What follows belongs to an exercise in optimizing a design on an open flow for small area and a short achievable clock period; a production flow would make more cautious choices. RTL that was checked went through simulation tests only; none was proved equivalent to the original. Some runs may be left out. An edit can pass the tests and still lose a function that they never use. Function not checked in runs 5 to 13: the RTL went through the layout flow alone.

[flow/run.sh]
#!/bin/bash
# synth_recipe.tcl (not shown) runs the flow's synth.tcl, then flattens the netlist and writes it again
# the make line also repeats each setting of config.mk as NAME=value (left out here)
make -C /OpenROAD-flow-scripts/flow DESIGN_CONFIG=/design/flow/config.mk WORK_HOME=/design/flow/orfs CLKGATE_MAP_FILE= SYNTH_SCRIPT=/design/flow/synth_recipe.tcl finish
[flow/config.mk]
export PLATFORM = sky130hd
export DESIGN_NAME = QE_M
export DESIGN_NICKNAME = QE_M
export VERILOG_FILES = /design/flow/design.v
export SDC_FILE = /design/flow/constraint.sdc
export NUM_CORES = 4
export LEC_CHECK = 0
export CAP_MARGIN = 20
export CORE_MARGIN = 2
export CORE_UTILIZATION = 40
export SLEW_MARGIN = 20
[flow/constraint.sdc]
create_clock -name core_clock -period 6.5 [get_ports {clk}]
set_input_delay 1.3000 -clock core_clock [delete_from_list [all_inputs] [get_ports {clk}]]
set_output_delay 1.3000 -clock core_clock [all_outputs]
set_load 0.01 [all_outputs]
[flow/design.v]
module FSM (clk, reset, mode, valid_in, last_in, enable_mode0, enable_mode1, valid_out, done);
input wire clk, reset;
input wire mode, valid_in, last_in;
output reg enable_mode0, enable_mode1, valid_out, done;
parameter MODE_0 = 1'b0;
parameter MODE_1 = 1'b1;
reg old_valid, last_input;
always @ (posedge clk or posedge reset) begin
	if (reset == 1'b1) begin
		enable_mode0 <= 1'b0;
		enable_mode1 <= 1'b0;
		valid_out <= 1'b0;
		last_input <= 1'b0;
		old_valid <= 1'b0;
		done <= 1'b0;
	end
	else begin
		case (mode)
		MODE_0: begin
			enable_mode0 <= 1'b1;
			enable_mode1 <= 1'b0;
			valid_out <= old_valid;
			last_input <= 1'b0;
			old_valid <= valid_in;
			done <= 0;
		end
		MODE_1: begin
			enable_mode0 <= 1'b0;
			enable_mode1 <= 1'b1;
			valid_out <= last_input;
			last_input <= last_in;
			old_valid <= valid_in;
			done <= last_in;
		end
		endcase
	end
end
endmodule
module Quadratic_Equation (clk, reset, enable,in_a, in_x, in_b, in_c, result);
input wire clk, reset, enable;
input wire [7:0]in_a;
input wire [7:0]in_x;
input wire [7:0]in_b;
input wire [7:0]in_c;
output reg [15:0]result;
reg [7:0]C;
reg [7:0]rX;
reg [15:0]R;
always @ ( posedge clk or posedge reset ) begin
    if (reset == 1) begin
        R <= 16'b0;
        C <= 8'b0;
        result <= 16'b0;
    end
    else begin
        if (enable == 1) begin
            rX <= in_x;
            C <= in_c;
            R <= (in_a * in_x) + in_b;
        end
        else begin
            rX <= 0;
            C <= 0;
            R <= 0;
        end
        result <= (R * rX) + C;
    end
end
endmodule  
module Product_Sum (clk, reset, enable, valid_in, done, in_ai, in_xi, result);
input wire clk, reset;
input wire done, enable, valid_in;
input wire [7:0]in_ai;
input wire [7:0]in_xi;
output reg [15:0]result;
reg [15:0]mult_reg;
reg [15:0]register;
wire [15:0]mult_result;
wire [15:0]result_w;
assign mult_result = in_ai*in_xi;
assign result_w = mult_reg + register;
always @ (posedge clk or posedge reset) begin
	if (reset == 1'b1) begin
		register <= 16'b0;
		mult_reg <= 16'b0;
	end
	else begin
		if (enable == 1) begin
			if (valid_in == 1) begin
				mult_reg <= mult_result;
			end
			else begin
				mult_reg <= 16'b0;
			end
			if (done == 0) begin
				register <= result_w;
			end
			else begin
				register <= 16'b0;
			end
			result <= result_w;
		end
		else begin
			register <= 16'b0;
		end
	end
end
endmodule
module QE_M (clk, reset, in_a, in_b, in_c, in_x, mode, valid_in, last_input, valid_out, result);
input wire clk, reset, mode;
input wire [7:0]in_a;
input wire [7:0]in_b;
input wire [7:0]in_c;
input wire [7:0]in_x;
input wire valid_in, last_input;
output wire valid_out;
output wire [15:0]result;
wire [15:0]result_0;
wire [15:0]result_1;
wire enable_mode0, enable_mode1, done;
assign result = (mode == 1'b0) ? result_0 : result_1;
Quadratic_Equation Quadratic_Equation (
	.clk		(clk),
	.reset 		(reset),
	.enable		(enable_mode0),
	.in_a 		(in_a),
	.in_x 		(in_x),
	.in_b 		(in_b),
	.in_c 		(in_c),
	.result		(result_0)
);
Product_Sum Product_Sum (
	.clk 		(clk),
	.reset 		(reset),
	.enable		(enable_mode1),
	.valid_in	(valid_in),
	.done		(done),
	.in_ai 		(in_a),
	.in_xi		(in_x),
	.result		(result_1)
);
FSM FSM (
	.clk			(clk),
	.reset 			(reset),
	.mode 			(mode),
	.valid_in 		(valid_in),
	.last_in		(last_input),
	.enable_mode0 	(enable_mode0),
	.enable_mode1 	(enable_mode1),
	.valid_out 		(valid_out),
	.done			(done)
);
endmodule
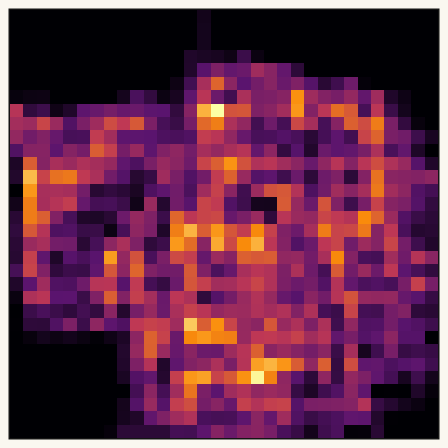
run_1/route_heat.png
32 x 32 tiles, from black (low) to pale yellow (high), scaled to the fullest tile. Values are wire area over tile area, all layers added.
nearly empty tiles: 24%
fullest tile: 0.50
mean over tiles: 0.13
tiles over half the peak: 14%

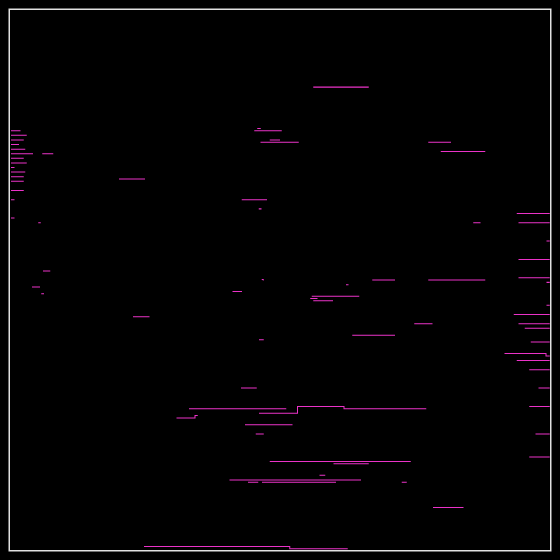
run_1/m3.png
share of all routed wire: 2.8%
wire length on this layer: 610 um
longest straight run: 43.0 um

==> notes.md, run 1 <==
vias in the first global route=7186; sequential area share after synthesis=0.2725; Non-CTS buffers=70; worst hold start=Quadratic_Equation.C[0]; vias per inst=4.928; ClkCell Share=0.02907; tapcell count=324; Ant. Diodes=0; family with the most delay on the worst path=adder cells; worst stage delay on the critical path=530 ps; Crit path arrival time=6260 ps; CP Capture Type=flop; CTS Buf Count=9; Worst Hold Margin=488.1 ps; Placement Rows=57; Iteration-0 DRC Markers=285; nets@finish=1274; GPL Wtd Cong=0.8369; most used cell, CP=fa_1; synthesized cell area=9716 sq um; #MultiIn Comb=691; Post-Route WL=21580 um; Post-Syn Instances=981; post-route antenna net violation count=0; drt drc=0; Worst Hold Class=flop to flop; fraction of area in multi-input gates=0.5768; Synth-to-Final Area Change=13.42%; period utilization=0.9287; # clk buffers=9; Reg area=2648 sq um; Crit Path Category=primary input to flop; CTS tree=built; crit path launch=in_a[3]; I/O pin count=54; area of the multi-input gates=6356 sq um; H-tree depth=3; final std cells w/o fill=1370; placed insts=1354; final hold vios=0; post-synth cell types=56; Max Buffers Root-to-Sink=2; seq_cells=101; clock-pin slew on the worst setup and hold paths=70 ps; grt ovf=0; final setup fails=0; number of max-cap violations=0; status=complete, no violations; root buf cell=clkbuf_16; All-Layer GR Usage=0.1794; Setup WS pre-CTS=62.55 ps; Worst path slowest cell=clkdlybuf4s50_1; Fillers=2366; crit path max fanout=6; post-CTS sizing=0; unrepaired setup endpoints after global routing=false
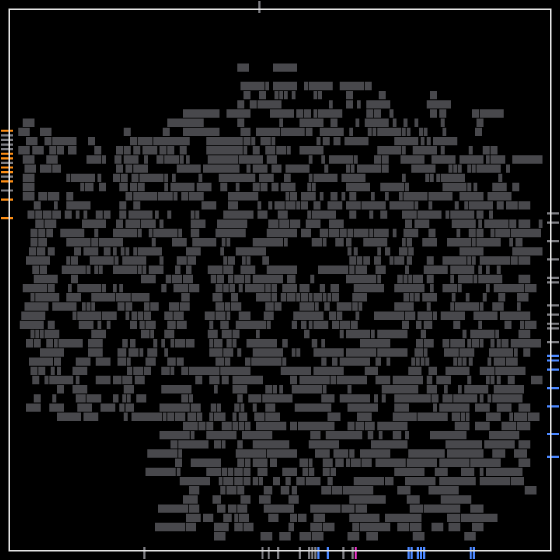
run_1/pinout.png
Pins as bars across the die edge, other pins in grey.
legend:
  blue:
    port: result
    pins: 16
    direction: output
    edge: 9 south, 7 east
  magenta:
    port: valid_out
    pins: 1
    direction: output
    edge: south
  orange:
    port: in_x
    pins: 8
    direction: input
    edge: west
all pins by edge: 20 south, 18 east, 15 west, 1 north
# port buffers: 53
die extent in y: 159.9 um
chip width: 159.9 um

## run 1: through the flow
step	area, sq um
6_report	11020
5_1_grt	11020
4_1_cts	11020
3_5_place_dp	10700
3_3_place_gp	10700
2_1_floorplan	9716
## run 1: cells by family (layout without fill, tap and decap cells)
logic type | Yosys count | count (layout) | synth area share
AO/OA/AOI/OAI | 117 | 117 | 0.07920
XOR/XNOR | 52 | 52 | 0.04688
adder cells (fa/ha/maj) | 196 | 196 | 0.3335
buffers and inverters | 189 | 254 | 0.07328
flip-flops | 101 | 101 | 0.2725
multiplexers | 19 | 19 | 0.02176
AND/OR/NAND/NOR | 307 | 307 | 0.1728
## run 1: metal layers
| metal | routed length (um) | GRT usage | vias up |
|---|---|---|---|
| li1 | - | - | 3274 |
| met1 | 9573 | 0.2377 | 3353 |
| met2 | 11130 | 0.3146 | 108 |
| met3 | 610 | 0.01818 | 17 |
| met4 | 261 | 0.04873 | 0 |
| met5 | 0 | 0 | - |
## run 1: synth_stat cells (8+ instances only)
cell	n	area, sq um
a21o_1	11	82.58
a21oi_1	20	100.1
and2_1	130	813.3
and3b_1	10	87.58
clkbuf_1	19	71.32
dfrtp_1	77	1927
edfxtp_1	24	720.7
fa_1	105	2102
ha_1	91	1139
inv_1	168	630.6
mux2_2	17	191.4
nand2_1	75	281.5
nand2b_1	10	62.56
nand3_1	8	40.04
nor2_1	30	112.6
nor2b_1	10	62.56
nor3_1	15	75.07
o21ai_0	31	155.2
o22ai_1	10	62.56
xnor2_1	32	280.3
xor2_1	20	175.2
## run 1: final timing paths
kind                       cells past startpoint  slack [ps]                             to
max                                           19         460       Quadratic_Equation.R[15]
min                                            1         490   Quadratic_Equation.result[0]
max reg2reg                                   13        1300  Quadratic_Equation.result[13]
min reg2reg                                    1         490   Quadratic_Equation.result[0]
max in group asynchronous                      3        4040   Quadratic_Equation.result[8]
min in group asynchronous                      2        1390        Product_Sum.register[0]
==> run 2: changes to the inputs <==
==> flow/design.v (replaced) <==
module QE_M (clk, reset, in_a, in_b, in_c, in_x, mode, valid_in, last_input, valid_out, result);
input wire clk, reset, mode;
input wire [7:0] in_a;
input wire [7:0] in_b;
input wire [7:0] in_c;
input wire [7:0] in_x;
input wire valid_in, last_input;
output reg valid_out;
output wire [15:0] result;
reg [15:0] R;
reg [7:0]  X1;
reg [7:0]  C1;
reg [15:0] Y;
reg        q1;      
reg        fresh;   
wire       clr = valid_out | fresh;
wire [15:0] Z = mode ? (clr ? 16'd0 : Y) : {8'd0, C1};
always @(posedge clk) begin
	R  <= in_a * in_x + (mode ? 8'd0 : in_b);
	X1 <= mode ? {7'd0, valid_in} : in_x;
	C1 <= in_c;
	Y  <= R * X1 + Z;
end
always @(posedge clk or posedge reset) begin
	if (reset) begin
		q1 <= 1'b0;
		valid_out <= 1'b0;
		fresh <= 1'b1;
	end else begin
		q1 <= mode ? last_input : valid_in;
		valid_out <= q1;
		fresh <= fresh & ~valid_in;
	end
end
assign result = Y;
endmodule
--- a/flow/config.mk
+++ b/flow/config.mk
@@ -8,4 +8,5 @@
 export CAP_MARGIN = 20
 export CORE_MARGIN = 2
 export CORE_UTILIZATION = 40
+export SETUP_SLACK_MARGIN = 1.5
 export SLEW_MARGIN = 20
==> run 2 against run 1 <==
  * Hold slack worse by 140 ps
  * Final cell count shrank 26%
  * First-iteration DRC count is 52% lower
  * Utilization up 3.5 points
  * Synthesized cell count down 27%
  * Wire length decreased by 34%
  * Synthesized area is 31% lower
  * Critical path type unchanged
  * Highest routed layer unchanged
==> notes.md, run 2 <==
status=complete, no violations; Synth-to-Final Area Change=20.94%; vias per inst=4.675 (-5.1%); sequential area share after synthesis=0.1549 (-0.1176); synthesized cell area=6698 sq um (-31%); CTS Buf Count=5 (-4); CP Capture Type=flop; Post-Route WL=14250 um (-34%); GPL Wtd Cong=0.8263 (-1.3%); final std cells w/o fill=1010 (-26%); Worst Hold Class=flop to flop; placed insts=982 (-27%); root buf cell=clkbuf_16; All-Layer GR Usage=0.1721 (-0.007280); count leader, synth=inv_1; grt ovf=0 (unchanged); chip width=133.4 um (-17%); Post-Syn Instances=718 (-27%); unrepaired setup endpoints after global routing=true; period utilization=0.7883 (-0.1404); crit path max fanout=8 (+2); final instance area=8100 sq um (-26%); Setup WS pre-CTS=329.7 ps (+267.1 ps); Commonest cells post-synth=inv_1 (169), fa_1 (118), and2_1 (97)
[run 2: cell count changes in the layout (fill, tap and decap cells not counted), sizes merged, moves of 22 or more]
cell	change
edfxtp	-24
o21ai	-22
nor2	-22
dfxtp	+48
ha	-30
and2	-33
dfrtp	-75
[run 2: area by class of cell]
class	instances	area, sq um	area share
inverter	169	634.4	0.07831
clock buffer	5	125.1	0.01545
timing repair buffer	75	680.7	0.08403
multi-input combinational	487	5320	0.6568
clock inverter	3	27.53	0.003398
sequential	51	1037	0.1281
tap	220	275.3	0.03398
[run 2: path summary, 6_finish.rpt]
check / depth (start not counted) / from / slack (ps) / to
worst max-delay path: 18 / mode / 1380 / Y[15]
worst min-delay path: 0 / q1 / 350 / valid_out
worst max register to register: 17 / fresh / 2000 / Y[15]
worst min register to register: 0 / q1 / 350 / valid_out
max in group asynchronous: 2 / reset / 5140 / fresh
min in group asynchronous: 2 / reset / 1150 / q1
[run 2: layer usage]
layer | GRT usage | share of wire | vias up
met2 | 0.3144 | 0.52 | 61
met1 | 0.2247 | 0.46 | 2389
met4 | 0.03369 | 0.011 | 0
met5 | 0 | 0 | -
met3 | 0.01408 | 0.018 | 12
li1 | - | - | 2260
[run 2: worst max-delay path: stages]
cell     delay (ps)
buf_8           100
nor3b_4         150
buf_12          150
buf_8           120
buf_4           120
buf_4           130
and2_1          190
fa_1            530
inv_1            50
fa_1            470
fa_1            500
fa_1            400
xor2_1          170
xnor2_1         210
xnor2_1         160
xnor2_1         110
xnor2_1         320
xnor2_1         110
[run 2: kinds of logic (layout without fill, tap and decap cells)]
group	Yosys count	in the layout	synth area share
simple gates	218	218	0.1749
buf+inv	180	252	0.1009
fa+ha+maj	179	179	0.4667
compound gates	53	53	0.05362
flops	51	51	0.1549
xor+xnor	35	35	0.04577
mux	2	2	0.003362
[run 2: what timing repair did]
action / in CTS / in global routing
gates resized for setup: 76 / 77
hold buffers: 0 / 0
setup endpoints to repair: 17 / 10
pin swaps: 32 / 60
endpoints found under the hold margin: 0 / 0
setup buffers: 11 / 9
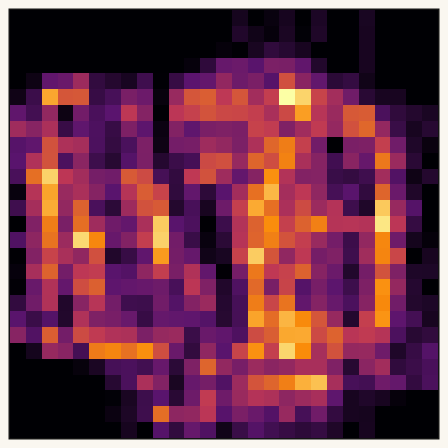
run_2/route_heat.png
27 x 27 tiles, from black (low) to pale yellow (high), scaled to the fullest tile. Values are wire area over tile area, all layers added.
tiles over half the peak: 19%
nearly empty tiles: 21%
mean over tiles: 0.12

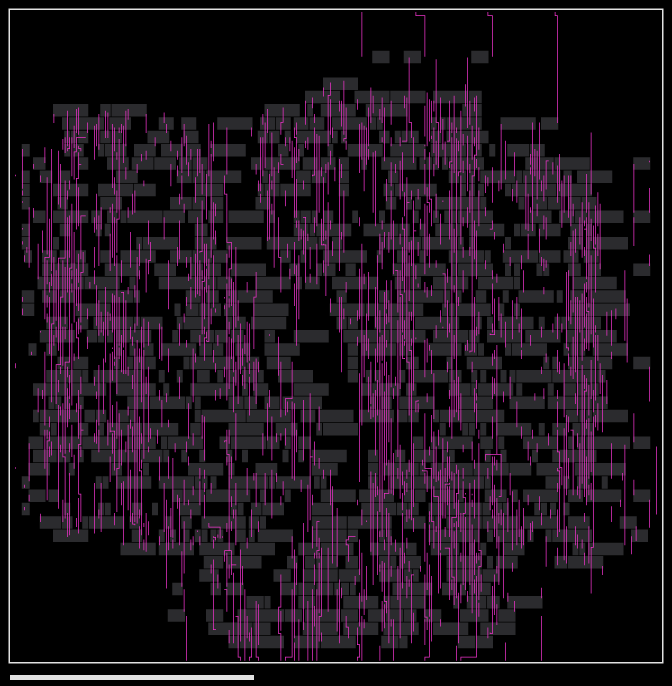
run_2/m2.png
Scale bar: 50 um. Cells faint in the background.
longest straight run: 56.1 um
share of all routed wire: 52%
main direction: vertical
nets with wire on the layer: 873
GRT met2 Usage: 0.3144
DR vias: 4722

==> run 3: changes to the inputs <==
--- a/flow/config.mk
+++ b/flow/config.mk
@@ -5,8 +5,8 @@
 export SDC_FILE = /design/flow/constraint.sdc
 export NUM_CORES = 4
 export LEC_CHECK = 0
+export ABC_AREA = 1
 export CAP_MARGIN = 20
 export CORE_MARGIN = 2
 export CORE_UTILIZATION = 40
-export SETUP_SLACK_MARGIN = 1.5
 export SLEW_MARGIN = 20
==> run 3 against run 2 <==
  * Final area decreased by 1.8%
  * Final cell count increased by 18%
  * Register-to-register slack got worse by 70 ps
  * Hold slack improved by 28 ps
  * Worst setup slack got worse by 470 ps
  * Synthesized area increased by 6.6%
  * Critical path type unchanged
  * Largest cell class unchanged
  * Highest routed layer unchanged
==> notes.md, run 3 <==
synthesized cell area=7141 sq um (+6.6%); GR Util met1=0.2298 (+0.005043); Core ar.=17360 sq um; post-CTS sizing=0 (-100%); chip width=137.6 um (+3.2%); sequential area share after synthesis=0.1453 (-0.009606); All-Layer GR Usage=0.1771 (+0.004906); CP Capture Type=flop; worst stage delay on the critical path=540 ps (about the same); Simple-Gate Fraction of Synth Area=0.1668 (-0.008043); final std cells w/o fill=1188 (+18%); die extent in y=137.6 um; Worst Path Buf+Inv=7 (+1); status=complete, no violations; grt ovf=0 (unchanged); number of max-cap violations=0; largest family of logic cells by synthesized area=adder cells; mux cell area share after synthesis=0 (-0.003363); HPWL after DPL=12420 um; Syn Area/Cell=7.596 sq um; CTS Buf Count=5 (unchanged); period utilization=0.8609 (+0.07261); root buf cell=clkbuf_16; crit path cell chain=clkdlybuf4s50_1 > buf_4 > inv_2 > a22o_1 > inv_1 > fa_1 > inv_1 > fa_1 > fa_1 > inv_1 > fa_1 > inv_1 > ha_1 > nand2_1 > nor2_1 > nand2_1 > o211ai_2 > nand4_1 > nand2_1 > xor2_1; Crit Path Category=primary input to flop; GR peak layer=met2; Synth-to-Final Area Change=11.39%; GPL Wtd Cong=0.8067 (-2.4%); count leader, synth=inv_1; Worst path slowest cell=fa_1; placed insts=1180 (+20%); Worst Hold Class=flop to flop; compound-gate portion of the synthesized area=0.03907 (-0.01454); family with the most delay on the worst path=adder cells; Post-Syn Instances=940 (+31%); first-pass GRT wire length=26350 um; crit path max fanout=17 (+9); CTS Hold Bufs=0 (unchanged); most frequent cells in the layout=inv_1 (298), nand2_1 (239), fa_1 (118); Synth Area in XOR/XNOR=0.02926 (-0.01651); unrepaired setup endpoints after global routing=false; I/O pin count=54; commonest non-fill, non-tap cell in the layout=inv_1; CTS tree=built; Initial Utilization=0.4114; vias per inst=4.521 (-3.3%); initial antenna violation count=0; Post-CTS Setup Bufs=0 (-11); met3 Use GR=0.02355 (+0.009468); Synth Area in Adders=0.4377 (-0.02895); Commonest cells post-synth=inv_1 (298), nand2_1 (239), fa_1 (118)
[run 3: final timing paths]
path / from / end / slack (ps) / cells past startpoint
max in group asynchronous: reset / fresh / 5130 / 2
hold / removal: q1 / valid_out / 380 / 0
setup / recovery: mode / Y[14] / 900 / 20
setup reg to reg: valid_out / Y[14] / 1930 / 19
min in group asynchronous: reset / q1 / 1160 / 2
hold reg to reg: q1 / valid_out / 380 / 0
[run 3: cell families (layout without fill, tap and decap cells)]
family	after synthesis	in the layout
adder cells (fa/ha/maj)	179	179
AND/OR/NAND/NOR	299	299
XOR/XNOR	23	23
buffers and inverters	343	366
AO/OA/AOI/OAI	45	45
flip-flops	51	51
[run 3: per-layer routing]
| metal | up-vias | share of wire |
|---|---|---|
| met2 | 80 | 0.49 |
| met4 | 0 | 0.012 |
| met3 | 15 | 0.036 |
| met1 | 2589 | 0.46 |
| met5 | - | 0 |
| li1 | 2687 | - |
[run 3: cell type report]
type | instances | area [sq um] | share of cell area
multi-input cells | 546 | 4805 | 0.6041
inverters | 304 | 1142 | 0.1436
flip-flops and latches | 51 | 1037 | 0.1304
repair buffers | 54 | 538.0 | 0.06764
well taps | 225 | 281.5 | 0.03539
clock buffers | 5 | 125.1 | 0.01573
clock inverters | 3 | 25.02 | 0.003146
[run 3: worst reg2reg max path: cells and delay by family (launching register included)]
kind                       cells  cell delay [ps]
AOI/OAI and AO/OA              2              290
and+or+nand+nor                6              740
DFF                            1              410
buffers and inverters          5              460
xor gates and xnor gates       1              170
adders and majority gates      5             2410
[run 3: metrics by stage]
step	setup slack, ps	instance area (sq um)	utilization
after floorplan	1483	7141	-
after global placement	680.5	7804	0.4496
after detailed placement	617.0	7804	0.4496
after CTS	924.8	7954	0.4583
after global routing	664.9	7954	0.4583
final	904.1	7954	0.4583
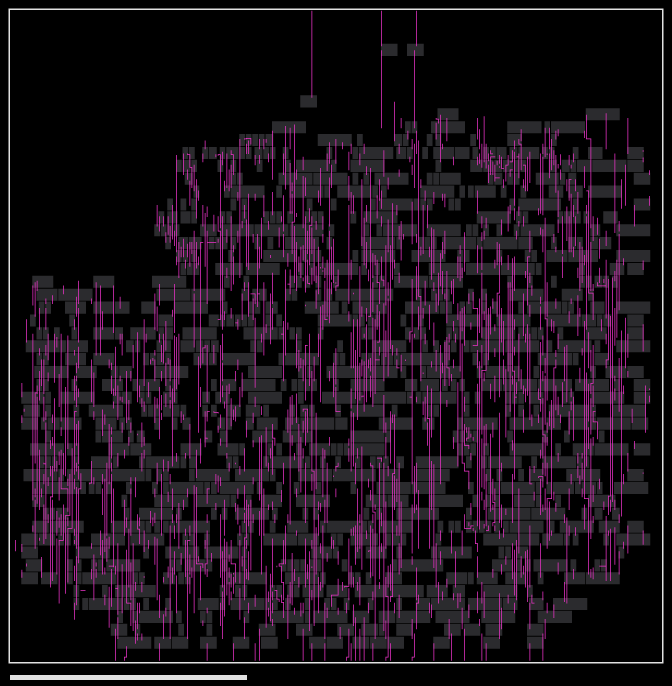
run_3/m2.png
Scale bar: 50 um. Cells faint in the background.
nets with wire on the layer: 956
main direction: vertical
longest straight run: 47.3 um
wire length on this layer: 7280 um
share of all routed wire: 49%
DR vias: 5371
Post-Route WL: 14760 um
GRT met2 Usage: 0.3137

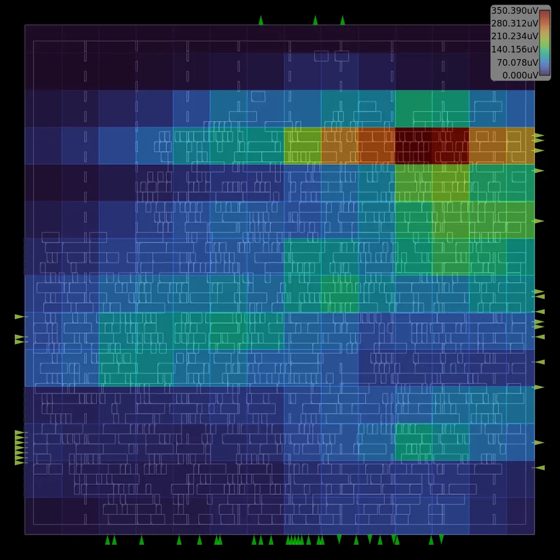
run_3/ir_map.png

==> run 4: changes to the inputs <==
--- a/flow/config.mk
+++ b/flow/config.mk
@@ -5,7 +5,6 @@
 export SDC_FILE = /design/flow/constraint.sdc
 export NUM_CORES = 4
 export LEC_CHECK = 0
-export ABC_AREA = 1
 export CAP_MARGIN = 20
 export CORE_MARGIN = 2
 export CORE_UTILIZATION = 40
==> run 4 against run 3 <==
  * Global-route usage shrank 2.0 points
  * Final area shrank 4.1%
  * First-iteration DRC count shrank 3.4%
  * Fmax shrank 4.7%
  * Still clean
  * Largest cell class unchanged
  * Via count shrank 15%
  * Clock-buffer cell count is the same
==> notes.md, run 4 <==
CTS tree=built; All-Layer GR Usage=0.1569 (-0.02020); Worst Path Buf+Inv=5 (-2); initial antenna violation count=0 (unchanged); period utilization=0.9035 (+0.04255); grt ovf=0 (unchanged); I/O pin count=54 (unchanged); CP Capture Type=flop; number of max-cap violations=0 (unchanged); commonest non-fill, non-tap cell in the layout=inv_1; GPL Wtd Cong=0.8159 (+1.1%); sequential area share after synthesis=0.1549 (+0.009606); vias per inst=4.587 (+1.5%); Post-CTS Setup Bufs=0 (unchanged); status=complete, no violations; synthesized cell area=6698 sq um (-6.2%); Syn Area/Cell=9.328 sq um (+23%); hold depth=0 (unchanged); Crit Path Category=primary input to flop; hold path endpoint=valid_out; CTS Hold Bufs=0 (unchanged); Worst path slowest cell=fa_1; count leader, synth=inv_1; Post-Route WL=13080 um (-11%); Worst Hold Class=flop to flop; root buf cell=clkbuf_16; worst stage delay on the critical path=540 ps (about the same); Initial Utilization=0.4068 (-0.004641); Synth-to-Final Area Change=13.92%; unrepaired setup endpoints after global routing=false; HPWL after DPL=11180 um (-10%); Commonest cells post-synth=inv_1 (169), fa_1 (118), and2_1 (97); crit path launch=mode
## run 4: changes by cell type after synthesis, moves of 5 or more
cell,change
o21a_1,+8
nand3_1,-19
inv_1,-129
buf_2,-5
nor2_1,-19
and2_1,+97
nand2_1,-160
xnor2_1,+16
a21o_1,+6
a22o_1,-6
clkbuf_1,-22
nor2b_1,+14
nand2b_1,+8
## run 4: cell type report
cell class	instances	area, sq um
Multi-Input combinational cell	487	4985
Clock buffer	5	125.1
Tap cell	220	275.3
Inverter	169	634.4
Clock inverter	3	27.53
Timing Repair Buffer	55	545.5
Fill cell	1573	8836
Sequential cell	51	1037
## run 4: per-stage QoR
step                hold WS, ps  worst slack [ps]  std cells
global route              381.7             353.9        990
floorplan                 331.2             927.5        718
global placement          332.2             337.5        982
CTS                       364.8             586.0        990
finish                    358.4             627.5        990
detailed placement        345.8             259.9        982
## run 4: metal layers
metal | vias up | wire [um] | track usage
li1 | 2219 | - | -
met1 | 2260 | 6145 | 0.2067
met2 | 55 | 6521 | 0.2841
met3 | 7 | 330 | 0.01560
met4 | 0 | 85 | 0.02660
met5 | - | 0 | 0
## run 4: worst max-delay path by stage
stage | end | slack (ps) | cells past startpoint
after global routing | Y[14] | 350 | 18
final | Y[14] | 630 | 17
after global placement | Y[14] | 340 | 17
after CTS | Y[14] | 590 | 17
after detailed placement | Y[14] | 260 | 17
after floorplan | Y[14] | 930 | 16
## run 4: cells by family (layout without fill, tap and decap cells)
logic type               after synthesis  count (layout)  synth area share
AO/OA/AOI/OAI                         53              53           0.05362
XOR/XNOR                              35              35           0.04577
adder cells (fa/ha/maj)              179             179            0.4667
buffers and inverters                180             232            0.1009
flip-flops                            51              51            0.1549
multiplexers                           2               2          0.003362
AND/OR/NAND/NOR                      218             218            0.1749
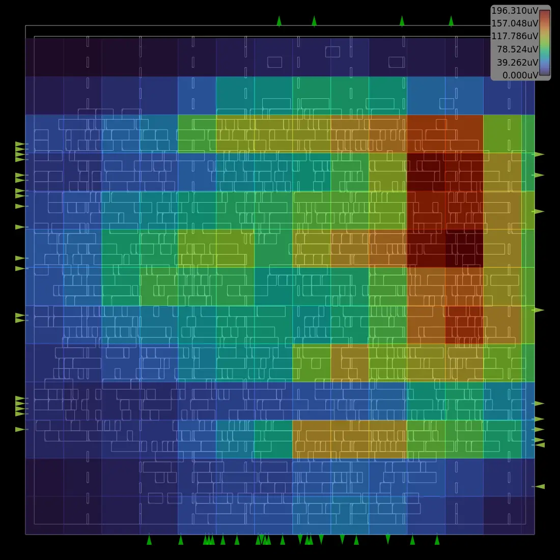
run_4/ir_map.png

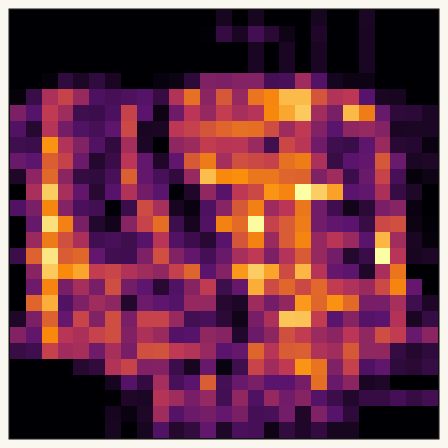
run_4/route_heat.png
27 x 27 tiles, from black (low) to pale yellow (high), scaled to the fullest tile. Values are wire area over tile area, all layers added.
mean over tiles: 0.11
nearly empty tiles: 22%
tiles over half the peak: 20%
fullest tile: 0.40
densest ninth of the die: centre

==> run 5: changes to the inputs <==
==> flow/design.v (replaced) <==
module QE_M (clk, reset, in_a, in_b, in_c, in_x, mode, valid_in, last_input, valid_out, result);
input wire clk, reset, mode;
input wire [7:0] in_a;
input wire [7:0] in_b;
input wire [7:0] in_c;
input wire [7:0] in_x;
input wire valid_in, last_input;
output reg valid_out;
output wire [15:0] result;
reg [7:0]  A0, B0, C0, X0;
reg        m0, v0, f0;
reg [15:0] R;
reg [7:0]  X1;
reg [7:0]  C1;
reg        m1, f1;
reg [15:0] Y;
reg        q0, q1;     
reg        lastd;      
wire [15:0] Z = m1 ? (f1 ? 16'd0 : Y) : {8'd0, C1};
always @(posedge clk) begin
	A0 <= in_a;
	B0 <= in_b;
	C0 <= in_c;
	X0 <= in_x;
	m0 <= mode;
	v0 <= valid_in;
	f0 <= lastd;
	R  <= A0 * X0 + (m0 ? 8'd0 : B0);
	X1 <= m0 ? {7'd0, v0} : X0;
	C1 <= C0;
	m1 <= m0;
	f1 <= f0;
	Y  <= R * X1 + Z;
end
always @(posedge clk or posedge reset) begin
	if (reset) begin
		q0 <= 1'b0;
		q1 <= 1'b0;
		valid_out <= 1'b0;
		lastd <= 1'b1;
	end else begin
		q0 <= mode ? last_input : valid_in;
		q1 <= q0;
		valid_out <= q1;
		lastd <= last_input;
	end
end
assign result = Y;
endmodule
--- a/flow/config.mk
+++ b/flow/config.mk
@@ -8,4 +8,5 @@
 export CAP_MARGIN = 20
 export CORE_MARGIN = 2
 export CORE_UTILIZATION = 40
+export SETUP_SLACK_MARGIN = 1.5
 export SLEW_MARGIN = 20
==> run 5 against run 4 <==
  * Sequential share of layout area grew 7.4 points
  * Fmax is 29% higher
  * Utilization hardly changed
  * Critical endpoint is now R[15]
  * Non-clock buffer count is 2 lower
  * Worst setup slack improved by 1300 ps
  * Die area increased by 11%
  * Hold slack worse by 30 ps
  * Global-route usage grew 0.17 points
  * Synthesized area rose by 12%
==> notes.md, run 5 <==
status=complete, no violations; vias per inst=4.503 (-1.8%); Post-Route WL=13990 um (+6.9%); grt ovf=0 (unchanged); Crit Path Category=flop to flop; hold depth=0 (unchanged); synthesized cell area=7486 sq um (+12%); worst stage delay on the critical path=550 ps (about the same); number of max-cap violations=0 (unchanged); Worst path slowest cell=fa_1; initial antenna violation count=0 (unchanged); commonest non-fill, non-tap cell in the layout=inv_1; Commonest cells post-synth=inv_1 (171), fa_1 (118), and2_1 (92); Setup WS pre-CTS=1481 ps (+1221 ps); Syn Area/Cell=9.735 sq um (+4.4%); Fillers=1786 (+14%); Reg area=1805 sq um (+74%); GPL Wtd Cong=0.7827 (-4.1%); unrepaired setup endpoints after global routing=false; CTS tree=built; Worst Hold Class=flop to flop; sequential area share after synthesis=0.2408 (+0.08598); CTS Hold Bufs=0 (unchanged); placed insts=1046 (+6.5%); Initial Utilization=0.4043 (-0.002506); period utilization=0.7006 (-0.2028); root buf cell=clkbuf_16; All-Layer GR Usage=0.1586 (+0.001726); final std cells w/o fill=1062 (+7.3%)
==> run 5: final cells by class <==
cell class,instances,area share
well taps,234,0.03410
flip-flops and latches,89,0.2103
clock buffers,9,0.02623
multi-input cells,499,0.5836
clock inverters,7,0.009181
inverters,171,0.07476
repair buffers,53,0.06179
==> run 5: repair_timing <==
item	CTS	global route
setup buffers	0	0
endpoints found under the hold margin	0	0
endpoints found under the setup margin	1	2
gates resized for setup	1	4
==> run 5: metal layers <==
layer	vias to the layer above	wire length [um]	track usage
met2	67	6525	0.2650
met3	13	353	0.02853
li1	2394	-	-
met4	0	161	0.03842
met5	-	0	0
met1	2308	6947	0.2153
==> run 5: cell families after synthesis <==
family / share of synthesized area
AND/OR/NAND/NOR: 0.1583
buffers and inverters: 0.09076
adder cells (fa/ha/maj): 0.4175
flip-flops: 0.2408
AO/OA/AOI/OAI: 0.04730
XOR/XNOR: 0.04095
multiplexers: 0.004345
==> run 5: through the flow <==
step / hold slack [ps] / util
after floorplan: 309.6 / -
after global placement: 309.7 / 0.4467
after detailed placement: 312.1 / 0.4467
after CTS: 331.2 / 0.4632
after global routing: 337.3 / 0.4636
final: 328.8 / 0.4636
==> run 5: worst max path at each step <==
stage / end / slack, ps / depth (start not counted) / from
floorplan: Y[15] / 1910 / 17 / m1
global placement: Y[15] / 1640 / 17 / m1
detailed placement: Y[15] / 1480 / 16 / m1
CTS: Y[15] / 1650 / 16 / m1
global route: Y[15] / 1580 / 15 / X1[1]
finish: R[15] / 1950 / 14 / m0
==> run 5: worst max-delay path: cells and delay by family (launching register included) <==
| family | cells | cell delay (ps) |
|---|---|---|
| AOI/OAI and AO/OA | 4 | 960 |
| xor gates and xnor gates | 1 | 120 |
| adders and majority gates | 5 | 2410 |
| buffers and inverters | 3 | 150 |
| DFF | 1 | 520 |
| and+or+nand+nor | 1 | 270 |
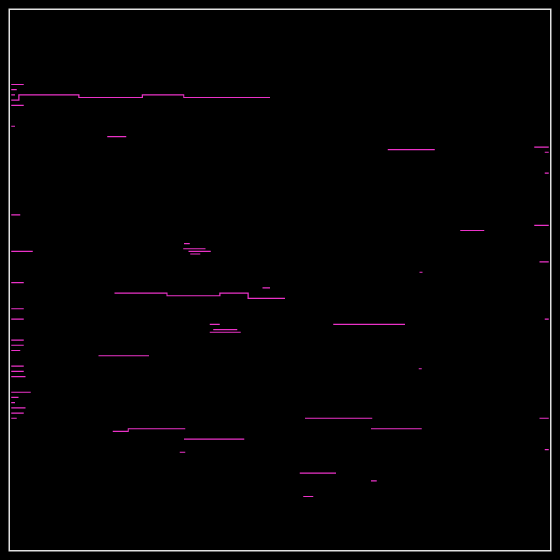
run_5/m3.png
wire length on this layer: 353 um
longest straight run: 22.3 um
nets with wire on the layer: 45
main direction: horizontal
share of all routed wire: 2.5%

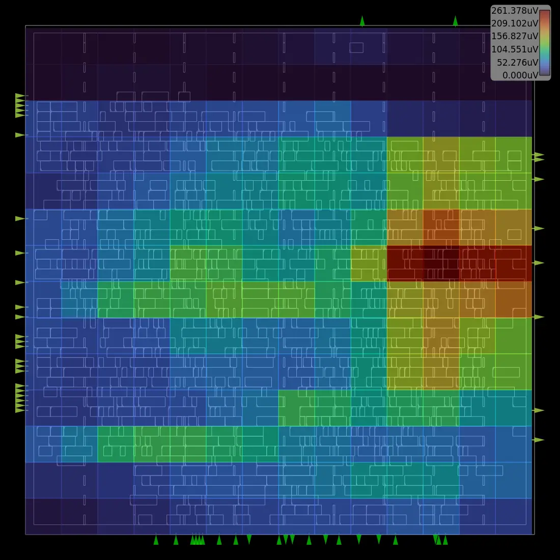
run_5/ir_map.png

==> run 6: changes to the inputs <==
--- a/flow/config.mk
+++ b/flow/config.mk
@@ -8,5 +8,4 @@
 export CAP_MARGIN = 20
 export CORE_MARGIN = 2
 export CORE_UTILIZATION = 40
-export SETUP_SLACK_MARGIN = 1.5
 export SLEW_MARGIN = 20
==> run 6 against run 5 <==
  * Synthesized cell count unchanged
  * Hold slack about the same
  * Wire length about the same
  * Clock-buffer cell count unchanged
  * Critical path type unchanged
  * Final cell count unchanged
  * Via count about the same
  * Still clean
  * Critical path depth increased by 2
==> notes.md, run 6 <==
number of max-cap violations=0 (unchanged); vias per inst=4.501 (about the same); final std cells w/o fill=1062 (unchanged); status=complete, no violations; post-CTS sizing=0 (-1); crit path launch=m1; CTS Hold Bufs=0 (unchanged); worst stage delay on the critical path=560 ps (about the same); Commonest cells post-synth=inv_1 (171), fa_1 (118), and2_1 (92); synthesized cell area=7486 sq um (unchanged); Post-Route WL=13990 um (about the same); ratio of cells with drive above 1 in the final layout=0.02536; Worst Hold Class=flop to flop; unrepaired setup endpoints after global routing=false; Setup WS pre-CTS=1481 ps (unchanged); hold depth=0 (unchanged); placed insts=1046 (unchanged); Worst Hold Margin=328.6 ps (-0.2230 ps); GPL Wtd Cong=0.7827 (unchanged); Syn Area/Cell=9.735 sq um (unchanged); crit path cell chain=and2b_1 > a21oi_1 > fa_1 > inv_1 > fa_1 > inv_1 > fa_1 > fa_1 > inv_1 > ha_1 > o21ai_0 > nor2_1 > o21a_1 > o31ai_1 > o21ai_0 > xnor2_1; period utilization=0.7727 (+0.07211); Crit Path Category=flop to flop; CTS tree=built; family with the most delay on the worst path=adder cells; Post-CTS Setup Bufs=0 (unchanged); commonest non-fill, non-tap cell in the layout=inv_1; Worst Path Buf+Inv=3 (unchanged); Main synth FF type=dfxtp_1; Worst path slowest cell=fa_1; Fillers=1791 (+0.28%); grt ovf=0 (unchanged); Initial Utilization=0.4043 (unchanged); root buf cell=clkbuf_16
## run 6: cell types whose count changed in the layout (fill, tap and decap cells not counted)
cell	change
o31ai_2	-1
and2b_1	+1
o31ai_1	+1
dfxtp_2	-2
dfxtp_1	+2
and2b_4	-1
## run 6: kinds of logic (layout without fill, tap and decap cells)
logic type                 Yosys count  count (layout)  share of synthesized area
and+or+nand+nor                    229             229                     0.1583
buffers and inverters              181             240                    0.09076
adders and majority gates          179             179                     0.4175
DFF                                 89              89                     0.2408
AOI/OAI and AO/OA                   53              53                    0.04730
xor gates and xnor gates            35              35                    0.04095
muxes                                3               3                   0.004345
## run 6: worst max-delay path by stage
stage / cells past startpoint / slack (ps) / endpoint
after floorplan: 17 / 1910 / Y[15]
after global placement: 17 / 1640 / Y[15]
after global routing: 16 / 1070 / Y[15]
final: 16 / 1480 / Y[15]
after detailed placement: 16 / 1480 / Y[15]
after CTS: 16 / 1470 / Y[15]
## run 6: metal layers
| layer | part of all wire | global-route usage | vias up | wire length [um] |
|---|---|---|---|---|
| met4 | 0.012 | 0.03842 | 0 | 161 |
| met3 | 0.025 | 0.02853 | 13 | 347 |
| met2 | 0.47 | 0.2650 | 67 | 6532 |
| li1 | - | - | 2394 | - |
| met1 | 0.50 | 0.2153 | 2306 | 6951 |
| met5 | 0 | 0 | - | 0 |
## run 6: cell type report
type | count | area, sq um | share of cell area
Multi-Input combinational cell | 499 | 5004 | 0.5835
Sequential cell | 89 | 1803 | 0.2102
Inverter | 171 | 641.9 | 0.07485
Timing Repair Buffer | 53 | 530.5 | 0.06186
Tap cell | 234 | 292.8 | 0.03414
Clock buffer | 9 | 225.2 | 0.02626
Clock inverter | 7 | 78.83 | 0.009192
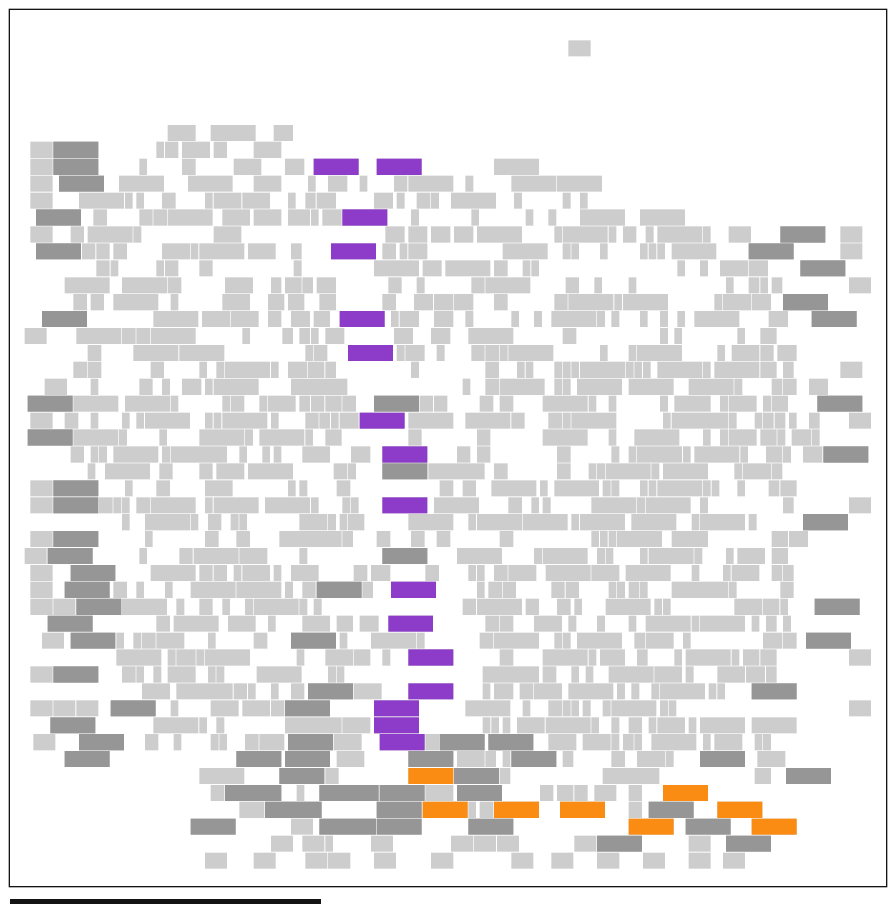
run_6/ff_map.png
Scale bar: 50 um. Other sequential cells in the stronger grey, the rest of the logic in the fainter grey.
legend:
  purple:
    netlist_name: R
    flops: 16
  orange:
    netlist_name: C1
    flops: 8
not coloured: 65
Final Core Density: 0.4631
Reg area: 1803 sq um
Seq area share: 0.2102

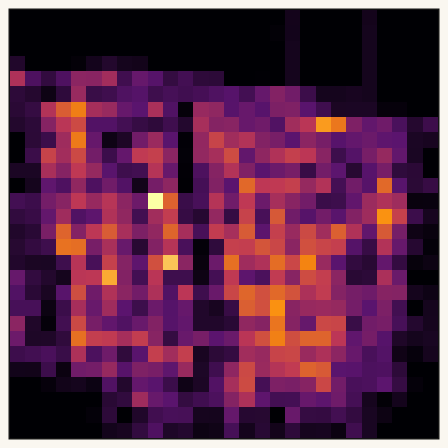
run_6/route_heat.png
28 x 28 tiles, from black (low) to pale yellow (high), scaled to the fullest tile. Values are wire area over tile area, all layers added.
fullest tile: 0.47
emptiest ninth of the die: north-east
tiles over half the peak: 12%
All-Layer GR Usage: 0.1586
DR WL/cell: 13.18 um

==> run 7: a larger rewrite; changed files in full <==
==> flow/design.v <==
module QE_M (clk, reset, in_a, in_b, in_c, in_x, mode, valid_in, last_input, valid_out, result);
input wire clk, reset, mode;
input wire [7:0] in_a;
input wire [7:0] in_b;
input wire [7:0] in_c;
input wire [7:0] in_x;
input wire valid_in, last_input;
output reg valid_out;
output wire [15:0] result;
reg [7:0]  A0, B0, C0, X0;
reg        m0, f0;
reg [15:0] R;
reg [7:0]  X1, C1;
reg        keep1;      
reg [15:0] Y;
reg        q0, q1;     
reg        lastd;      
wire [15:0] Z = (Y & {16{keep1}}) | {8'd0, C1};
wire p1_0_0, p1_0_1, p1_0_2, p1_0_3, p1_0_4, p1_0_5, p1_0_6, p1_0_7;
wire p1_1_0, p1_1_1, p1_1_2, p1_1_3, p1_1_4, p1_1_5, p1_1_6, p1_1_7;
wire p1_2_0, p1_2_1, p1_2_2, p1_2_3, p1_2_4, p1_2_5, p1_2_6, p1_2_7;
wire p1_3_0, p1_3_1, p1_3_2, p1_3_3, p1_3_4, p1_3_5, p1_3_6, p1_3_7;
wire p1_4_0, p1_4_1, p1_4_2, p1_4_3, p1_4_4, p1_4_5, p1_4_6, p1_4_7;
wire p1_5_0, p1_5_1, p1_5_2, p1_5_3, p1_5_4, p1_5_5, p1_5_6, p1_5_7;
wire p1_6_0, p1_6_1, p1_6_2, p1_6_3, p1_6_4, p1_6_5, p1_6_6, p1_6_7;
wire p1_7_0, p1_7_1, p1_7_2, p1_7_3, p1_7_4, p1_7_5, p1_7_6, p1_7_7;
wire p2_0_0, p2_1_0, p2_2_0, p2_3_0, p2_4_0, p2_5_0, p2_6_0, p2_7_0;
wire p2_8_0, p2_9_0, p2_10_0, p2_11_0, p2_12_0, p2_13_0, p2_14_0, p2_15_0;
wire p2_0_1, p2_1_1, p2_2_1, p2_3_1, p2_4_1, p2_5_1, p2_6_1, p2_7_1;
wire p2_8_1, p2_9_1, p2_10_1, p2_11_1, p2_12_1, p2_13_1, p2_14_1, p2_0_2;
wire p2_1_2, p2_2_2, p2_3_2, p2_4_2, p2_5_2, p2_6_2, p2_7_2, p2_8_2;
wire p2_9_2, p2_10_2, p2_11_2, p2_12_2, p2_13_2, p2_0_3, p2_1_3, p2_2_3;
wire p2_3_3, p2_4_3, p2_5_3, p2_6_3, p2_7_3, p2_8_3, p2_9_3, p2_10_3;
wire p2_11_3, p2_12_3, p2_0_4, p2_1_4, p2_2_4, p2_3_4, p2_4_4, p2_5_4;
wire p2_6_4, p2_7_4, p2_8_4, p2_9_4, p2_10_4, p2_11_4, p2_0_5, p2_1_5;
wire p2_2_5, p2_3_5, p2_4_5, p2_5_5, p2_6_5, p2_7_5, p2_8_5, p2_9_5;
wire p2_10_5, p2_0_6, p2_1_6, p2_2_6, p2_3_6, p2_4_6, p2_5_6, p2_6_6;
wire p2_7_6, p2_8_6, p2_9_6, p2_0_7, p2_1_7, p2_2_7, p2_3_7, p2_4_7;
wire p2_5_7, p2_6_7, p2_7_7, p2_8_7;
assign p1_0_0 = A0[0] & X0[0];
assign p1_0_1 = A0[0] & X0[1];
assign p1_0_2 = A0[0] & X0[2];
assign p1_0_3 = A0[0] & X0[3];
assign p1_0_4 = A0[0] & X0[4];
assign p1_0_5 = A0[0] & X0[5];
assign p1_0_6 = A0[0] & X0[6];
assign p1_0_7 = A0[0] & X0[7];
assign p1_1_0 = A0[1] & X0[0];
assign p1_1_1 = A0[1] & X0[1];
assign p1_1_2 = A0[1] & X0[2];
assign p1_1_3 = A0[1] & X0[3];
assign p1_1_4 = A0[1] & X0[4];
assign p1_1_5 = A0[1] & X0[5];
assign p1_1_6 = A0[1] & X0[6];
assign p1_1_7 = A0[1] & X0[7];
assign p1_2_0 = A0[2] & X0[0];
assign p1_2_1 = A0[2] & X0[1];
assign p1_2_2 = A0[2] & X0[2];
assign p1_2_3 = A0[2] & X0[3];
assign p1_2_4 = A0[2] & X0[4];
assign p1_2_5 = A0[2] & X0[5];
assign p1_2_6 = A0[2] & X0[6];
assign p1_2_7 = A0[2] & X0[7];
assign p1_3_0 = A0[3] & X0[0];
assign p1_3_1 = A0[3] & X0[1];
assign p1_3_2 = A0[3] & X0[2];
assign p1_3_3 = A0[3] & X0[3];
assign p1_3_4 = A0[3] & X0[4];
assign p1_3_5 = A0[3] & X0[5];
assign p1_3_6 = A0[3] & X0[6];
assign p1_3_7 = A0[3] & X0[7];
assign p1_4_0 = A0[4] & X0[0];
assign p1_4_1 = A0[4] & X0[1];
assign p1_4_2 = A0[4] & X0[2];
assign p1_4_3 = A0[4] & X0[3];
assign p1_4_4 = A0[4] & X0[4];
assign p1_4_5 = A0[4] & X0[5];
assign p1_4_6 = A0[4] & X0[6];
assign p1_4_7 = A0[4] & X0[7];
assign p1_5_0 = A0[5] & X0[0];
assign p1_5_1 = A0[5] & X0[1];
assign p1_5_2 = A0[5] & X0[2];
assign p1_5_3 = A0[5] & X0[3];
assign p1_5_4 = A0[5] & X0[4];
assign p1_5_5 = A0[5] & X0[5];
assign p1_5_6 = A0[5] & X0[6];
assign p1_5_7 = A0[5] & X0[7];
assign p1_6_0 = A0[6] & X0[0];
assign p1_6_1 = A0[6] & X0[1];
assign p1_6_2 = A0[6] & X0[2];
assign p1_6_3 = A0[6] & X0[3];
assign p1_6_4 = A0[6] & X0[4];
assign p1_6_5 = A0[6] & X0[5];
assign p1_6_6 = A0[6] & X0[6];
assign p1_6_7 = A0[6] & X0[7];
assign p1_7_0 = A0[7] & X0[0];
assign p1_7_1 = A0[7] & X0[1];
assign p1_7_2 = A0[7] & X0[2];
assign p1_7_3 = A0[7] & X0[3];
assign p1_7_4 = A0[7] & X0[4];
assign p1_7_5 = A0[7] & X0[5];
assign p1_7_6 = A0[7] & X0[6];
assign p1_7_7 = A0[7] & X0[7];
wire s1_1, s1_2, s1_3, s1_4, s1_5, s1_6, s1_7, s1_8;
wire s1_9, s1_10, s1_11, s1_12, s1_13, s1_14, s1_15, s1_16;
wire s1_17, s1_18, s1_19, s1_20, s1_21, s1_22, s1_23, s1_24;
wire s1_25, s1_26, s1_27, s1_28, s1_29, s1_30, s1_31, s1_32;
wire s1_33, s1_34, s1_35, s1_36, s1_37, s1_38, s1_39, s1_40;
wire s1_41, s1_42, s1_43, s1_44, s1_45, s1_46, s1_47, s1_48;
wire s1_49, s1_50, s1_51, s1_52, s1_53, s1_54, s1_55, s1_56;
wire s1_57, s1_58, s1_59, s1_60, s1_61, s1_62, s1_63, s1_64;
wire s1_65, s1_66, s1_67, s1_68, s1_69, s1_70, s1_71, s1_72;
wire s1_73, s1_74, s1_75, s1_76, s1_77, s1_78, s1_79, s1_80;
wire s1_81, s1_82, s1_83, s1_84, s1_85, s1_86, s1_87, s1_88;
wire s1_89, s1_90, s1_91, s1_92, s1_93, s1_94, s1_95, s1_96;
wire s1_97, s1_98;
assign s1_1 = B0[1] ^ p1_0_1;
assign s1_2 = B0[1] & p1_0_1;
assign s1_3 = B0[2] ^ p1_0_2 ^ p1_1_1;
assign s1_4 = (B0[2] & p1_0_2) | (p1_1_1 & (B0[2] ^ p1_0_2));
assign s1_5 = p1_2_0 ^ s1_2;
assign s1_6 = p1_2_0 & s1_2;
assign s1_7 = B0[3] ^ p1_0_3 ^ p1_1_2;
assign s1_8 = (B0[3] & p1_0_3) | (p1_1_2 & (B0[3] ^ p1_0_3));
assign s1_9 = p1_2_1 ^ p1_3_0 ^ s1_4;
assign s1_10 = (p1_2_1 & p1_3_0) | (s1_4 & (p1_2_1 ^ p1_3_0));
assign s1_11 = s1_6 ^ s1_7;
assign s1_12 = s1_6 & s1_7;
assign s1_13 = B0[4] ^ p1_0_4 ^ p1_1_3;
assign s1_14 = (B0[4] & p1_0_4) | (p1_1_3 & (B0[4] ^ p1_0_4));
assign s1_15 = p1_2_2 ^ p1_3_1 ^ p1_4_0;
assign s1_16 = (p1_2_2 & p1_3_1) | (p1_4_0 & (p1_2_2 ^ p1_3_1));
assign s1_17 = s1_8 ^ s1_13 ^ s1_15;
assign s1_18 = (s1_8 & s1_13) | (s1_15 & (s1_8 ^ s1_13));
assign s1_19 = s1_12 ^ s1_10;
assign s1_20 = s1_12 & s1_10;
assign s1_21 = B0[5] ^ p1_0_5 ^ p1_1_4;
assign s1_22 = (B0[5] & p1_0_5) | (p1_1_4 & (B0[5] ^ p1_0_5));
assign s1_23 = p1_2_3 ^ p1_3_2 ^ p1_4_1;
assign s1_24 = (p1_2_3 & p1_3_2) | (p1_4_1 & (p1_2_3 ^ p1_3_2));
assign s1_25 = p1_5_0 ^ s1_14 ^ s1_16;
assign s1_26 = (p1_5_0 & s1_14) | (s1_16 & (p1_5_0 ^ s1_14));
assign s1_27 = s1_21 ^ s1_23 ^ s1_18;
assign s1_28 = (s1_21 & s1_23) | (s1_18 & (s1_21 ^ s1_23));
assign s1_29 = s1_25 ^ s1_20;
assign s1_30 = s1_25 & s1_20;
assign s1_31 = B0[6] ^ p1_0_6 ^ p1_1_5;
assign s1_32 = (B0[6] & p1_0_6) | (p1_1_5 & (B0[6] ^ p1_0_6));
assign s1_33 = p1_2_4 ^ p1_3_3 ^ p1_4_2;
assign s1_34 = (p1_2_4 & p1_3_3) | (p1_4_2 & (p1_2_4 ^ p1_3_3));
assign s1_35 = p1_5_1 ^ p1_6_0 ^ s1_22;
assign s1_36 = (p1_5_1 & p1_6_0) | (s1_22 & (p1_5_1 ^ p1_6_0));
assign s1_37 = s1_24 ^ s1_31 ^ s1_33;
assign s1_38 = (s1_24 & s1_31) | (s1_33 & (s1_24 ^ s1_31));
assign s1_39 = s1_26 ^ s1_35 ^ s1_37;
assign s1_40 = (s1_26 & s1_35) | (s1_37 & (s1_26 ^ s1_35));
assign s1_41 = s1_28 ^ s1_30;
assign s1_42 = s1_28 & s1_30;
assign s1_43 = B0[7] ^ p1_0_7 ^ p1_1_6;
assign s1_44 = (B0[7] & p1_0_7) | (p1_1_6 & (B0[7] ^ p1_0_7));
assign s1_45 = p1_2_5 ^ p1_3_4 ^ p1_4_3;
assign s1_46 = (p1_2_5 & p1_3_4) | (p1_4_3 & (p1_2_5 ^ p1_3_4));
assign s1_47 = p1_5_2 ^ p1_6_1 ^ p1_7_0;
assign s1_48 = (p1_5_2 & p1_6_1) | (p1_7_0 & (p1_5_2 ^ p1_6_1));
assign s1_49 = s1_32 ^ s1_34 ^ s1_43;
assign s1_50 = (s1_32 & s1_34) | (s1_43 & (s1_32 ^ s1_34));
assign s1_51 = s1_45 ^ s1_47 ^ s1_36;
assign s1_52 = (s1_45 & s1_47) | (s1_36 & (s1_45 ^ s1_47));
assign s1_53 = s1_38 ^ s1_49 ^ s1_51;
assign s1_54 = (s1_38 & s1_49) | (s1_51 & (s1_38 ^ s1_49));
assign s1_55 = s1_40 ^ s1_42;
assign s1_56 = s1_40 & s1_42;
assign s1_57 = p1_1_7 ^ p1_2_6 ^ p1_3_5;
assign s1_58 = (p1_1_7 & p1_2_6) | (p1_3_5 & (p1_1_7 ^ p1_2_6));
assign s1_59 = p1_4_4 ^ p1_5_3 ^ p1_6_2;
assign s1_60 = (p1_4_4 & p1_5_3) | (p1_6_2 & (p1_4_4 ^ p1_5_3));
assign s1_61 = p1_7_1 ^ s1_44 ^ s1_46;
assign s1_62 = (p1_7_1 & s1_44) | (s1_46 & (p1_7_1 ^ s1_44));
assign s1_63 = s1_48 ^ s1_57 ^ s1_59;
assign s1_64 = (s1_48 & s1_57) | (s1_59 & (s1_48 ^ s1_57));
assign s1_65 = s1_50 ^ s1_61 ^ s1_63;
assign s1_66 = (s1_50 & s1_61) | (s1_63 & (s1_50 ^ s1_61));
assign s1_67 = s1_52 ^ s1_65 ^ s1_54;
assign s1_68 = (s1_52 & s1_65) | (s1_54 & (s1_52 ^ s1_65));
assign s1_69 = p1_2_7 ^ p1_3_6 ^ p1_4_5;
assign s1_70 = (p1_2_7 & p1_3_6) | (p1_4_5 & (p1_2_7 ^ p1_3_6));
assign s1_71 = p1_5_4 ^ p1_6_3 ^ p1_7_2;
assign s1_72 = (p1_5_4 & p1_6_3) | (p1_7_2 & (p1_5_4 ^ p1_6_3));
assign s1_73 = s1_58 ^ s1_60 ^ s1_69;
assign s1_74 = (s1_58 & s1_60) | (s1_69 & (s1_58 ^ s1_60));
assign s1_75 = s1_71 ^ s1_62 ^ s1_64;
assign s1_76 = (s1_71 & s1_62) | (s1_64 & (s1_71 ^ s1_62));
assign s1_77 = s1_73 ^ s1_66 ^ s1_75;
assign s1_78 = (s1_73 & s1_66) | (s1_75 & (s1_73 ^ s1_66));
assign s1_79 = p1_3_7 ^ p1_4_6 ^ p1_5_5;
assign s1_80 = (p1_3_7 & p1_4_6) | (p1_5_5 & (p1_3_7 ^ p1_4_6));
assign s1_81 = p1_6_4 ^ p1_7_3 ^ s1_70;
assign s1_82 = (p1_6_4 & p1_7_3) | (s1_70 & (p1_6_4 ^ p1_7_3));
assign s1_83 = s1_72 ^ s1_79 ^ s1_74;
assign s1_84 = (s1_72 & s1_79) | (s1_74 & (s1_72 ^ s1_79));
assign s1_85 = s1_81 ^ s1_76 ^ s1_83;
assign s1_86 = (s1_81 & s1_76) | (s1_83 & (s1_81 ^ s1_76));
assign s1_87 = p1_4_7 ^ p1_5_6 ^ p1_6_5;
assign s1_88 = (p1_4_7 & p1_5_6) | (p1_6_5 & (p1_4_7 ^ p1_5_6));
assign s1_89 = p1_7_4 ^ s1_80 ^ s1_87;
assign s1_90 = (p1_7_4 & s1_80) | (s1_87 & (p1_7_4 ^ s1_80));
assign s1_91 = s1_82 ^ s1_89 ^ s1_84;
assign s1_92 = (s1_82 & s1_89) | (s1_84 & (s1_82 ^ s1_89));
assign s1_93 = p1_5_7 ^ p1_6_6 ^ p1_7_5;
assign s1_94 = (p1_5_7 & p1_6_6) | (p1_7_5 & (p1_5_7 ^ p1_6_6));
assign s1_95 = s1_88 ^ s1_93 ^ s1_90;
assign s1_96 = (s1_88 & s1_93) | (s1_90 & (s1_88 ^ s1_93));
assign s1_97 = p1_6_7 ^ p1_7_6 ^ s1_94;
assign s1_98 = (p1_6_7 & p1_7_6) | (s1_94 & (p1_6_7 ^ p1_7_6));
wire [15:0] S1a = {1'b0, p1_7_7, s1_97, s1_95, s1_86, s1_78, s1_77, s1_56, s1_53, s1_39, s1_27, s1_17, s1_11, s1_3, p1_1_0, B0[0]};
wire [15:0] S1b = {1'b0, s1_98, s1_96, s1_92, s1_91, s1_85, s1_68, s1_67, s1_55, s1_41, s1_29, s1_19, s1_9, s1_5, s1_1, p1_0_0};
assign p2_0_0 = R[0] & X1[0];
assign p2_1_0 = R[1] & X1[0];
assign p2_2_0 = R[2] & X1[0];
assign p2_3_0 = R[3] & X1[0];
assign p2_4_0 = R[4] & X1[0];
assign p2_5_0 = R[5] & X1[0];
assign p2_6_0 = R[6] & X1[0];
assign p2_7_0 = R[7] & X1[0];
assign p2_8_0 = R[8] & X1[0];
assign p2_9_0 = R[9] & X1[0];
assign p2_10_0 = R[10] & X1[0];
assign p2_11_0 = R[11] & X1[0];
assign p2_12_0 = R[12] & X1[0];
assign p2_13_0 = R[13] & X1[0];
assign p2_14_0 = R[14] & X1[0];
assign p2_15_0 = R[15] & X1[0];
assign p2_0_1 = R[0] & X1[1];
assign p2_1_1 = R[1] & X1[1];
assign p2_2_1 = R[2] & X1[1];
assign p2_3_1 = R[3] & X1[1];
assign p2_4_1 = R[4] & X1[1];
assign p2_5_1 = R[5] & X1[1];
assign p2_6_1 = R[6] & X1[1];
assign p2_7_1 = R[7] & X1[1];
assign p2_8_1 = R[8] & X1[1];
assign p2_9_1 = R[9] & X1[1];
assign p2_10_1 = R[10] & X1[1];
assign p2_11_1 = R[11] & X1[1];
assign p2_12_1 = R[12] & X1[1];
assign p2_13_1 = R[13] & X1[1];
assign p2_14_1 = R[14] & X1[1];
assign p2_0_2 = R[0] & X1[2];
assign p2_1_2 = R[1] & X1[2];
assign p2_2_2 = R[2] & X1[2];
assign p2_3_2 = R[3] & X1[2];
assign p2_4_2 = R[4] & X1[2];
assign p2_5_2 = R[5] & X1[2];
assign p2_6_2 = R[6] & X1[2];
assign p2_7_2 = R[7] & X1[2];
assign p2_8_2 = R[8] & X1[2];
assign p2_9_2 = R[9] & X1[2];
assign p2_10_2 = R[10] & X1[2];
assign p2_11_2 = R[11] & X1[2];
assign p2_12_2 = R[12] & X1[2];
assign p2_13_2 = R[13] & X1[2];
assign p2_0_3 = R[0] & X1[3];
assign p2_1_3 = R[1] & X1[3];
assign p2_2_3 = R[2] & X1[3];
assign p2_3_3 = R[3] & X1[3];
assign p2_4_3 = R[4] & X1[3];
assign p2_5_3 = R[5] & X1[3];
assign p2_6_3 = R[6] & X1[3];
assign p2_7_3 = R[7] & X1[3];
assign p2_8_3 = R[8] & X1[3];
assign p2_9_3 = R[9] & X1[3];
assign p2_10_3 = R[10] & X1[3];
assign p2_11_3 = R[11] & X1[3];
assign p2_12_3 = R[12] & X1[3];
assign p2_0_4 = R[0] & X1[4];
assign p2_1_4 = R[1] & X1[4];
assign p2_2_4 = R[2] & X1[4];
assign p2_3_4 = R[3] & X1[4];
assign p2_4_4 = R[4] & X1[4];
assign p2_5_4 = R[5] & X1[4];
assign p2_6_4 = R[6] & X1[4];
assign p2_7_4 = R[7] & X1[4];
assign p2_8_4 = R[8] & X1[4];
assign p2_9_4 = R[9] & X1[4];
assign p2_10_4 = R[10] & X1[4];
assign p2_11_4 = R[11] & X1[4];
assign p2_0_5 = R[0] & X1[5];
assign p2_1_5 = R[1] & X1[5];
assign p2_2_5 = R[2] & X1[5];
assign p2_3_5 = R[3] & X1[5];
assign p2_4_5 = R[4] & X1[5];
assign p2_5_5 = R[5] & X1[5];
assign p2_6_5 = R[6] & X1[5];
assign p2_7_5 = R[7] & X1[5];
assign p2_8_5 = R[8] & X1[5];
assign p2_9_5 = R[9] & X1[5];
assign p2_10_5 = R[10] & X1[5];
assign p2_0_6 = R[0] & X1[6];
assign p2_1_6 = R[1] & X1[6];
assign p2_2_6 = R[2] & X1[6];
assign p2_3_6 = R[3] & X1[6];
assign p2_4_6 = R[4] & X1[6];
assign p2_5_6 = R[5] & X1[6];
assign p2_6_6 = R[6] & X1[6];
assign p2_7_6 = R[7] & X1[6];
assign p2_8_6 = R[8] & X1[6];
assign p2_9_6 = R[9] & X1[6];
assign p2_0_7 = R[0] & X1[7];
assign p2_1_7 = R[1] & X1[7];
assign p2_2_7 = R[2] & X1[7];
assign p2_3_7 = R[3] & X1[7];
assign p2_4_7 = R[4] & X1[7];
assign p2_5_7 = R[5] & X1[7];
assign p2_6_7 = R[6] & X1[7];
assign p2_7_7 = R[7] & X1[7];
assign p2_8_7 = R[8] & X1[7];
wire s2_1, s2_2, s2_3, s2_4, s2_5, s2_6, s2_7, s2_8;
wire s2_9, s2_10, s2_11, s2_12, s2_13, s2_14, s2_15, s2_16;
wire s2_17, s2_18, s2_19, s2_20, s2_21, s2_22, s2_23, s2_24;
wire s2_25, s2_26, s2_27, s2_28, s2_29, s2_30, s2_31, s2_32;
wire s2_33, s2_34, s2_35, s2_36, s2_37, s2_38, s2_39, s2_40;
wire s2_41, s2_42, s2_43, s2_44, s2_45, s2_46, s2_47, s2_48;
wire s2_49, s2_50, s2_51, s2_52, s2_53, s2_54, s2_55, s2_56;
wire s2_57, s2_58, s2_59, s2_60, s2_61, s2_62, s2_63, s2_64;
wire s2_65, s2_66, s2_67, s2_68, s2_69, s2_70, s2_71, s2_72;
wire s2_73, s2_74, s2_75, s2_76, s2_77, s2_78, s2_79, s2_80;
wire s2_81, s2_82, s2_83, s2_84, s2_85, s2_86, s2_87, s2_88;
wire s2_89, s2_90, s2_91, s2_92, s2_93, s2_94, s2_95, s2_96;
wire s2_97, s2_98, s2_99, s2_100, s2_101, s2_102, s2_103, s2_104;
wire s2_105, s2_106, s2_107, s2_108, s2_109, s2_110, s2_111, s2_112;
wire s2_113, s2_114, s2_115, s2_116, s2_117, s2_118, s2_119, s2_120;
wire s2_121, s2_122, s2_123, s2_124, s2_125, s2_126, s2_127, s2_128;
wire s2_129, s2_130, s2_131, s2_132, s2_133, s2_134, s2_135, s2_136;
wire s2_137, s2_138, s2_139, s2_140, s2_141, s2_142, s2_143, s2_144;
wire s2_145, s2_146, s2_147, s2_148, s2_149, s2_150, s2_151, s2_152;
wire s2_153, s2_154, s2_155, s2_156, s2_157, s2_158, s2_159, s2_160;
wire s2_161, s2_162, s2_163, s2_164, s2_165, s2_166, s2_167, s2_168;
assign s2_1 = p2_1_0 ^ p2_0_1;
assign s2_2 = p2_1_0 & p2_0_1;
assign s2_3 = p2_2_0 ^ p2_1_1 ^ p2_0_2;
assign s2_4 = (p2_2_0 & p2_1_1) | (p2_0_2 & (p2_2_0 ^ p2_1_1));
assign s2_5 = Z[2] ^ s2_2;
assign s2_6 = Z[2] & s2_2;
assign s2_7 = p2_3_0 ^ p2_2_1 ^ p2_1_2;
assign s2_8 = (p2_3_0 & p2_2_1) | (p2_1_2 & (p2_3_0 ^ p2_2_1));
assign s2_9 = p2_0_3 ^ Z[3] ^ s2_4;
assign s2_10 = (p2_0_3 & Z[3]) | (s2_4 & (p2_0_3 ^ Z[3]));
assign s2_11 = s2_6 ^ s2_7;
assign s2_12 = s2_6 & s2_7;
assign s2_13 = p2_4_0 ^ p2_3_1 ^ p2_2_2;
assign s2_14 = (p2_4_0 & p2_3_1) | (p2_2_2 & (p2_4_0 ^ p2_3_1));
assign s2_15 = p2_1_3 ^ p2_0_4 ^ Z[4];
assign s2_16 = (p2_1_3 & p2_0_4) | (Z[4] & (p2_1_3 ^ p2_0_4));
assign s2_17 = s2_8 ^ s2_13 ^ s2_15;
assign s2_18 = (s2_8 & s2_13) | (s2_15 & (s2_8 ^ s2_13));
assign s2_19 = s2_12 ^ s2_10;
assign s2_20 = s2_12 & s2_10;
assign s2_21 = p2_5_0 ^ p2_4_1 ^ p2_3_2;
assign s2_22 = (p2_5_0 & p2_4_1) | (p2_3_2 & (p2_5_0 ^ p2_4_1));
assign s2_23 = p2_2_3 ^ p2_1_4 ^ p2_0_5;
assign s2_24 = (p2_2_3 & p2_1_4) | (p2_0_5 & (p2_2_3 ^ p2_1_4));
assign s2_25 = Z[5] ^ s2_14 ^ s2_21;
assign s2_26 = (Z[5] & s2_14) | (s2_21 & (Z[5] ^ s2_14));
assign s2_27 = s2_23 ^ s2_16 ^ s2_25;
assign s2_28 = (s2_23 & s2_16) | (s2_25 & (s2_23 ^ s2_16));
assign s2_29 = s2_18 ^ s2_20;
assign s2_30 = s2_18 & s2_20;
assign s2_31 = p2_6_0 ^ p2_5_1 ^ p2_4_2;
assign s2_32 = (p2_6_0 & p2_5_1) | (p2_4_2 & (p2_6_0 ^ p2_5_1));
assign s2_33 = p2_3_3 ^ p2_2_4 ^ p2_1_5;
assign s2_34 = (p2_3_3 & p2_2_4) | (p2_1_5 & (p2_3_3 ^ p2_2_4));
assign s2_35 = p2_0_6 ^ Z[6] ^ s2_22;
assign s2_36 = (p2_0_6 & Z[6]) | (s2_22 & (p2_0_6 ^ Z[6]));
assign s2_37 = s2_24 ^ s2_31 ^ s2_33;
assign s2_38 = (s2_24 & s2_31) | (s2_33 & (s2_24 ^ s2_31));
assign s2_39 = s2_26 ^ s2_35 ^ s2_37;
assign s2_40 = (s2_26 & s2_35) | (s2_37 & (s2_26 ^ s2_35));
assign s2_41 = s2_30 ^ s2_28;
assign s2_42 = s2_30 & s2_28;
assign s2_43 = p2_7_0 ^ p2_6_1 ^ p2_5_2;
assign s2_44 = (p2_7_0 & p2_6_1) | (p2_5_2 & (p2_7_0 ^ p2_6_1));
assign s2_45 = p2_4_3 ^ p2_3_4 ^ p2_2_5;
assign s2_46 = (p2_4_3 & p2_3_4) | (p2_2_5 & (p2_4_3 ^ p2_3_4));
assign s2_47 = p2_1_6 ^ p2_0_7 ^ Z[7];
assign s2_48 = (p2_1_6 & p2_0_7) | (Z[7] & (p2_1_6 ^ p2_0_7));
assign s2_49 = s2_32 ^ s2_34 ^ s2_43;
assign s2_50 = (s2_32 & s2_34) | (s2_43 & (s2_32 ^ s2_34));
assign s2_51 = s2_45 ^ s2_47 ^ s2_36;
assign s2_52 = (s2_45 & s2_47) | (s2_36 & (s2_45 ^ s2_47));
assign s2_53 = s2_38 ^ s2_49 ^ s2_51;
assign s2_54 = (s2_38 & s2_49) | (s2_51 & (s2_38 ^ s2_49));
assign s2_55 = s2_40 ^ s2_42;
assign s2_56 = s2_40 & s2_42;
assign s2_57 = p2_8_0 ^ p2_7_1 ^ p2_6_2;
assign s2_58 = (p2_8_0 & p2_7_1) | (p2_6_2 & (p2_8_0 ^ p2_7_1));
assign s2_59 = p2_5_3 ^ p2_4_4 ^ p2_3_5;
assign s2_60 = (p2_5_3 & p2_4_4) | (p2_3_5 & (p2_5_3 ^ p2_4_4));
assign s2_61 = p2_2_6 ^ p2_1_7 ^ Z[8];
assign s2_62 = (p2_2_6 & p2_1_7) | (Z[8] & (p2_2_6 ^ p2_1_7));
assign s2_63 = s2_44 ^ s2_46 ^ s2_57;
assign s2_64 = (s2_44 & s2_46) | (s2_57 & (s2_44 ^ s2_46));
assign s2_65 = s2_59 ^ s2_48 ^ s2_61;
assign s2_66 = (s2_59 & s2_48) | (s2_61 & (s2_59 ^ s2_48));
assign s2_67 = s2_50 ^ s2_63 ^ s2_65;
assign s2_68 = (s2_50 & s2_63) | (s2_65 & (s2_50 ^ s2_63));
assign s2_69 = s2_52 ^ s2_67 ^ s2_54;
assign s2_70 = (s2_52 & s2_67) | (s2_54 & (s2_52 ^ s2_67));
assign s2_71 = p2_9_0 ^ p2_8_1 ^ p2_7_2;
assign s2_72 = (p2_9_0 & p2_8_1) | (p2_7_2 & (p2_9_0 ^ p2_8_1));
assign s2_73 = p2_6_3 ^ p2_5_4 ^ p2_4_5;
assign s2_74 = (p2_6_3 & p2_5_4) | (p2_4_5 & (p2_6_3 ^ p2_5_4));
assign s2_75 = p2_3_6 ^ p2_2_7 ^ Z[9];
assign s2_76 = (p2_3_6 & p2_2_7) | (Z[9] & (p2_3_6 ^ p2_2_7));
assign s2_77 = s2_58 ^ s2_60 ^ s2_71;
assign s2_78 = (s2_58 & s2_60) | (s2_71 & (s2_58 ^ s2_60));
assign s2_79 = s2_73 ^ s2_62 ^ s2_75;
assign s2_80 = (s2_73 & s2_62) | (s2_75 & (s2_73 ^ s2_62));
assign s2_81 = s2_64 ^ s2_77 ^ s2_66;
assign s2_82 = (s2_64 & s2_77) | (s2_66 & (s2_64 ^ s2_77));
assign s2_83 = s2_79 ^ s2_68 ^ s2_81;
assign s2_84 = (s2_79 & s2_68) | (s2_81 & (s2_79 ^ s2_68));
assign s2_85 = p2_10_0 ^ p2_9_1 ^ p2_8_2;
assign s2_86 = (p2_10_0 & p2_9_1) | (p2_8_2 & (p2_10_0 ^ p2_9_1));
assign s2_87 = p2_7_3 ^ p2_6_4 ^ p2_5_5;
assign s2_88 = (p2_7_3 & p2_6_4) | (p2_5_5 & (p2_7_3 ^ p2_6_4));
assign s2_89 = p2_4_6 ^ p2_3_7 ^ Z[10];
assign s2_90 = (p2_4_6 & p2_3_7) | (Z[10] & (p2_4_6 ^ p2_3_7));
assign s2_91 = s2_72 ^ s2_74 ^ s2_85;
assign s2_92 = (s2_72 & s2_74) | (s2_85 & (s2_72 ^ s2_74));
assign s2_93 = s2_87 ^ s2_76 ^ s2_89;
assign s2_94 = (s2_87 & s2_76) | (s2_89 & (s2_87 ^ s2_76));
assign s2_95 = s2_78 ^ s2_91 ^ s2_80;
assign s2_96 = (s2_78 & s2_91) | (s2_80 & (s2_78 ^ s2_91));
assign s2_97 = s2_93 ^ s2_82 ^ s2_95;
assign s2_98 = (s2_93 & s2_82) | (s2_95 & (s2_93 ^ s2_82));
assign s2_99 = p2_11_0 ^ p2_10_1 ^ p2_9_2;
assign s2_100 = (p2_11_0 & p2_10_1) | (p2_9_2 & (p2_11_0 ^ p2_10_1));
assign s2_101 = p2_8_3 ^ p2_7_4 ^ p2_6_5;
assign s2_102 = (p2_8_3 & p2_7_4) | (p2_6_5 & (p2_8_3 ^ p2_7_4));
assign s2_103 = p2_5_6 ^ p2_4_7 ^ Z[11];
assign s2_104 = (p2_5_6 & p2_4_7) | (Z[11] & (p2_5_6 ^ p2_4_7));
assign s2_105 = s2_86 ^ s2_88 ^ s2_99;
assign s2_106 = (s2_86 & s2_88) | (s2_99 & (s2_86 ^ s2_88));
assign s2_107 = s2_101 ^ s2_90 ^ s2_103;
assign s2_108 = (s2_101 & s2_90) | (s2_103 & (s2_101 ^ s2_90));
assign s2_109 = s2_92 ^ s2_105 ^ s2_94;
assign s2_110 = (s2_92 & s2_105) | (s2_94 & (s2_92 ^ s2_105));
assign s2_111 = s2_107 ^ s2_96 ^ s2_109;
assign s2_112 = (s2_107 & s2_96) | (s2_109 & (s2_107 ^ s2_96));
assign s2_113 = p2_12_0 ^ p2_11_1 ^ p2_10_2;
assign s2_114 = (p2_12_0 & p2_11_1) | (p2_10_2 & (p2_12_0 ^ p2_11_1));
assign s2_115 = p2_9_3 ^ p2_8_4 ^ p2_7_5;
assign s2_116 = (p2_9_3 & p2_8_4) | (p2_7_5 & (p2_9_3 ^ p2_8_4));
assign s2_117 = p2_6_6 ^ p2_5_7 ^ Z[12];
assign s2_118 = (p2_6_6 & p2_5_7) | (Z[12] & (p2_6_6 ^ p2_5_7));
assign s2_119 = s2_100 ^ s2_102 ^ s2_113;
assign s2_120 = (s2_100 & s2_102) | (s2_113 & (s2_100 ^ s2_102));
assign s2_121 = s2_115 ^ s2_104 ^ s2_117;
assign s2_122 = (s2_115 & s2_104) | (s2_117 & (s2_115 ^ s2_104));
assign s2_123 = s2_106 ^ s2_119 ^ s2_108;
assign s2_124 = (s2_106 & s2_119) | (s2_108 & (s2_106 ^ s2_119));
assign s2_125 = s2_121 ^ s2_110 ^ s2_123;
assign s2_126 = (s2_121 & s2_110) | (s2_123 & (s2_121 ^ s2_110));
assign s2_127 = p2_13_0 ^ p2_12_1 ^ p2_11_2;
assign s2_128 = (p2_13_0 & p2_12_1) | (p2_11_2 & (p2_13_0 ^ p2_12_1));
assign s2_129 = p2_10_3 ^ p2_9_4 ^ p2_8_5;
assign s2_130 = (p2_10_3 & p2_9_4) | (p2_8_5 & (p2_10_3 ^ p2_9_4));
assign s2_131 = p2_7_6 ^ p2_6_7 ^ Z[13];
assign s2_132 = (p2_7_6 & p2_6_7) | (Z[13] & (p2_7_6 ^ p2_6_7));
assign s2_133 = s2_114 ^ s2_116 ^ s2_127;
assign s2_134 = (s2_114 & s2_116) | (s2_127 & (s2_114 ^ s2_116));
assign s2_135 = s2_129 ^ s2_118 ^ s2_131;
assign s2_136 = (s2_129 & s2_118) | (s2_131 & (s2_129 ^ s2_118));
assign s2_137 = s2_120 ^ s2_133 ^ s2_122;
assign s2_138 = (s2_120 & s2_133) | (s2_122 & (s2_120 ^ s2_133));
assign s2_139 = s2_135 ^ s2_124 ^ s2_137;
assign s2_140 = (s2_135 & s2_124) | (s2_137 & (s2_135 ^ s2_124));
assign s2_141 = p2_14_0 ^ p2_13_1 ^ p2_12_2;
assign s2_142 = (p2_14_0 & p2_13_1) | (p2_12_2 & (p2_14_0 ^ p2_13_1));
assign s2_143 = p2_11_3 ^ p2_10_4 ^ p2_9_5;
assign s2_144 = (p2_11_3 & p2_10_4) | (p2_9_5 & (p2_11_3 ^ p2_10_4));
assign s2_145 = p2_8_6 ^ p2_7_7 ^ Z[14];
assign s2_146 = (p2_8_6 & p2_7_7) | (Z[14] & (p2_8_6 ^ p2_7_7));
assign s2_147 = s2_128 ^ s2_130 ^ s2_141;
assign s2_148 = (s2_128 & s2_130) | (s2_141 & (s2_128 ^ s2_130));
assign s2_149 = s2_143 ^ s2_132 ^ s2_145;
assign s2_150 = (s2_143 & s2_132) | (s2_145 & (s2_143 ^ s2_132));
assign s2_151 = s2_134 ^ s2_147 ^ s2_136;
assign s2_152 = (s2_134 & s2_147) | (s2_136 & (s2_134 ^ s2_147));
assign s2_153 = s2_149 ^ s2_138 ^ s2_151;
assign s2_154 = (s2_149 & s2_138) | (s2_151 & (s2_149 ^ s2_138));
assign s2_155 = p2_15_0 ^ p2_14_1 ^ p2_13_2;
assign s2_156 = (p2_15_0 & p2_14_1) | (p2_13_2 & (p2_15_0 ^ p2_14_1));
assign s2_157 = p2_12_3 ^ p2_11_4 ^ p2_10_5;
assign s2_158 = (p2_12_3 & p2_11_4) | (p2_10_5 & (p2_12_3 ^ p2_11_4));
assign s2_159 = p2_9_6 ^ p2_8_7 ^ Z[15];
assign s2_160 = (p2_9_6 & p2_8_7) | (Z[15] & (p2_9_6 ^ p2_8_7));
assign s2_161 = s2_142 ^ s2_144 ^ s2_155;
assign s2_162 = (s2_142 & s2_144) | (s2_155 & (s2_142 ^ s2_144));
assign s2_163 = s2_157 ^ s2_146 ^ s2_159;
assign s2_164 = (s2_157 & s2_146) | (s2_159 & (s2_157 ^ s2_146));
assign s2_165 = s2_148 ^ s2_161 ^ s2_150;
assign s2_166 = (s2_148 & s2_161) | (s2_150 & (s2_148 ^ s2_161));
assign s2_167 = s2_163 ^ s2_152 ^ s2_165;
assign s2_168 = (s2_163 & s2_152) | (s2_165 & (s2_163 ^ s2_152));
wire [15:0] S2a = {s2_154, s2_140, s2_126, s2_112, s2_98, s2_84, s2_83, s2_56, s2_53, s2_39, s2_29, s2_17, s2_11, s2_3, Z[1], p2_0_0};
wire [15:0] S2b = {s2_167, s2_153, s2_139, s2_125, s2_111, s2_97, s2_70, s2_69, s2_55, s2_41, s2_27, s2_19, s2_9, s2_5, s2_1, Z[0]};
always @(posedge clk) begin
	A0 <= in_a & {8{~mode | valid_in}};
	B0 <= in_b & {8{~mode}};
	C0 <= in_c & {8{~mode}};
	X0 <= in_x;
	m0 <= mode;
	f0 <= lastd;
	R  <= S1a + S1b;
	X1 <= m0 ? 8'd1 : X0;
	C1 <= C0;
	keep1 <= m0 & ~f0;
	Y  <= S2a + S2b;
end
always @(posedge clk or posedge reset) begin
	if (reset) begin
		q0 <= 1'b0;
		q1 <= 1'b0;
		valid_out <= 1'b0;
		lastd <= 1'b1;
	end else begin
		q0 <= mode ? last_input : valid_in;
		q1 <= q0;
		valid_out <= q1;
		lastd <= last_input;
	end
end
assign result = Y;
endmodule
==> run 7 against run 6 <==
  * Fmax up 11%
  * Sequential share of layout area about the same
  * Worst setup slack better by 480 ps
  * Non-clock buffer count unchanged
  * Critical path type unchanged
  * Highest routed layer unchanged
==> notes.md, run 7 <==
crit path launch=X1[0]; All-Layer GR Usage=0.1594 (+0.0008010); DR vias=4793; number of max-cap violations=0 (unchanged); Worst Hold Class=flop to flop; Crit Path Category=flop to flop; commonest non-fill, non-tap cell in the layout=inv_1; GPL Wtd Cong=0.8407 (+7.4%); post-CTS sizing=0 (unchanged); root buf cell=clkbuf_16; CTS Hold Bufs=0 (unchanged); CTS tree=built; grt ovf=0 (unchanged); Commonest cells post-synth=inv_1 (120), fa_1 (114), and2_1 (104); family with the most delay on the worst path=adder cells; Worst Path Buf+Inv=1 (-2); reg-to-reg slack, setup=1960 ps; Syn Area/Cell=9.828 sq um (+0.96%); period utilization=0.6991 (-0.07364); Worst Hold Margin=327.1 ps (-1.540 ps); sequential area share after synthesis=0.2427; HPWL after DPL=11180 um; Crit path depth=13 (-3); Post-Route WL=13850 um (-1.0%); Main synth FF type=dfxtp_1; crit path cell chain=nand2_1 > fa_1 > fa_1 > inv_1 > fa_1 > fa_1 > fa_1 > ha_1 > nand2_1 > or3_1 > o21a_1 > a211o_1 > o211ai_1; synthesized cell area=7263 sq um (-3.0%); Setup WS pre-CTS=1966 ps (+485.8 ps); # port buffers=53; Worst-Margin Slew=728.6 ps; ratio of cells with drive above 1 in the final layout=0.03026 (+0.004902); vias per inst=4.690 (+4.2%); Post-CTS Setup Bufs=0 (unchanged); DR WL/cell=13.55 um (+2.9%); Initial Utilization=0.4057 (+0.001460); Slew HR=0.5136; unrepaired setup endpoints after global routing=false; worst stage delay on the critical path=620 ps (+60 ps); Die Area=19250 sq um; H-tree depth=3; status=complete, no violations; CP endpoint=Y[14]
[run 7: kinds of logic (layout without fill, tap and decap cells)]
| logic type | Yosys count | count (layout) | share of synthesized area |
|---|---|---|---|
| buf+inv | 135 | 189 | 0.07011 |
| flops | 87 | 87 | 0.2427 |
| mux | 1 | 1 | 0.001550 |
| simple gates | 246 | 246 | 0.1785 |
| fa+ha+maj | 158 | 158 | 0.3900 |
| xor+xnor | 37 | 37 | 0.04462 |
| compound gates | 75 | 75 | 0.07253 |
[run 7: worst register-to-register path, cell delays in order, from the launching register on]
cell and delay (ps):
dfxtp_1 620, nand2_1 150, fa_1 480, fa_1 370, inv_1 70, fa_1 430
fa_1 420, fa_1 450, ha_1 450, nand2_1 110, or3_1 350, o21a_1 210
a211o_1 300, o211ai_1 80
[run 7: worst min path at each step]
| stage | slack, ps | endpoint | start | depth (start not counted) |
|---|---|---|---|---|
| floorplan | 310 | C1[0] | C0[0] | 0 |
| global placement | 310 | C1[2] | C0[2] | 0 |
| detailed placement | 310 | C1[1] | C0[1] | 0 |
| CTS | 330 | C1[1] | C0[1] | 0 |
| global route | 330 | C1[5] | C0[5] | 0 |
| finish | 330 | C1[6] | C0[6] | 0 |
[run 7: metal layers]
metal,global-route usage,part of all wire,up-vias
li1,-,-,2358
met1,0.2060,0.47,2336
met2,0.2731,0.48,80
met3,0.02693,0.027,19
met4,0.05369,0.017,0
met5,0,0,-
[run 7: metrics by stage]
stage               utilization  cells  instance area [sq um]
floorplan                     -    739                   7263
global placement         0.4481   1006                   8021
detailed placement       0.4481   1006                   8021
CTS                      0.4674   1022                   8367
global route             0.4674   1022                   8367
finish                   0.4674   1022                   8367
[run 7: area by class of cell]
class / instances / area (sq um)
clock buffers: 10 / 229.0
clock inverters: 6 / 116.4
fillers: 1753 / 9535
inverters: 120 / 450.4
multi-input cells: 517 / 4991
flip-flops and latches: 87 / 1763
well taps: 229 / 286.5
repair buffers: 53 / 530.5
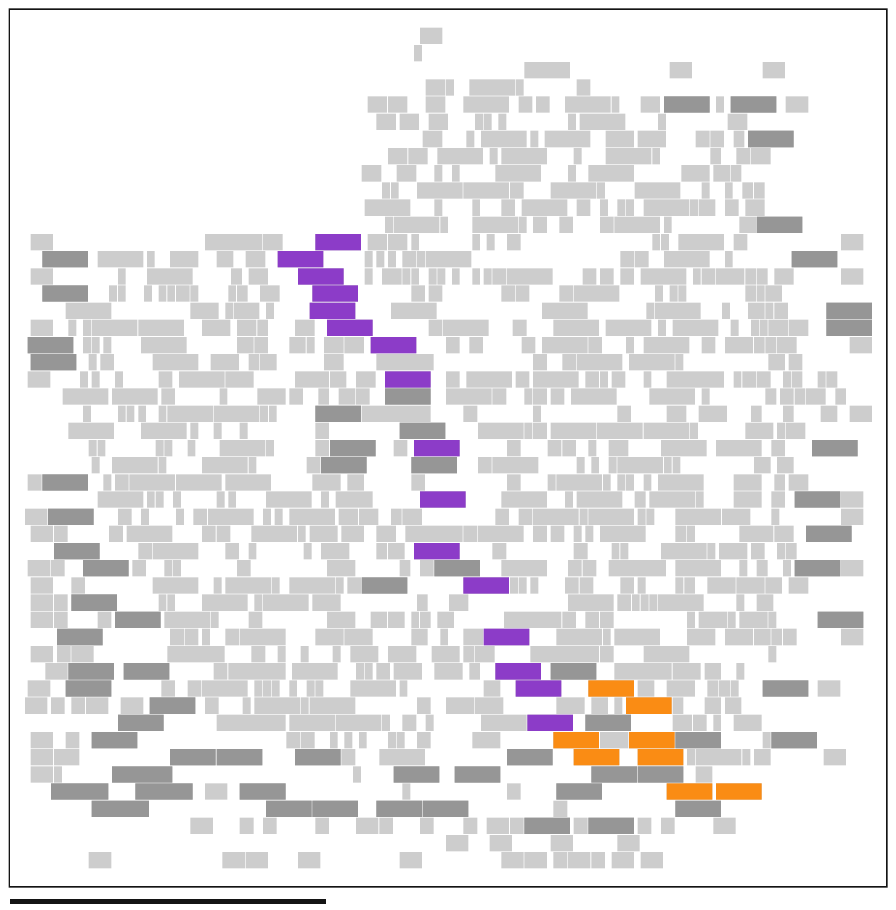
run_7/ff_map.png
Scale bar: 50 um. Other sequential cells in the stronger grey, the rest of the logic in the fainter grey.
legend:
  orange:
    netlist_name: C1
    flops: 8
    where: south-east
  purple:
    netlist_name: R
    flops: 16
Seq area share: 0.2107
Final Core Density: 0.4674

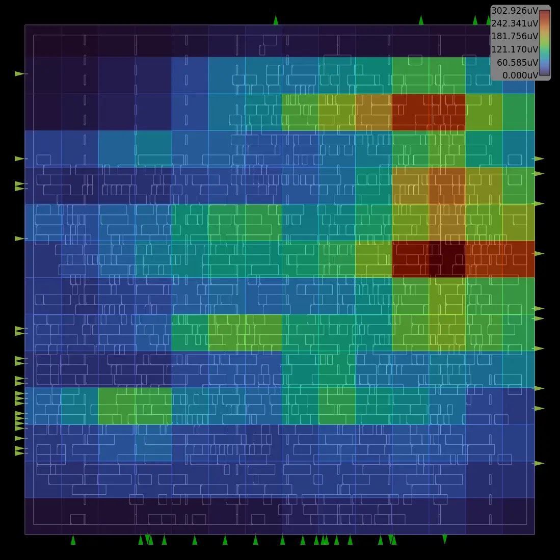
run_7/ir_map.png

==> run 8: changes to the inputs <==
--- a/flow/config.mk
+++ b/flow/config.mk
@@ -8,4 +8,5 @@
 export CAP_MARGIN = 20
 export CORE_MARGIN = 2
 export CORE_UTILIZATION = 40
+export SETUP_SLACK_MARGIN = 2.5
 export SLEW_MARGIN = 20
==> run 8 against run 7 <==
  * Still clean
  * Hold slack improved by 1.5 ps
  * Global-route usage increased by 0.57 points
  * Wire length increased by 10%
  * Largest cell class unchanged
==> notes.md, run 8 <==
CP Capture Type=flop; DR WL/cell=14.55 um (+7.4%); CP Launch Type=flop; crit path cell chain=buf_6 > nand2_4 > fa_2 > fa_2 > inv_2 > fa_1 > fa_2 > fa_1 > ha_4 > nand2_2 > or3_1 > o21a_1 > a211o_1 > o211ai_1; Post-Route WL=15280 um (+10%); Worst Path Buf+Inv=2 (+1); Synth-to-Final Area Change=22.43%; family with the most delay on the worst path=adder cells; period utilization=0.6249 (-0.07417); worst stage delay on the critical path=490 ps (-130 ps); Worst-Margin Slew=670.3 ps (-58.26 ps); grt ovf=0 (unchanged); synthesized cell area=7263 sq um (unchanged); CTS tree=built; commonest non-fill, non-tap cell in the layout=inv_1; All-Layer GR Usage=0.1651 (+0.005672); status=complete, no violations; DR vias=5042 (+5.2%); number of max-cap violations=0 (unchanged); post-route antenna net violation count=0; GPL Wtd Cong=0.8525 (+1.4%); Crit path depth=14 (+1); ratio of cells with drive above 1 in the final layout=0.1583 (+0.1281); # port buffers=53 (unchanged); vias per inst=4.802 (+2.4%); HPWL after DPL=11840 um (+5.9%); root buf cell=clkbuf_16; Crit Path Category=flop to flop; Die Area=19250 sq um (unchanged); Slew HR=0.5517 (+0.03811); Worst Hold Margin=328.6 ps (+1.491 ps); unrepaired setup endpoints after global routing=true; CTS Hold Bufs=0 (unchanged); sequential area share after synthesis=0.2427 (unchanged)
[run 8: cell counts after synthesis]
No cell type changed its count.
[run 8: cells by family after synthesis]
| logic type | after synthesis | synth area share |
|---|---|---|
| xor+xnor | 37 | 0.04462 |
| simple gates | 246 | 0.1785 |
| mux | 1 | 0.001550 |
| flops | 87 | 0.2427 |
| fa+ha+maj | 158 | 0.3900 |
| buf+inv | 135 | 0.07011 |
| compound gates | 75 | 0.07253 |
[run 8: cell type report]
class                           count  area (sq um)
Clock buffer                       10         250.2
Clock inverter                      6         65.06
Fill cell                        1657          9010
Inverter                          120         450.4
Multi-Input combinational cell    517          5228
Sequential cell                    87          1862
Tap cell                          229         286.5
Timing Repair Buffer               81         750.7
[run 8: timing repair]
item	CTS	global route
gates cloned	0	0
gates resized for setup	63	44
endpoints found under the setup margin	12	14
setup buffers	12	16
pin swaps	8	19
[run 8: layer usage]
layer / vias to the layer above / routed length, um / GRT usage
li1: 2419 / - / -
met1: 2522 / 6764 / 0.2010
met2: 84 / 7830 / 0.2970
met3: 17 / 457 / 0.03280
met4: 0 / 222 / 0.04838
met5: - / 0 / 0
[run 8: through the flow]
| step | util | worst slack [ps] | std cells | cell area, sq um |
|---|---|---|---|---|
| floorplan | - | 2501 | 739 | 7355 |
| global placement | 0.4503 | 2216 | 1006 | 8061 |
| detailed placement | 0.4503 | 2028 | 1006 | 8061 |
| CTS | 0.4817 | 2470 | 1034 | 8623 |
| global route | 0.4967 | 2350 | 1050 | 8892 |
| finish | 0.4967 | 2438 | 1050 | 8892 |
[run 8: path summary, 6_finish.rpt]
check / slack, ps / to / from
hold reg to reg: 330 / C1[2] / C0[2]
min in group asynchronous: 1130 / q0 / reset
hold / removal: 330 / C1[2] / C0[2]
setup / recovery: 2440 / Y[14] / X1[0]
max in group asynchronous: 5150 / lastd / reset
setup reg to reg: 2440 / Y[14] / X1[0]
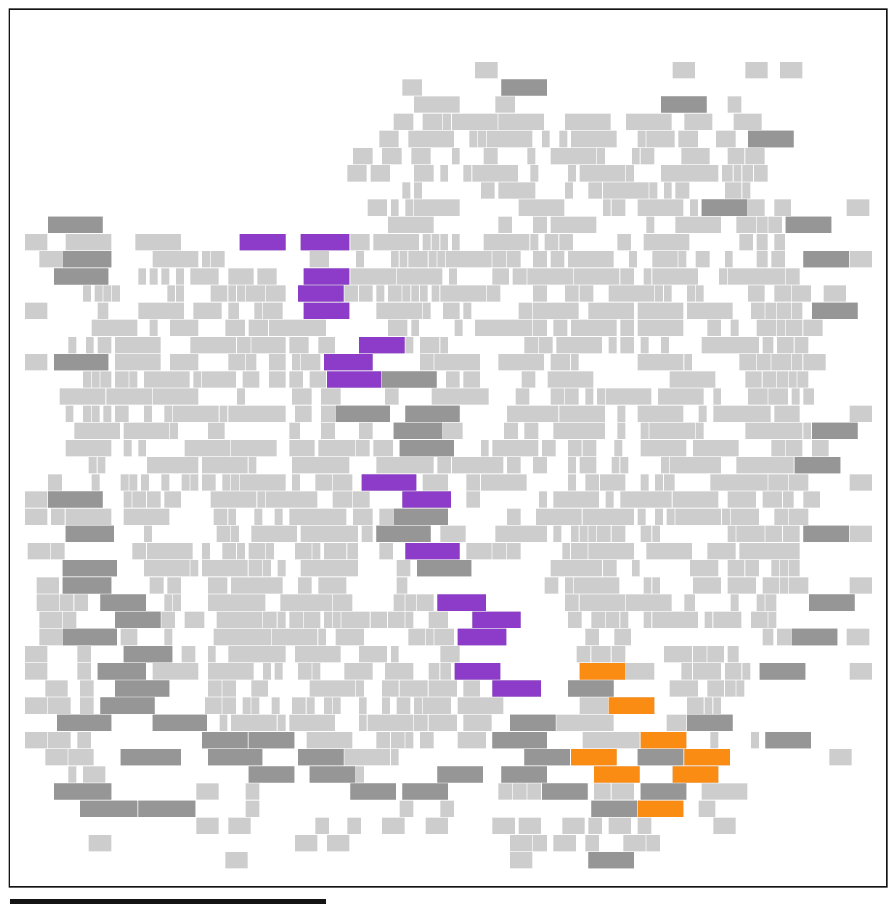
run_8/ff_map.png
Scale bar: 50 um. Other sequential cells in the stronger grey, the rest of the logic in the fainter grey.
legend:
  orange:
    netlist_name: C1
    flops: 8
    where: south-east
  purple:
    netlist_name: R
    flops: 16
not coloured: 63
Seq area share: 0.2094
Final Core Density: 0.4967
Reg area: 1862 sq um

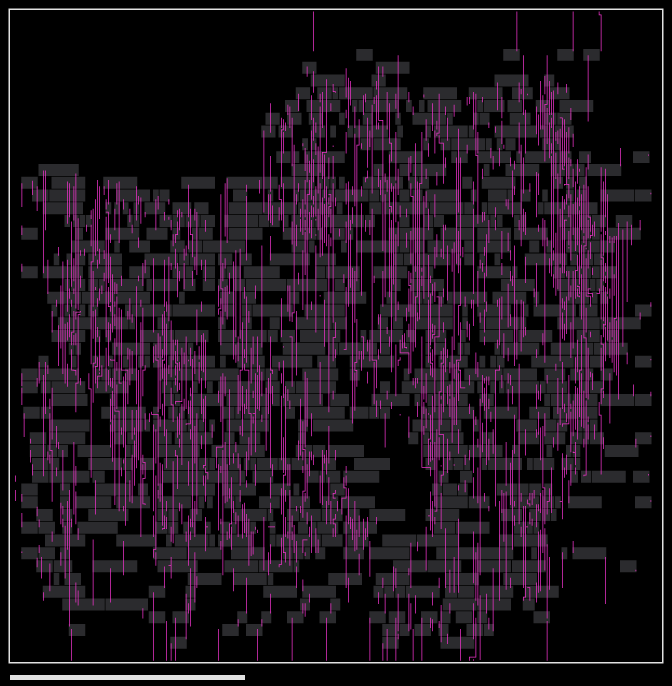
run_8/m2.png
Scale bar: 50 um. Cells faint in the background.
nets with wire on the layer: 879
main direction: vertical

--- run 9: outline of the changes from run 8 ---
flow/design.v: 535 -> 412 lines; modules unchanged: 0
  QE_M: edited, 535 -> 402 lines
  qe_fa: new, 5 lines
  qe_ha: new, 5 lines
==> module qe_ha as of run 9 <==
module qe_ha (a, b, s, co);
input wire a, b;
output wire s, co;
assign {co, s} = a + b;
endmodule
==> module qe_fa as of run 9 <==
module qe_fa (a, b, c, s, co);
input wire a, b, c;
output wire s, co;
assign {co, s} = a + b + c;
endmodule
--- a/flow/config.mk
+++ b/flow/config.mk
@@ -9,4 +9,4 @@
 export CORE_MARGIN = 2
 export CORE_UTILIZATION = 40
-export SETUP_SLACK_MARGIN = 2.5
 export SLEW_MARGIN = 20
+export SYNTH_HIERARCHICAL = 1
==> run 9 against run 8 <==
  * Register-to-register slack got worse by 210 ps
  * Still clean on timing, DRC and antenna
  * Clock skew increased by 0.68 ps
  * Synthesized cell count shrank 13%
==> notes.md, run 9 <==
Post-CTS Setup Bufs=0 (-12); Die Area=19060 sq um (-1.0%); Fillers=1658 (+0.060%); final std cells w/o fill=929 (-12%); GR Util met1=0.2055 (+0.004435); root buf cell=clkbuf_16; Crit Path Category=flop to flop; post-route antenna net violation count=0 (unchanged); Slew HR=0.5972 (+0.04549); All-Layer GR Usage=0.1668 (+0.001715); met3 Use GR=0.02459 (-0.008211); synthesized cell area=7188 sq um (-1.0%); GRT met2 Usage=0.3035 (+0.006514); period utilization=0.6566 (+0.03168); Worst Slack Setup Final=2232 ps (-205.9 ps); unrepaired setup endpoints after global routing=false; sequential area share after synthesis=0.2453 (+0.002535); metal3 WL=404 um (-12%); drt pass-1 iters=4; DR vias=4720 (-6.4%); Worst-Margin Slew=602.3 ps (-68.03 ps); placed insts=913 (-9.2%); Post-Route WL=14780 um (-3.3%); Synth-to-Final Area Change=14.83%; CP Launch Type=flop; # port buffers=53 (unchanged); ratio of cells with drive above 1 in the final layout=0.03857 (-0.1198); status=complete, no violations; CTS Hold Bufs=0 (unchanged); max layer used=met4; CTS tree=built; grt ovf=0 (unchanged); GR peak layer=met2; HPWL after DPL=12120 um (+2.4%); DR WL/cell=15.90 um (+9.3%); die extent in y=138.1 um; Setup WS pre-CTS=2207 ps (+178.9 ps); met1 WL=6544 um (-3.3%); WL met2=7592 um (-3.0%); commonest non-fill, non-tap cell in the layout=and2_1; final hold vios=0; CP Capture Type=flop
[run 9: per-module statistics from Yosys, one instance, submodules excluded]
module | cells inside | area, sq um | copies in the design | flops+latches
qe_ha | 1 | 12.51 | 14 | 0
qe_fa | 1 | 20.02 | 119 | 0
QE_M | 508 | 4631 | 1 | 87
[run 9: worst paths after layout]
kind                       start  endpoint  slack (ps)  cells past startpoint
setup / recovery           X1[0]     Y[15]        2230                     12
hold reg to reg            C0[5]     C1[5]         320                      0
hold / removal             C0[5]     C1[5]         320                      0
setup reg to reg           X1[0]     Y[15]        2230                     12
max in group asynchronous  reset     lastd        5150                      2
min in group asynchronous  reset        q0        1130                      2
[run 9: area by class of cell]
cell class | instances | area (sq um) | share of cell area
clock buffers | 10 | 239.0 | 0.02895
clock inverters | 6 | 50.05 | 0.006063
inverters | 10 | 37.54 | 0.004548
multi-input cells | 534 | 5348 | 0.6479
flip-flops and latches | 87 | 1763 | 0.2136
well taps | 229 | 286.5 | 0.03471
repair buffers | 53 | 530.5 | 0.06427
[run 9: critical path, cell delays in order, from the launching register on]
cell and delay (ps):
dfxtp_1 460, and2_1 240, fa_1 450, fa_1 390
fa_1 460, fa_1 400, fa_1 450, ha_1 400
nand2_1 130, a2111oi_2 300, o21bai_1 170, and4_1 200
a211oi_1 160
[run 9: metrics by stage]
| stage | hold WS, ps | util | cell area (sq um) |
|---|---|---|---|
| 4_1_cts | 324.1 | 0.4643 | 8254 |
| 3_3_place_gp | 317.0 | 0.4480 | 7965 |
| 2_1_floorplan | 309.6 | - | 7188 |
| 5_1_grt | 326.8 | 0.4643 | 8254 |
| 6_report | 320.1 | 0.4643 | 8254 |
| 3_5_place_dp | 313.6 | 0.4480 | 7965 |
[run 9: logic make-up after synthesis]
logic type	share of synthesized area
xor gates and xnor gates	0.02924
and+or+nand+nor	0.2179
muxes	0.001566
adders and majority gates	0.4136
AOI/OAI and AO/OA	0.08164
DFF	0.2453
buffers and inverters	0.01079
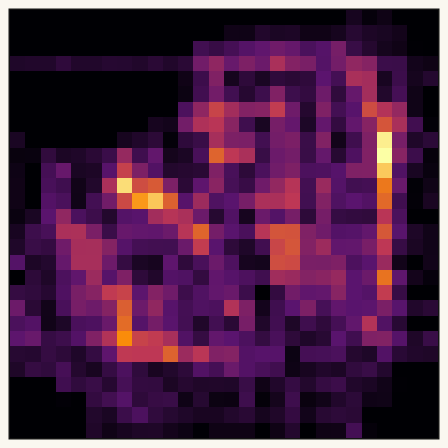
run_9/route_heat.png
28 x 28 tiles, from black (low) to pale yellow (high), scaled to the fullest tile. Values are wire area over tile area, all layers added.
emptiest ninth of the die: north-west
mean over tiles: 0.12
tiles over half the peak: 5.2%
densest ninth of the die: centre
fullest tile: 0.66

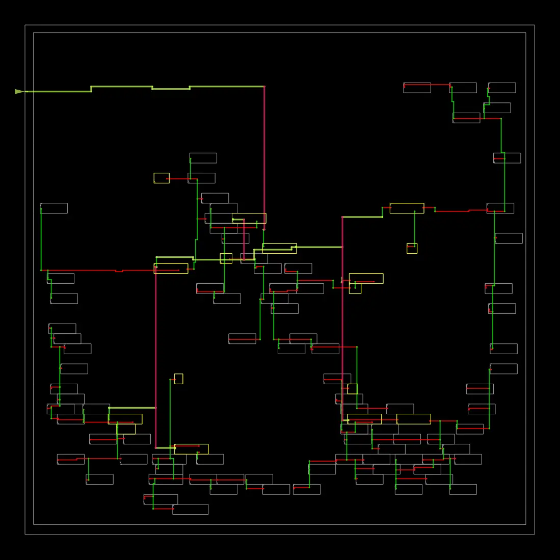
run_9/clock_nets.png
CTS Buf Count: 9
Clock Sink Count: 87
clock latency on the worst-skew pair: 350 ps
seq_cells: 87
Setup Skew: 10.11 ps

==> run 10: changes to the inputs <==
--- a/flow/config.mk
+++ b/flow/config.mk
@@ -8,5 +8,6 @@
 export CAP_MARGIN = 20
 export CORE_MARGIN = 2
 export CORE_UTILIZATION = 40
+export SETUP_SLACK_MARGIN = 3
 export SLEW_MARGIN = 20
 export SYNTH_HIERARCHICAL = 1
==> run 10 against run 9 <==
  * Highest routed layer unchanged
  * Via count grew 1.7%
  * Clock skew barely moved
  * Fmax increased by 12%
  * Still clean on timing, DRC and antenna
==> notes.md, run 10 <==
status=complete, no violations; synthesized cell area=7188 sq um (unchanged); period utilization=0.5863 (-0.07033); final hold vios=0 (unchanged); CTS tree=built; Synth-to-Final Area Change=28.77%; final instance area=9256 sq um (+12%); root buf cell=clkbuf_16; CP Capture Type=flop; unrepaired setup endpoints after global routing=true; commonest non-fill, non-tap cell in the layout=and2_1; die extent in y=138.1 um (unchanged); # port buffers=53 (unchanged); CTS Hold Bufs=0 (unchanged); ratio of cells with drive above 1 in the final layout=0.2649 (+0.2263); CP Launch Type=flop; area of the multi-input gates=5904 sq um (+10%); sequential area share after synthesis=0.2453 (unchanged); DP Area=8152 sq um (+2.3%); CTS Buf Count=9 (unchanged); post-route antenna net violation count=0 (unchanged); reg-to-reg slack, setup=2690 ps (+460 ps); Worst Hold Margin=325.7 ps (+5.603 ps); DR WL/cell=16.23 um (+2.1%); Fillers=1557 (-6.1%); clock latency on the worst-skew pair=350 ps (about the same); drt pass-1 iters=4 (unchanged); HPWL after DPL=12220 um (+0.82%)
-- run 10: cell counts after synthesis --
No cell type changed its count.
-- run 10: metal layers --
metal,vias up,share of wire,global-route usage
met5,-,0,0
met4,0,0.017,0.05908
met1,2416,0.44,0.2146
li1,2295,-,-
met2,66,0.52,0.3231
met3,22,0.020,0.02667
-- run 10: path summary, 6_finish.rpt --
kind,from,end,cells past startpoint
min in group asynchronous,reset,q1,2
setup reg to reg,R[5],Y[15],12
max in group asynchronous,reset,lastd,2
setup / recovery,R[5],Y[15],12
hold reg to reg,C0[0],C1[0],0
hold / removal,C0[0],C1[0],0
-- run 10: layout make-up --
class,count,area share
Clock buffer,10,0.02703
Clock inverter,5,0.007029
Inverter,10,0.004055
Multi-Input combinational cell,534,0.6379
Sequential cell,87,0.1998
Tap cell,229,0.03095
Timing Repair Buffer,94,0.09327
-- run 10: modules after synthesis, one instance, submodules excluded --
module  cells  flip-flops and latches
qe_fa       1                       0
qe_ha       1                       0
QE_M      508                      87
-- run 10: cells by family (layout without fill, tap and decap cells) --
family,Yosys count,after routing,share of synthesized area
flops,87,87,0.2453
xor+xnor,24,24,0.02924
buf+inv,20,119,0.01079
compound gates,80,80,0.08164
fa+ha+maj,165,165,0.4136
mux,1,1,0.001566
simple gates,264,264,0.2179
-- run 10: through the flow --
stage,utilization,worst slack [ps],std cells
2_1_floorplan,-,2731,641
3_5_place_dp,0.4585,2349,913
6_report,0.5206,2689,969
4_1_cts,0.5108,2672,961
3_3_place_gp,0.4585,2428,913
5_1_grt,0.5206,2557,969
-- run 10: worst max-delay path, cell delays in order, from the launching register on --
cell	delay [ps]
dfxtp_4	370
and2_4	170
fa_2	390
fa_2	350
fa_1	460
fa_2	370
fa_1	520
ha_4	330
nand2_4	70
a2111oi_4	250
o21bai_2	130
and4_1	200
a211oi_2	150
-- run 10: repair_timing --
item,in CTS,in global routing
setup endpoints to repair,16,16
resized for setup,106,26
pin swaps,52,26
setup buffers,33,8
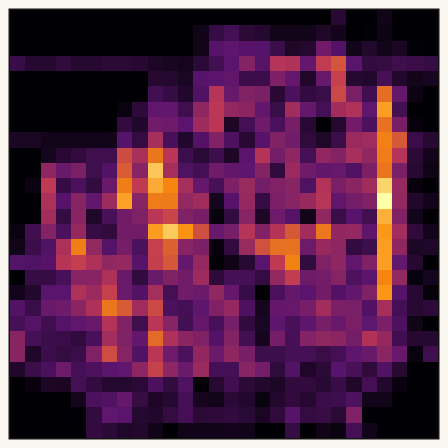
run_10/route_heat.png
28 x 28 tiles, from black (low) to pale yellow (high), scaled to the fullest tile. Values are wire area over tile area, all layers added.
fullest tile: 0.58
tiles over half the peak: 7.3%
nearly empty tiles: 19%
Post-Route WL: 15730 um
All-Layer GR Usage: 0.1773
DR vias: 4799

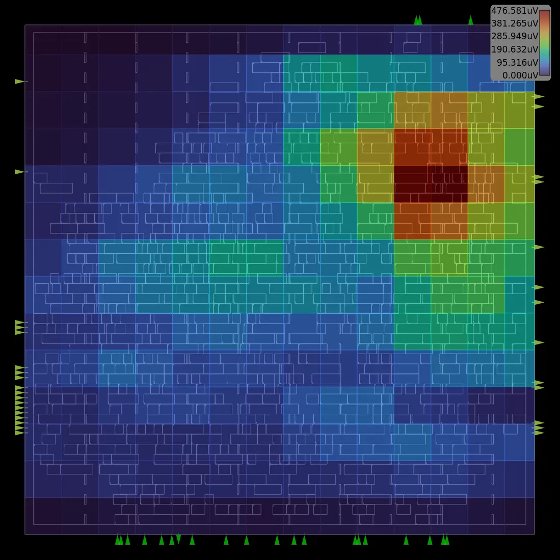
run_10/ir_map.png

## Run 11: large edit since run 10, in outline
flow/design.v: 412 -> 509 lines; modules unchanged: 2
  QE_M: edited, 402 -> 499 lines
--- a/flow/config.mk
+++ b/flow/config.mk
@@ -9,5 +9,4 @@
 export CORE_MARGIN = 2
 export CORE_UTILIZATION = 40
-export SETUP_SLACK_MARGIN = 3
 export SLEW_MARGIN = 20
 export SYNTH_HIERARCHICAL = 1
==> run 11 against run 10 <==
  * Still clean on timing, DRC and antenna
  * Via count rose by 5.6%
  * Global-route usage down 3.7 points
  * Synthesized area increased by 24%
  * Synthesized cell count grew 12%
  * Final area rose by 12%
  * Register-to-register slack better by 720 ps
  * Utilization is 4.6 points lower
  * Critical endpoint unchanged
==> notes.md, run 11 <==
status=complete, no violations; CTS Buf Count=17 (+8); die extent in y=153.4 um (+11%); Reg2Reg Launch Point=keep3; DR vias=5067 (+5.6%); Fillers=1999 (+28%); hold depth=0 (unchanged); Clock Sink Count=169; CP Capture Type=flop; drt drc=0; Post-Route WL=15420 um (-2.0%); Crit path arrival time=3420 ps; root buf cell=clkbuf_16; crit path cell chain=and2_1 > fa_1 > ha_1 > a21oi_2 > o21ai_0 > nor2_1 > o21ai_2 > or4_1 > and3_1; count leader, synth=and2_1; worst stage delay on the critical path=570 ps (+50 ps); synthesized cell area=8934 sq um (+24%); Placement Rows=54; Worst Hold Margin=314.9 ps (-10.83 ps); post-route antenna net violation count=0 (unchanged); Worst Path Buf+Inv=0 (unchanged); HPWL after DPL=12080 um (-1.1%); drt pass-1 iters=4 (unchanged); worst hold start=X1[2]; # port buffers=53 (unchanged); ratio of cells with drive above 1 in the final layout=0.05044 (-0.2144); clock latency on the worst-skew pair=430 ps (+80 ps); commonest non-fill, non-tap cell in the layout=and2_1; CP Launch Type=flop; area of the multi-input gates=5451 sq um (-7.7%); DR WL/cell=14.37 um (-11%); Crit path depth=9 (-3); post-CTS sizing=0 (-100%); Main synth FF type=dfxtp_1; period utilization=0.4759 (-0.1104); Reg area=3415 sq um; All-Layer GR Usage=0.1403 (-0.03693); final hold vios=0 (unchanged); CTS tree=built; family with the most delay on the worst path=simple AND/OR/NAND/NOR gates; FF-to-FF path depth=9 (-3); sequential area share after synthesis=0.3822 (+0.1370); Final Core Density=0.4748 (-0.04583); unrepaired setup endpoints after global routing=false; CTS Hold Bufs=0 (unchanged); crit path launch=keep3; Post-CTS Setup Bufs=0 (-100%); synth warn=7; number of max-cap violations=0; Synth-to-Final Area Change=16.34%; Worst path slowest cell=dfxtp_1
run 11: final timing paths:
check	to	slack [ps]
hold reg to reg	X2[2]	310
hold / removal	X2[2]	310
setup reg to reg	Y[15]	3410
min in group asynchronous	q0	1070
max in group asynchronous	lastd	5180
setup / recovery	Y[15]	3410
run 11: Yosys stat by module (local to each module, per instance):
module  flip-flops and latches  cells  area (sq um)
qe_fa                        0      1         20.02
QE_M                       169    568          6123
qe_ha                        0      1         12.51
run 11: worst register-to-register path: cells and delay by family, from the launching register on:
family / cells / cell delay (ps)
AND/OR/NAND/NOR: 4 / 1120
flip-flops: 1 / 570
adder cells (fa/ha/maj): 2 / 790
AO/OA/AOI/OAI: 3 / 520
run 11: final cells by class:
cell class,instances,area share
clock inverter,12,0.01601
clock buffer,19,0.04261
tap,280,0.03371
sequential,169,0.3285
multi-input combinational,530,0.5245
inverter,10,0.003611
timing repair buffer,53,0.05104
run 11: cell families after synthesis:
family	after synthesis	synth area share
adders and majority gates	181	0.3611
xor gates and xnor gates	23	0.02255
DFF	169	0.3822
AOI/OAI and AO/OA	61	0.04678
and+or+nand+nor	263	0.1773
muxes	2	0.002521
buffers and inverters	18	0.007564
run 11: layer usage:
metal / track usage / part of all wire / vias up
li1: - / - / 2438
met1: 0.1753 / 0.47 / 2511
met2: 0.2394 / 0.49 / 99
met3: 0.02920 / 0.030 / 19
met4: 0.05461 / 0.016 / 0
met5: 0 / 0 / -
run 11: stage by stage:
step / setup slack (ps) / instance area [sq um] / instances
2_1_floorplan: 3618 / 8934 / 717
3_3_place_gp: 3458 / 9784 / 1042
3_5_place_dp: 3378 / 9784 / 1042
4_1_cts: 3390 / 10390 / 1073
5_1_grt: 3113 / 10390 / 1073
6_report: 3407 / 10390 / 1073
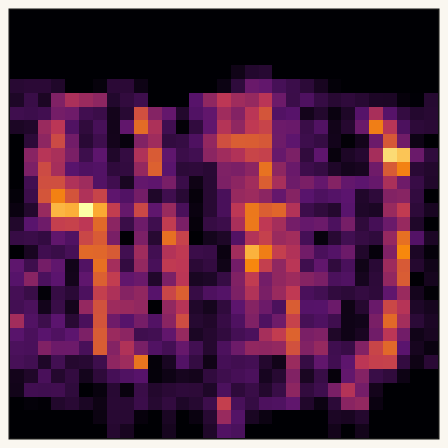
run_11/route_heat.png
31 x 31 tiles, from black (low) to pale yellow (high), scaled to the fullest tile. Values are wire area over tile area, all layers added.
emptiest ninth of the die: north-east
fullest tile: 0.51
tiles over half the peak: 9.4%
mean over tiles: 0.10

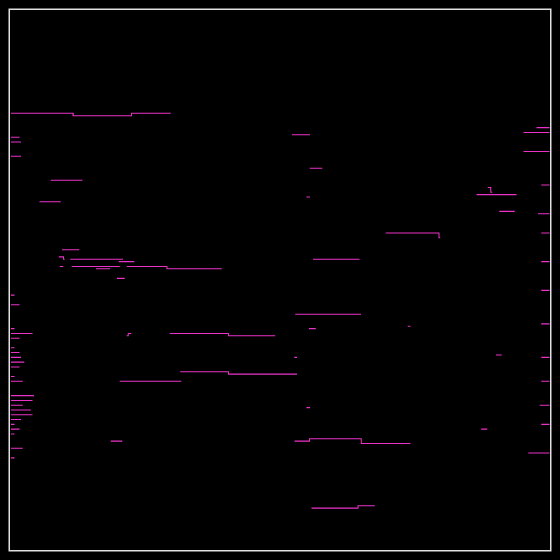
run_11/m3.png
wire length on this layer: 464 um
nets with wire on the layer: 61
main direction: horizontal

--- run 12: outline of the changes from run 11 ---
flow/design.v: 509 -> 488 lines; modules unchanged: 2
  QE_M: edited, 499 -> 478 lines
==> run 12 against run 11 <==
  * Flip-flop and latch count shrank 29
  * Critical path depth shrank 4
  * Highest routed layer unchanged
  * First-iteration DRC count grew 17%
  * Via count grew 2.7%
  * Utilization is essentially flat
  * Still clean
  * Sequential share of layout area shrank 3.4 points
  * Worst setup slack lost 590 ps
==> notes.md, run 12 <==
status=complete, no violations; Crit path arrival time=3980 ps (+560 ps); HPWL after DPL=12570 um (+4.0%); CP Capture Type=flop; synth warn=7 (unchanged); final setup fails=0; drt pass-1 iters=6 (+2); initial antenna violation count=0; post-route antenna net violation count=0 (unchanged); Core ar.=20230 sq um; Initial Utilization=0.4074; crit path max fanout=26; die extent in y=147.6 um (-3.8%); Reg area=2829 sq um (-17%); post-CTS sizing=0 (unchanged); chip width=147.6 um; Synth-to-Final Area Change=16.55%; Worst Slack Setup Final=2814 ps (-592.7 ps); number of max-cap violations=0 (unchanged); EDFF count, synth=0; GR Util met1=0.1995 (+0.02422); period utilization=0.5670 (+0.09119); area of the multi-input gates=5309 sq um (-2.6%); root buf cell=clkbuf_16; Critical Path RT=6800 ps; Placement Rows=52 (-3.7%); drt drc=0 (unchanged); Synth area leaders=dfxtp_1 (33%), fa_1 (28%), and2_1 (11%); Post-Syn Instances=692; Final Core Density=0.4748 (about the same); sequential area share after synthesis=0.3432 (-0.03901); unrepaired setup endpoints after global routing=false; CTS tree=built; count leader, synth=and2_1; met3 Use GR=0.03117 (+0.001970); final hold vios=0 (unchanged); GRT met2 Usage=0.2730 (+0.03365); Crit Path Category=primary input to flop; CTS Hold Bufs=0 (unchanged); CP Launch Type=primary input; synthesized cell area=8243 sq um (-7.7%); ratio of cells with drive above 1 in the final layout=0.04856 (-0.001885); # port buffers=53 (unchanged); Main synth FF type=dfxtp_1; commonest non-fill, non-tap cell in the layout=and2_1; Setup WS pre-CTS=2311 ps (-1067 ps); CTS Buf Count=17 (unchanged); Post-CTS Setup Bufs=0 (unchanged); Fillers=1803 (-9.8%)
## run 12: final timing paths
path	start	to	slack, ps	cells past startpoint
worst max-delay path	mode	T1b7	2810	5
worst min-delay path	C1[6]	C2[6]	320	0
worst max register to register	X2[1]	S3b11	3170	6
worst min register to register	C1[6]	C2[6]	320	0
max in group asynchronous	reset	lastd	5190	2
min in group asynchronous	reset	valid_out	1070	2
## run 12: metal layers
layer,vias to the layer above,part of all wire
met1,2584,0.45
met5,-,0
met3,37,0.035
met4,0,0.024
met2,128,0.49
li1,2455,-
## run 12: critical path, cell delays in order
cell and delay, ps:
clkdlybuf4s50_1 1110, nor2b_1 150, fa_1 490, fa_1 530, fa_1 400
## run 12: per-module statistics from Yosys, one instance, submodules excluded
module  copies in the design  area, sq um  cells inside
qe_fa                    114        20.02             1
QE_M                       1         5698           557
qe_ha                     21        12.51             1
## run 12: cell type report
type	count	share of cell area
Multi-Input combinational cell	527	0.5526
Sequential cell	140	0.2945
Timing Repair Buffer	54	0.05600
Clock buffer	21	0.04689
Tap cell	270	0.03517
Clock inverter	11	0.01133
Inverter	9	0.003517
## run 12: cells by family after synthesis
family,count (synthesis),synth area share
and+or+nand+nor,225,0.1588
adders and majority gates,167,0.3591
DFF,140,0.3432
AOI/OAI and AO/OA,113,0.1022
buffers and inverters,25,0.01275
xor gates and xnor gates,20,0.02125
muxes,2,0.002732
## run 12: per-stage QoR
step | std cells | cell area (sq um)
finish | 1032 | 9607
global route | 1032 | 9607
CTS | 1032 | 9607
detailed placement | 1000 | 9047
global placement | 1000 | 9047
floorplan | 692 | 8243
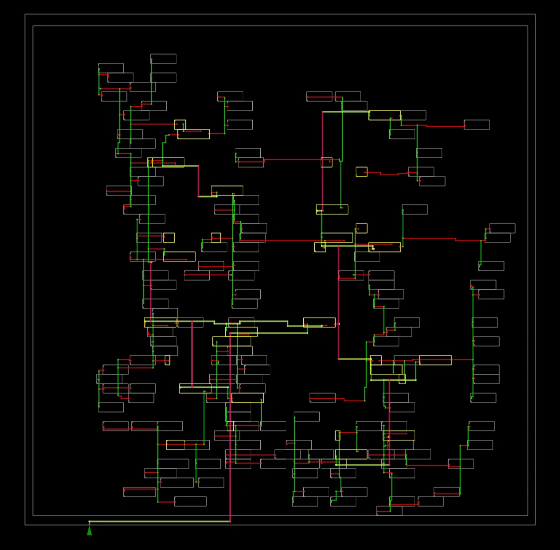
run_12/clock_nets.png
clock latency on the worst-skew pair: 420 ps
Clock Sink Count: 140

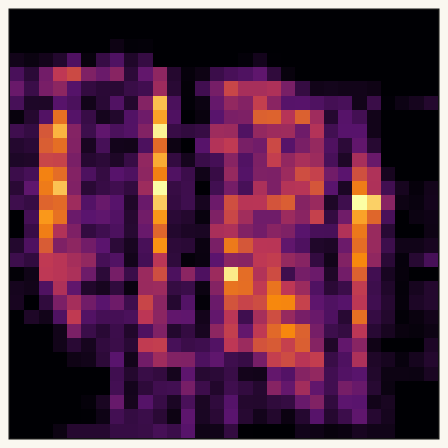
run_12/route_heat.png
30 x 30 tiles, from black (low) to pale yellow (high), scaled to the fullest tile. Values are wire area over tile area, all layers added.
mean over tiles: 0.12
densest ninth of the die: centre
nearly empty tiles: 25%
fullest tile: 0.58
All-Layer GR Usage: 0.1602
DR WL/cell: 15.91 um
Post-Route WL: 16420 um
DR vias: 5204

--- run 13: outline of the changes from run 12 ---
flow/design.v: 488 -> 495 lines; modules unchanged: 2
  QE_M: edited, 478 -> 485 lines
==> run 13 against run 12 <==
  * Clock skew rose by 2.6 ps
  * Via count is 0.90% lower
  * First-iteration DRC count fell by 34%
  * Synthesized area increased by 1.6%
  * Die area increased by 1.6%
==> notes.md, run 13 <==
count leader, synth=dfxtp_1; Post-Syn Instances=699 (+1.0%); CTS tree=built; period utilization=0.5023 (-0.06479); initial antenna violation count=0 (unchanged); crit path cell chain=clkdlybuf4s50_1 > nor2b_1 > fa_1 > fa_1; placed insts=1006 (+0.60%); post-route antenna net violation count=0 (unchanged); unrepaired setup endpoints after global routing=false; synthesized cell area=8376 sq um (+1.6%); final std cells w/o fill=1038 (+0.58%); synth warn=7 (unchanged); root buf cell=clkbuf_16; reg-to-reg slack, setup=3400 ps (+230 ps); Worst Slack Setup Final=3235 ps (+421.1 ps); EDFF count, synth=0 (unchanged); drt drc=0 (unchanged); CP Capture Type=flop; final hold vios=0 (unchanged); Core ar.=20360 sq um (+0.64%); status=complete, no violations; Crit path arrival time=3570 ps (-410 ps); Crit path depth=4 (-1); sequential area share after synthesis=0.3521 (+0.008907); Initial Utilization=0.4113 (+0.003910); Reg2Reg Launch Point=X2[1]
## run 13: cell types whose count changed after synthesis
cell	delta
dfxtp_1	+6
ha_1	+1
## run 13: cell families after synthesis
group | Yosys count | synth area share
buffers and inverters | 25 | 0.01255
DFF | 146 | 0.3521
xor gates and xnor gates | 20 | 0.02091
AOI/OAI and AO/OA | 113 | 0.1005
adders and majority gates | 168 | 0.3549
muxes | 2 | 0.002689
and+or+nand+nor | 225 | 0.1563
## run 13: modules after synthesis (local to each module, per instance)
| module | area, sq um | cells inside | times used |
|---|---|---|---|
| QE_M | 5818 | 563 | 1 |
| qe_ha | 12.51 | 1 | 22 |
| qe_fa | 20.02 | 1 | 114 |
## run 13: worst min-delay path by stage
stage	startpoint	endpoint	slack, ps	cells after the start
after floorplan	C1[0]	C2[0]	310	0
after global placement	X1[6]	X2[6]	310	0
after detailed placement	C1[4]	C2[4]	310	0
after CTS	X1[0]	X2[0]	330	0
after global routing	C1[4]	C2[4]	330	0
final	X1[2]	X2[2]	330	0
## run 13: final cells by class
cell class	instances	area, sq um
tap	270	337.8
inverter	9	33.78
sequential	146	2950
clock inverter	11	128.9
clock buffer	21	450.4
fill	1796	10610
timing repair buffer	53	530.5
multi-input combinational	528	5321
## run 13: through the flow
step	utilization	area, sq um
final	0.4789	9753
after global routing	0.4789	9753
after CTS	0.4789	9752
after detailed placement	0.4504	9173
after global placement	0.4504	9173
after floorplan	-	8376
## run 13: per-layer routing
metal / routed length (um) / global-route usage / vias up / part of all wire
li1: - / - / 2475 / -
met2: 8222 / 0.2789 / 121 / 0.50
met5: 0 / 0 / - / 0
met4: 227 / 0.05810 / 0 / 0.014
met3: 674 / 0.03957 / 19 / 0.041
met1: 7458 / 0.2019 / 2542 / 0.45
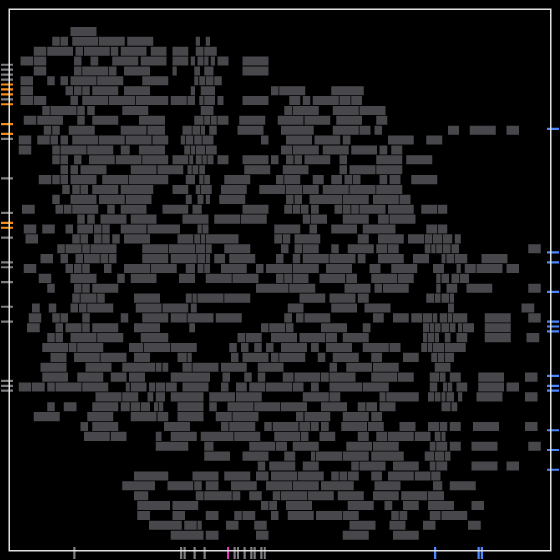
run_13/pinout.png
Pins as bars across the die edge, other pins in grey.
legend:
  magenta:
    port: valid_out
    pins: 1
    direction: output
    edge: south
  blue:
    port: result
    pins: 16
    direction: output
    edge: 13 east, 3 south
  orange:
    port: in_x
    pins: 8
    direction: input
    edge: west
die extent in y: 148.7 um
chip width: 148.7 um

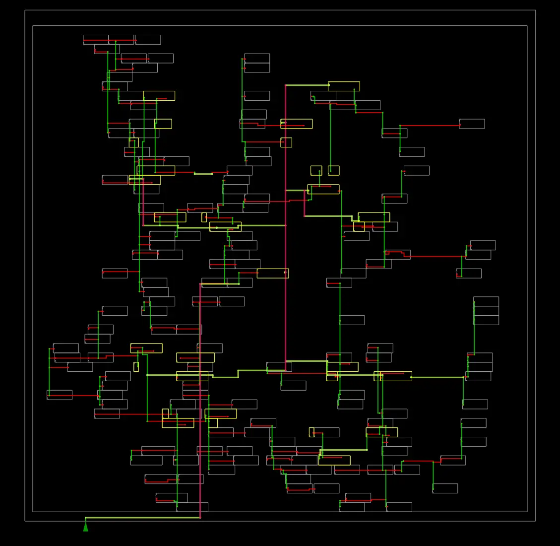
run_13/clock_nets.png
seq_cells: 146
Clock Sink Count: 146
clock latency on the worst-skew pair: 430 ps
Setup Skew: 8.722 ps

-- afterwards: timing with drivers on the ports --
How much do the figures lean on ideal ports? The routed layouts below were timed once more, with nothing changed but the port constraints. Step 1, drivers: a clkbuf_16 drives clk and a buf_2 each remaining input, both assumed. Step 2 adds t to the input delays and takes it off the output delays; t is the mean of the earliest and latest rising clock arrival at the registers after step 1. Input paths then give back, and output paths get back, about the clock's delay inside the block. Slacks: ideal ports / drivers / drivers and shift; pairs: ideal ports / drivers.
run | t, ns | setup WS [ns] | slew at the worst register clock pin (ns)
run 1 | 0.396 | 0.463 / 0.481 / 0.085 | 0.08 / 0.08
run 2 | 0.341 | 1.376 / 1.378 / 1.037 | 0.08 / 0.08
run 3 | 0.341 | 0.904 / 0.921 / 0.580 | 0.08 / 0.08
run 4 | 0.331 | 0.627 / 0.632 / 0.301 | 0.08 / 0.08
run 5 | 0.394 | 1.946 / 1.946 / 1.946 | 0.08 / 0.08
run 6 | 0.393 | 1.477 / 1.477 / 1.477 | 0.08 / 0.08
run 7 | 0.390 | 1.956 / 1.956 / 1.956 | 0.07 / 0.07
run 8 | 0.389 | 2.438 / 2.438 / 2.438 | 0.07 / 0.07
run 9 | 0.385 | 2.232 / 2.232 / 2.232 | 0.07 / 0.07
run 10 | 0.389 | 2.689 / 2.689 / 2.689 | 0.07 / 0.07
run 11 | 0.468 | 3.407 / 3.407 / 3.407 | 0.07 / 0.07
run 12 | 0.459 | 2.814 / 2.828 / 2.369 | 0.06 / 0.06
run 13 | 0.461 | 3.235 / 3.251 / 2.790 | 0.06 / 0.06
After both steps every run listed still meets setup and hold.
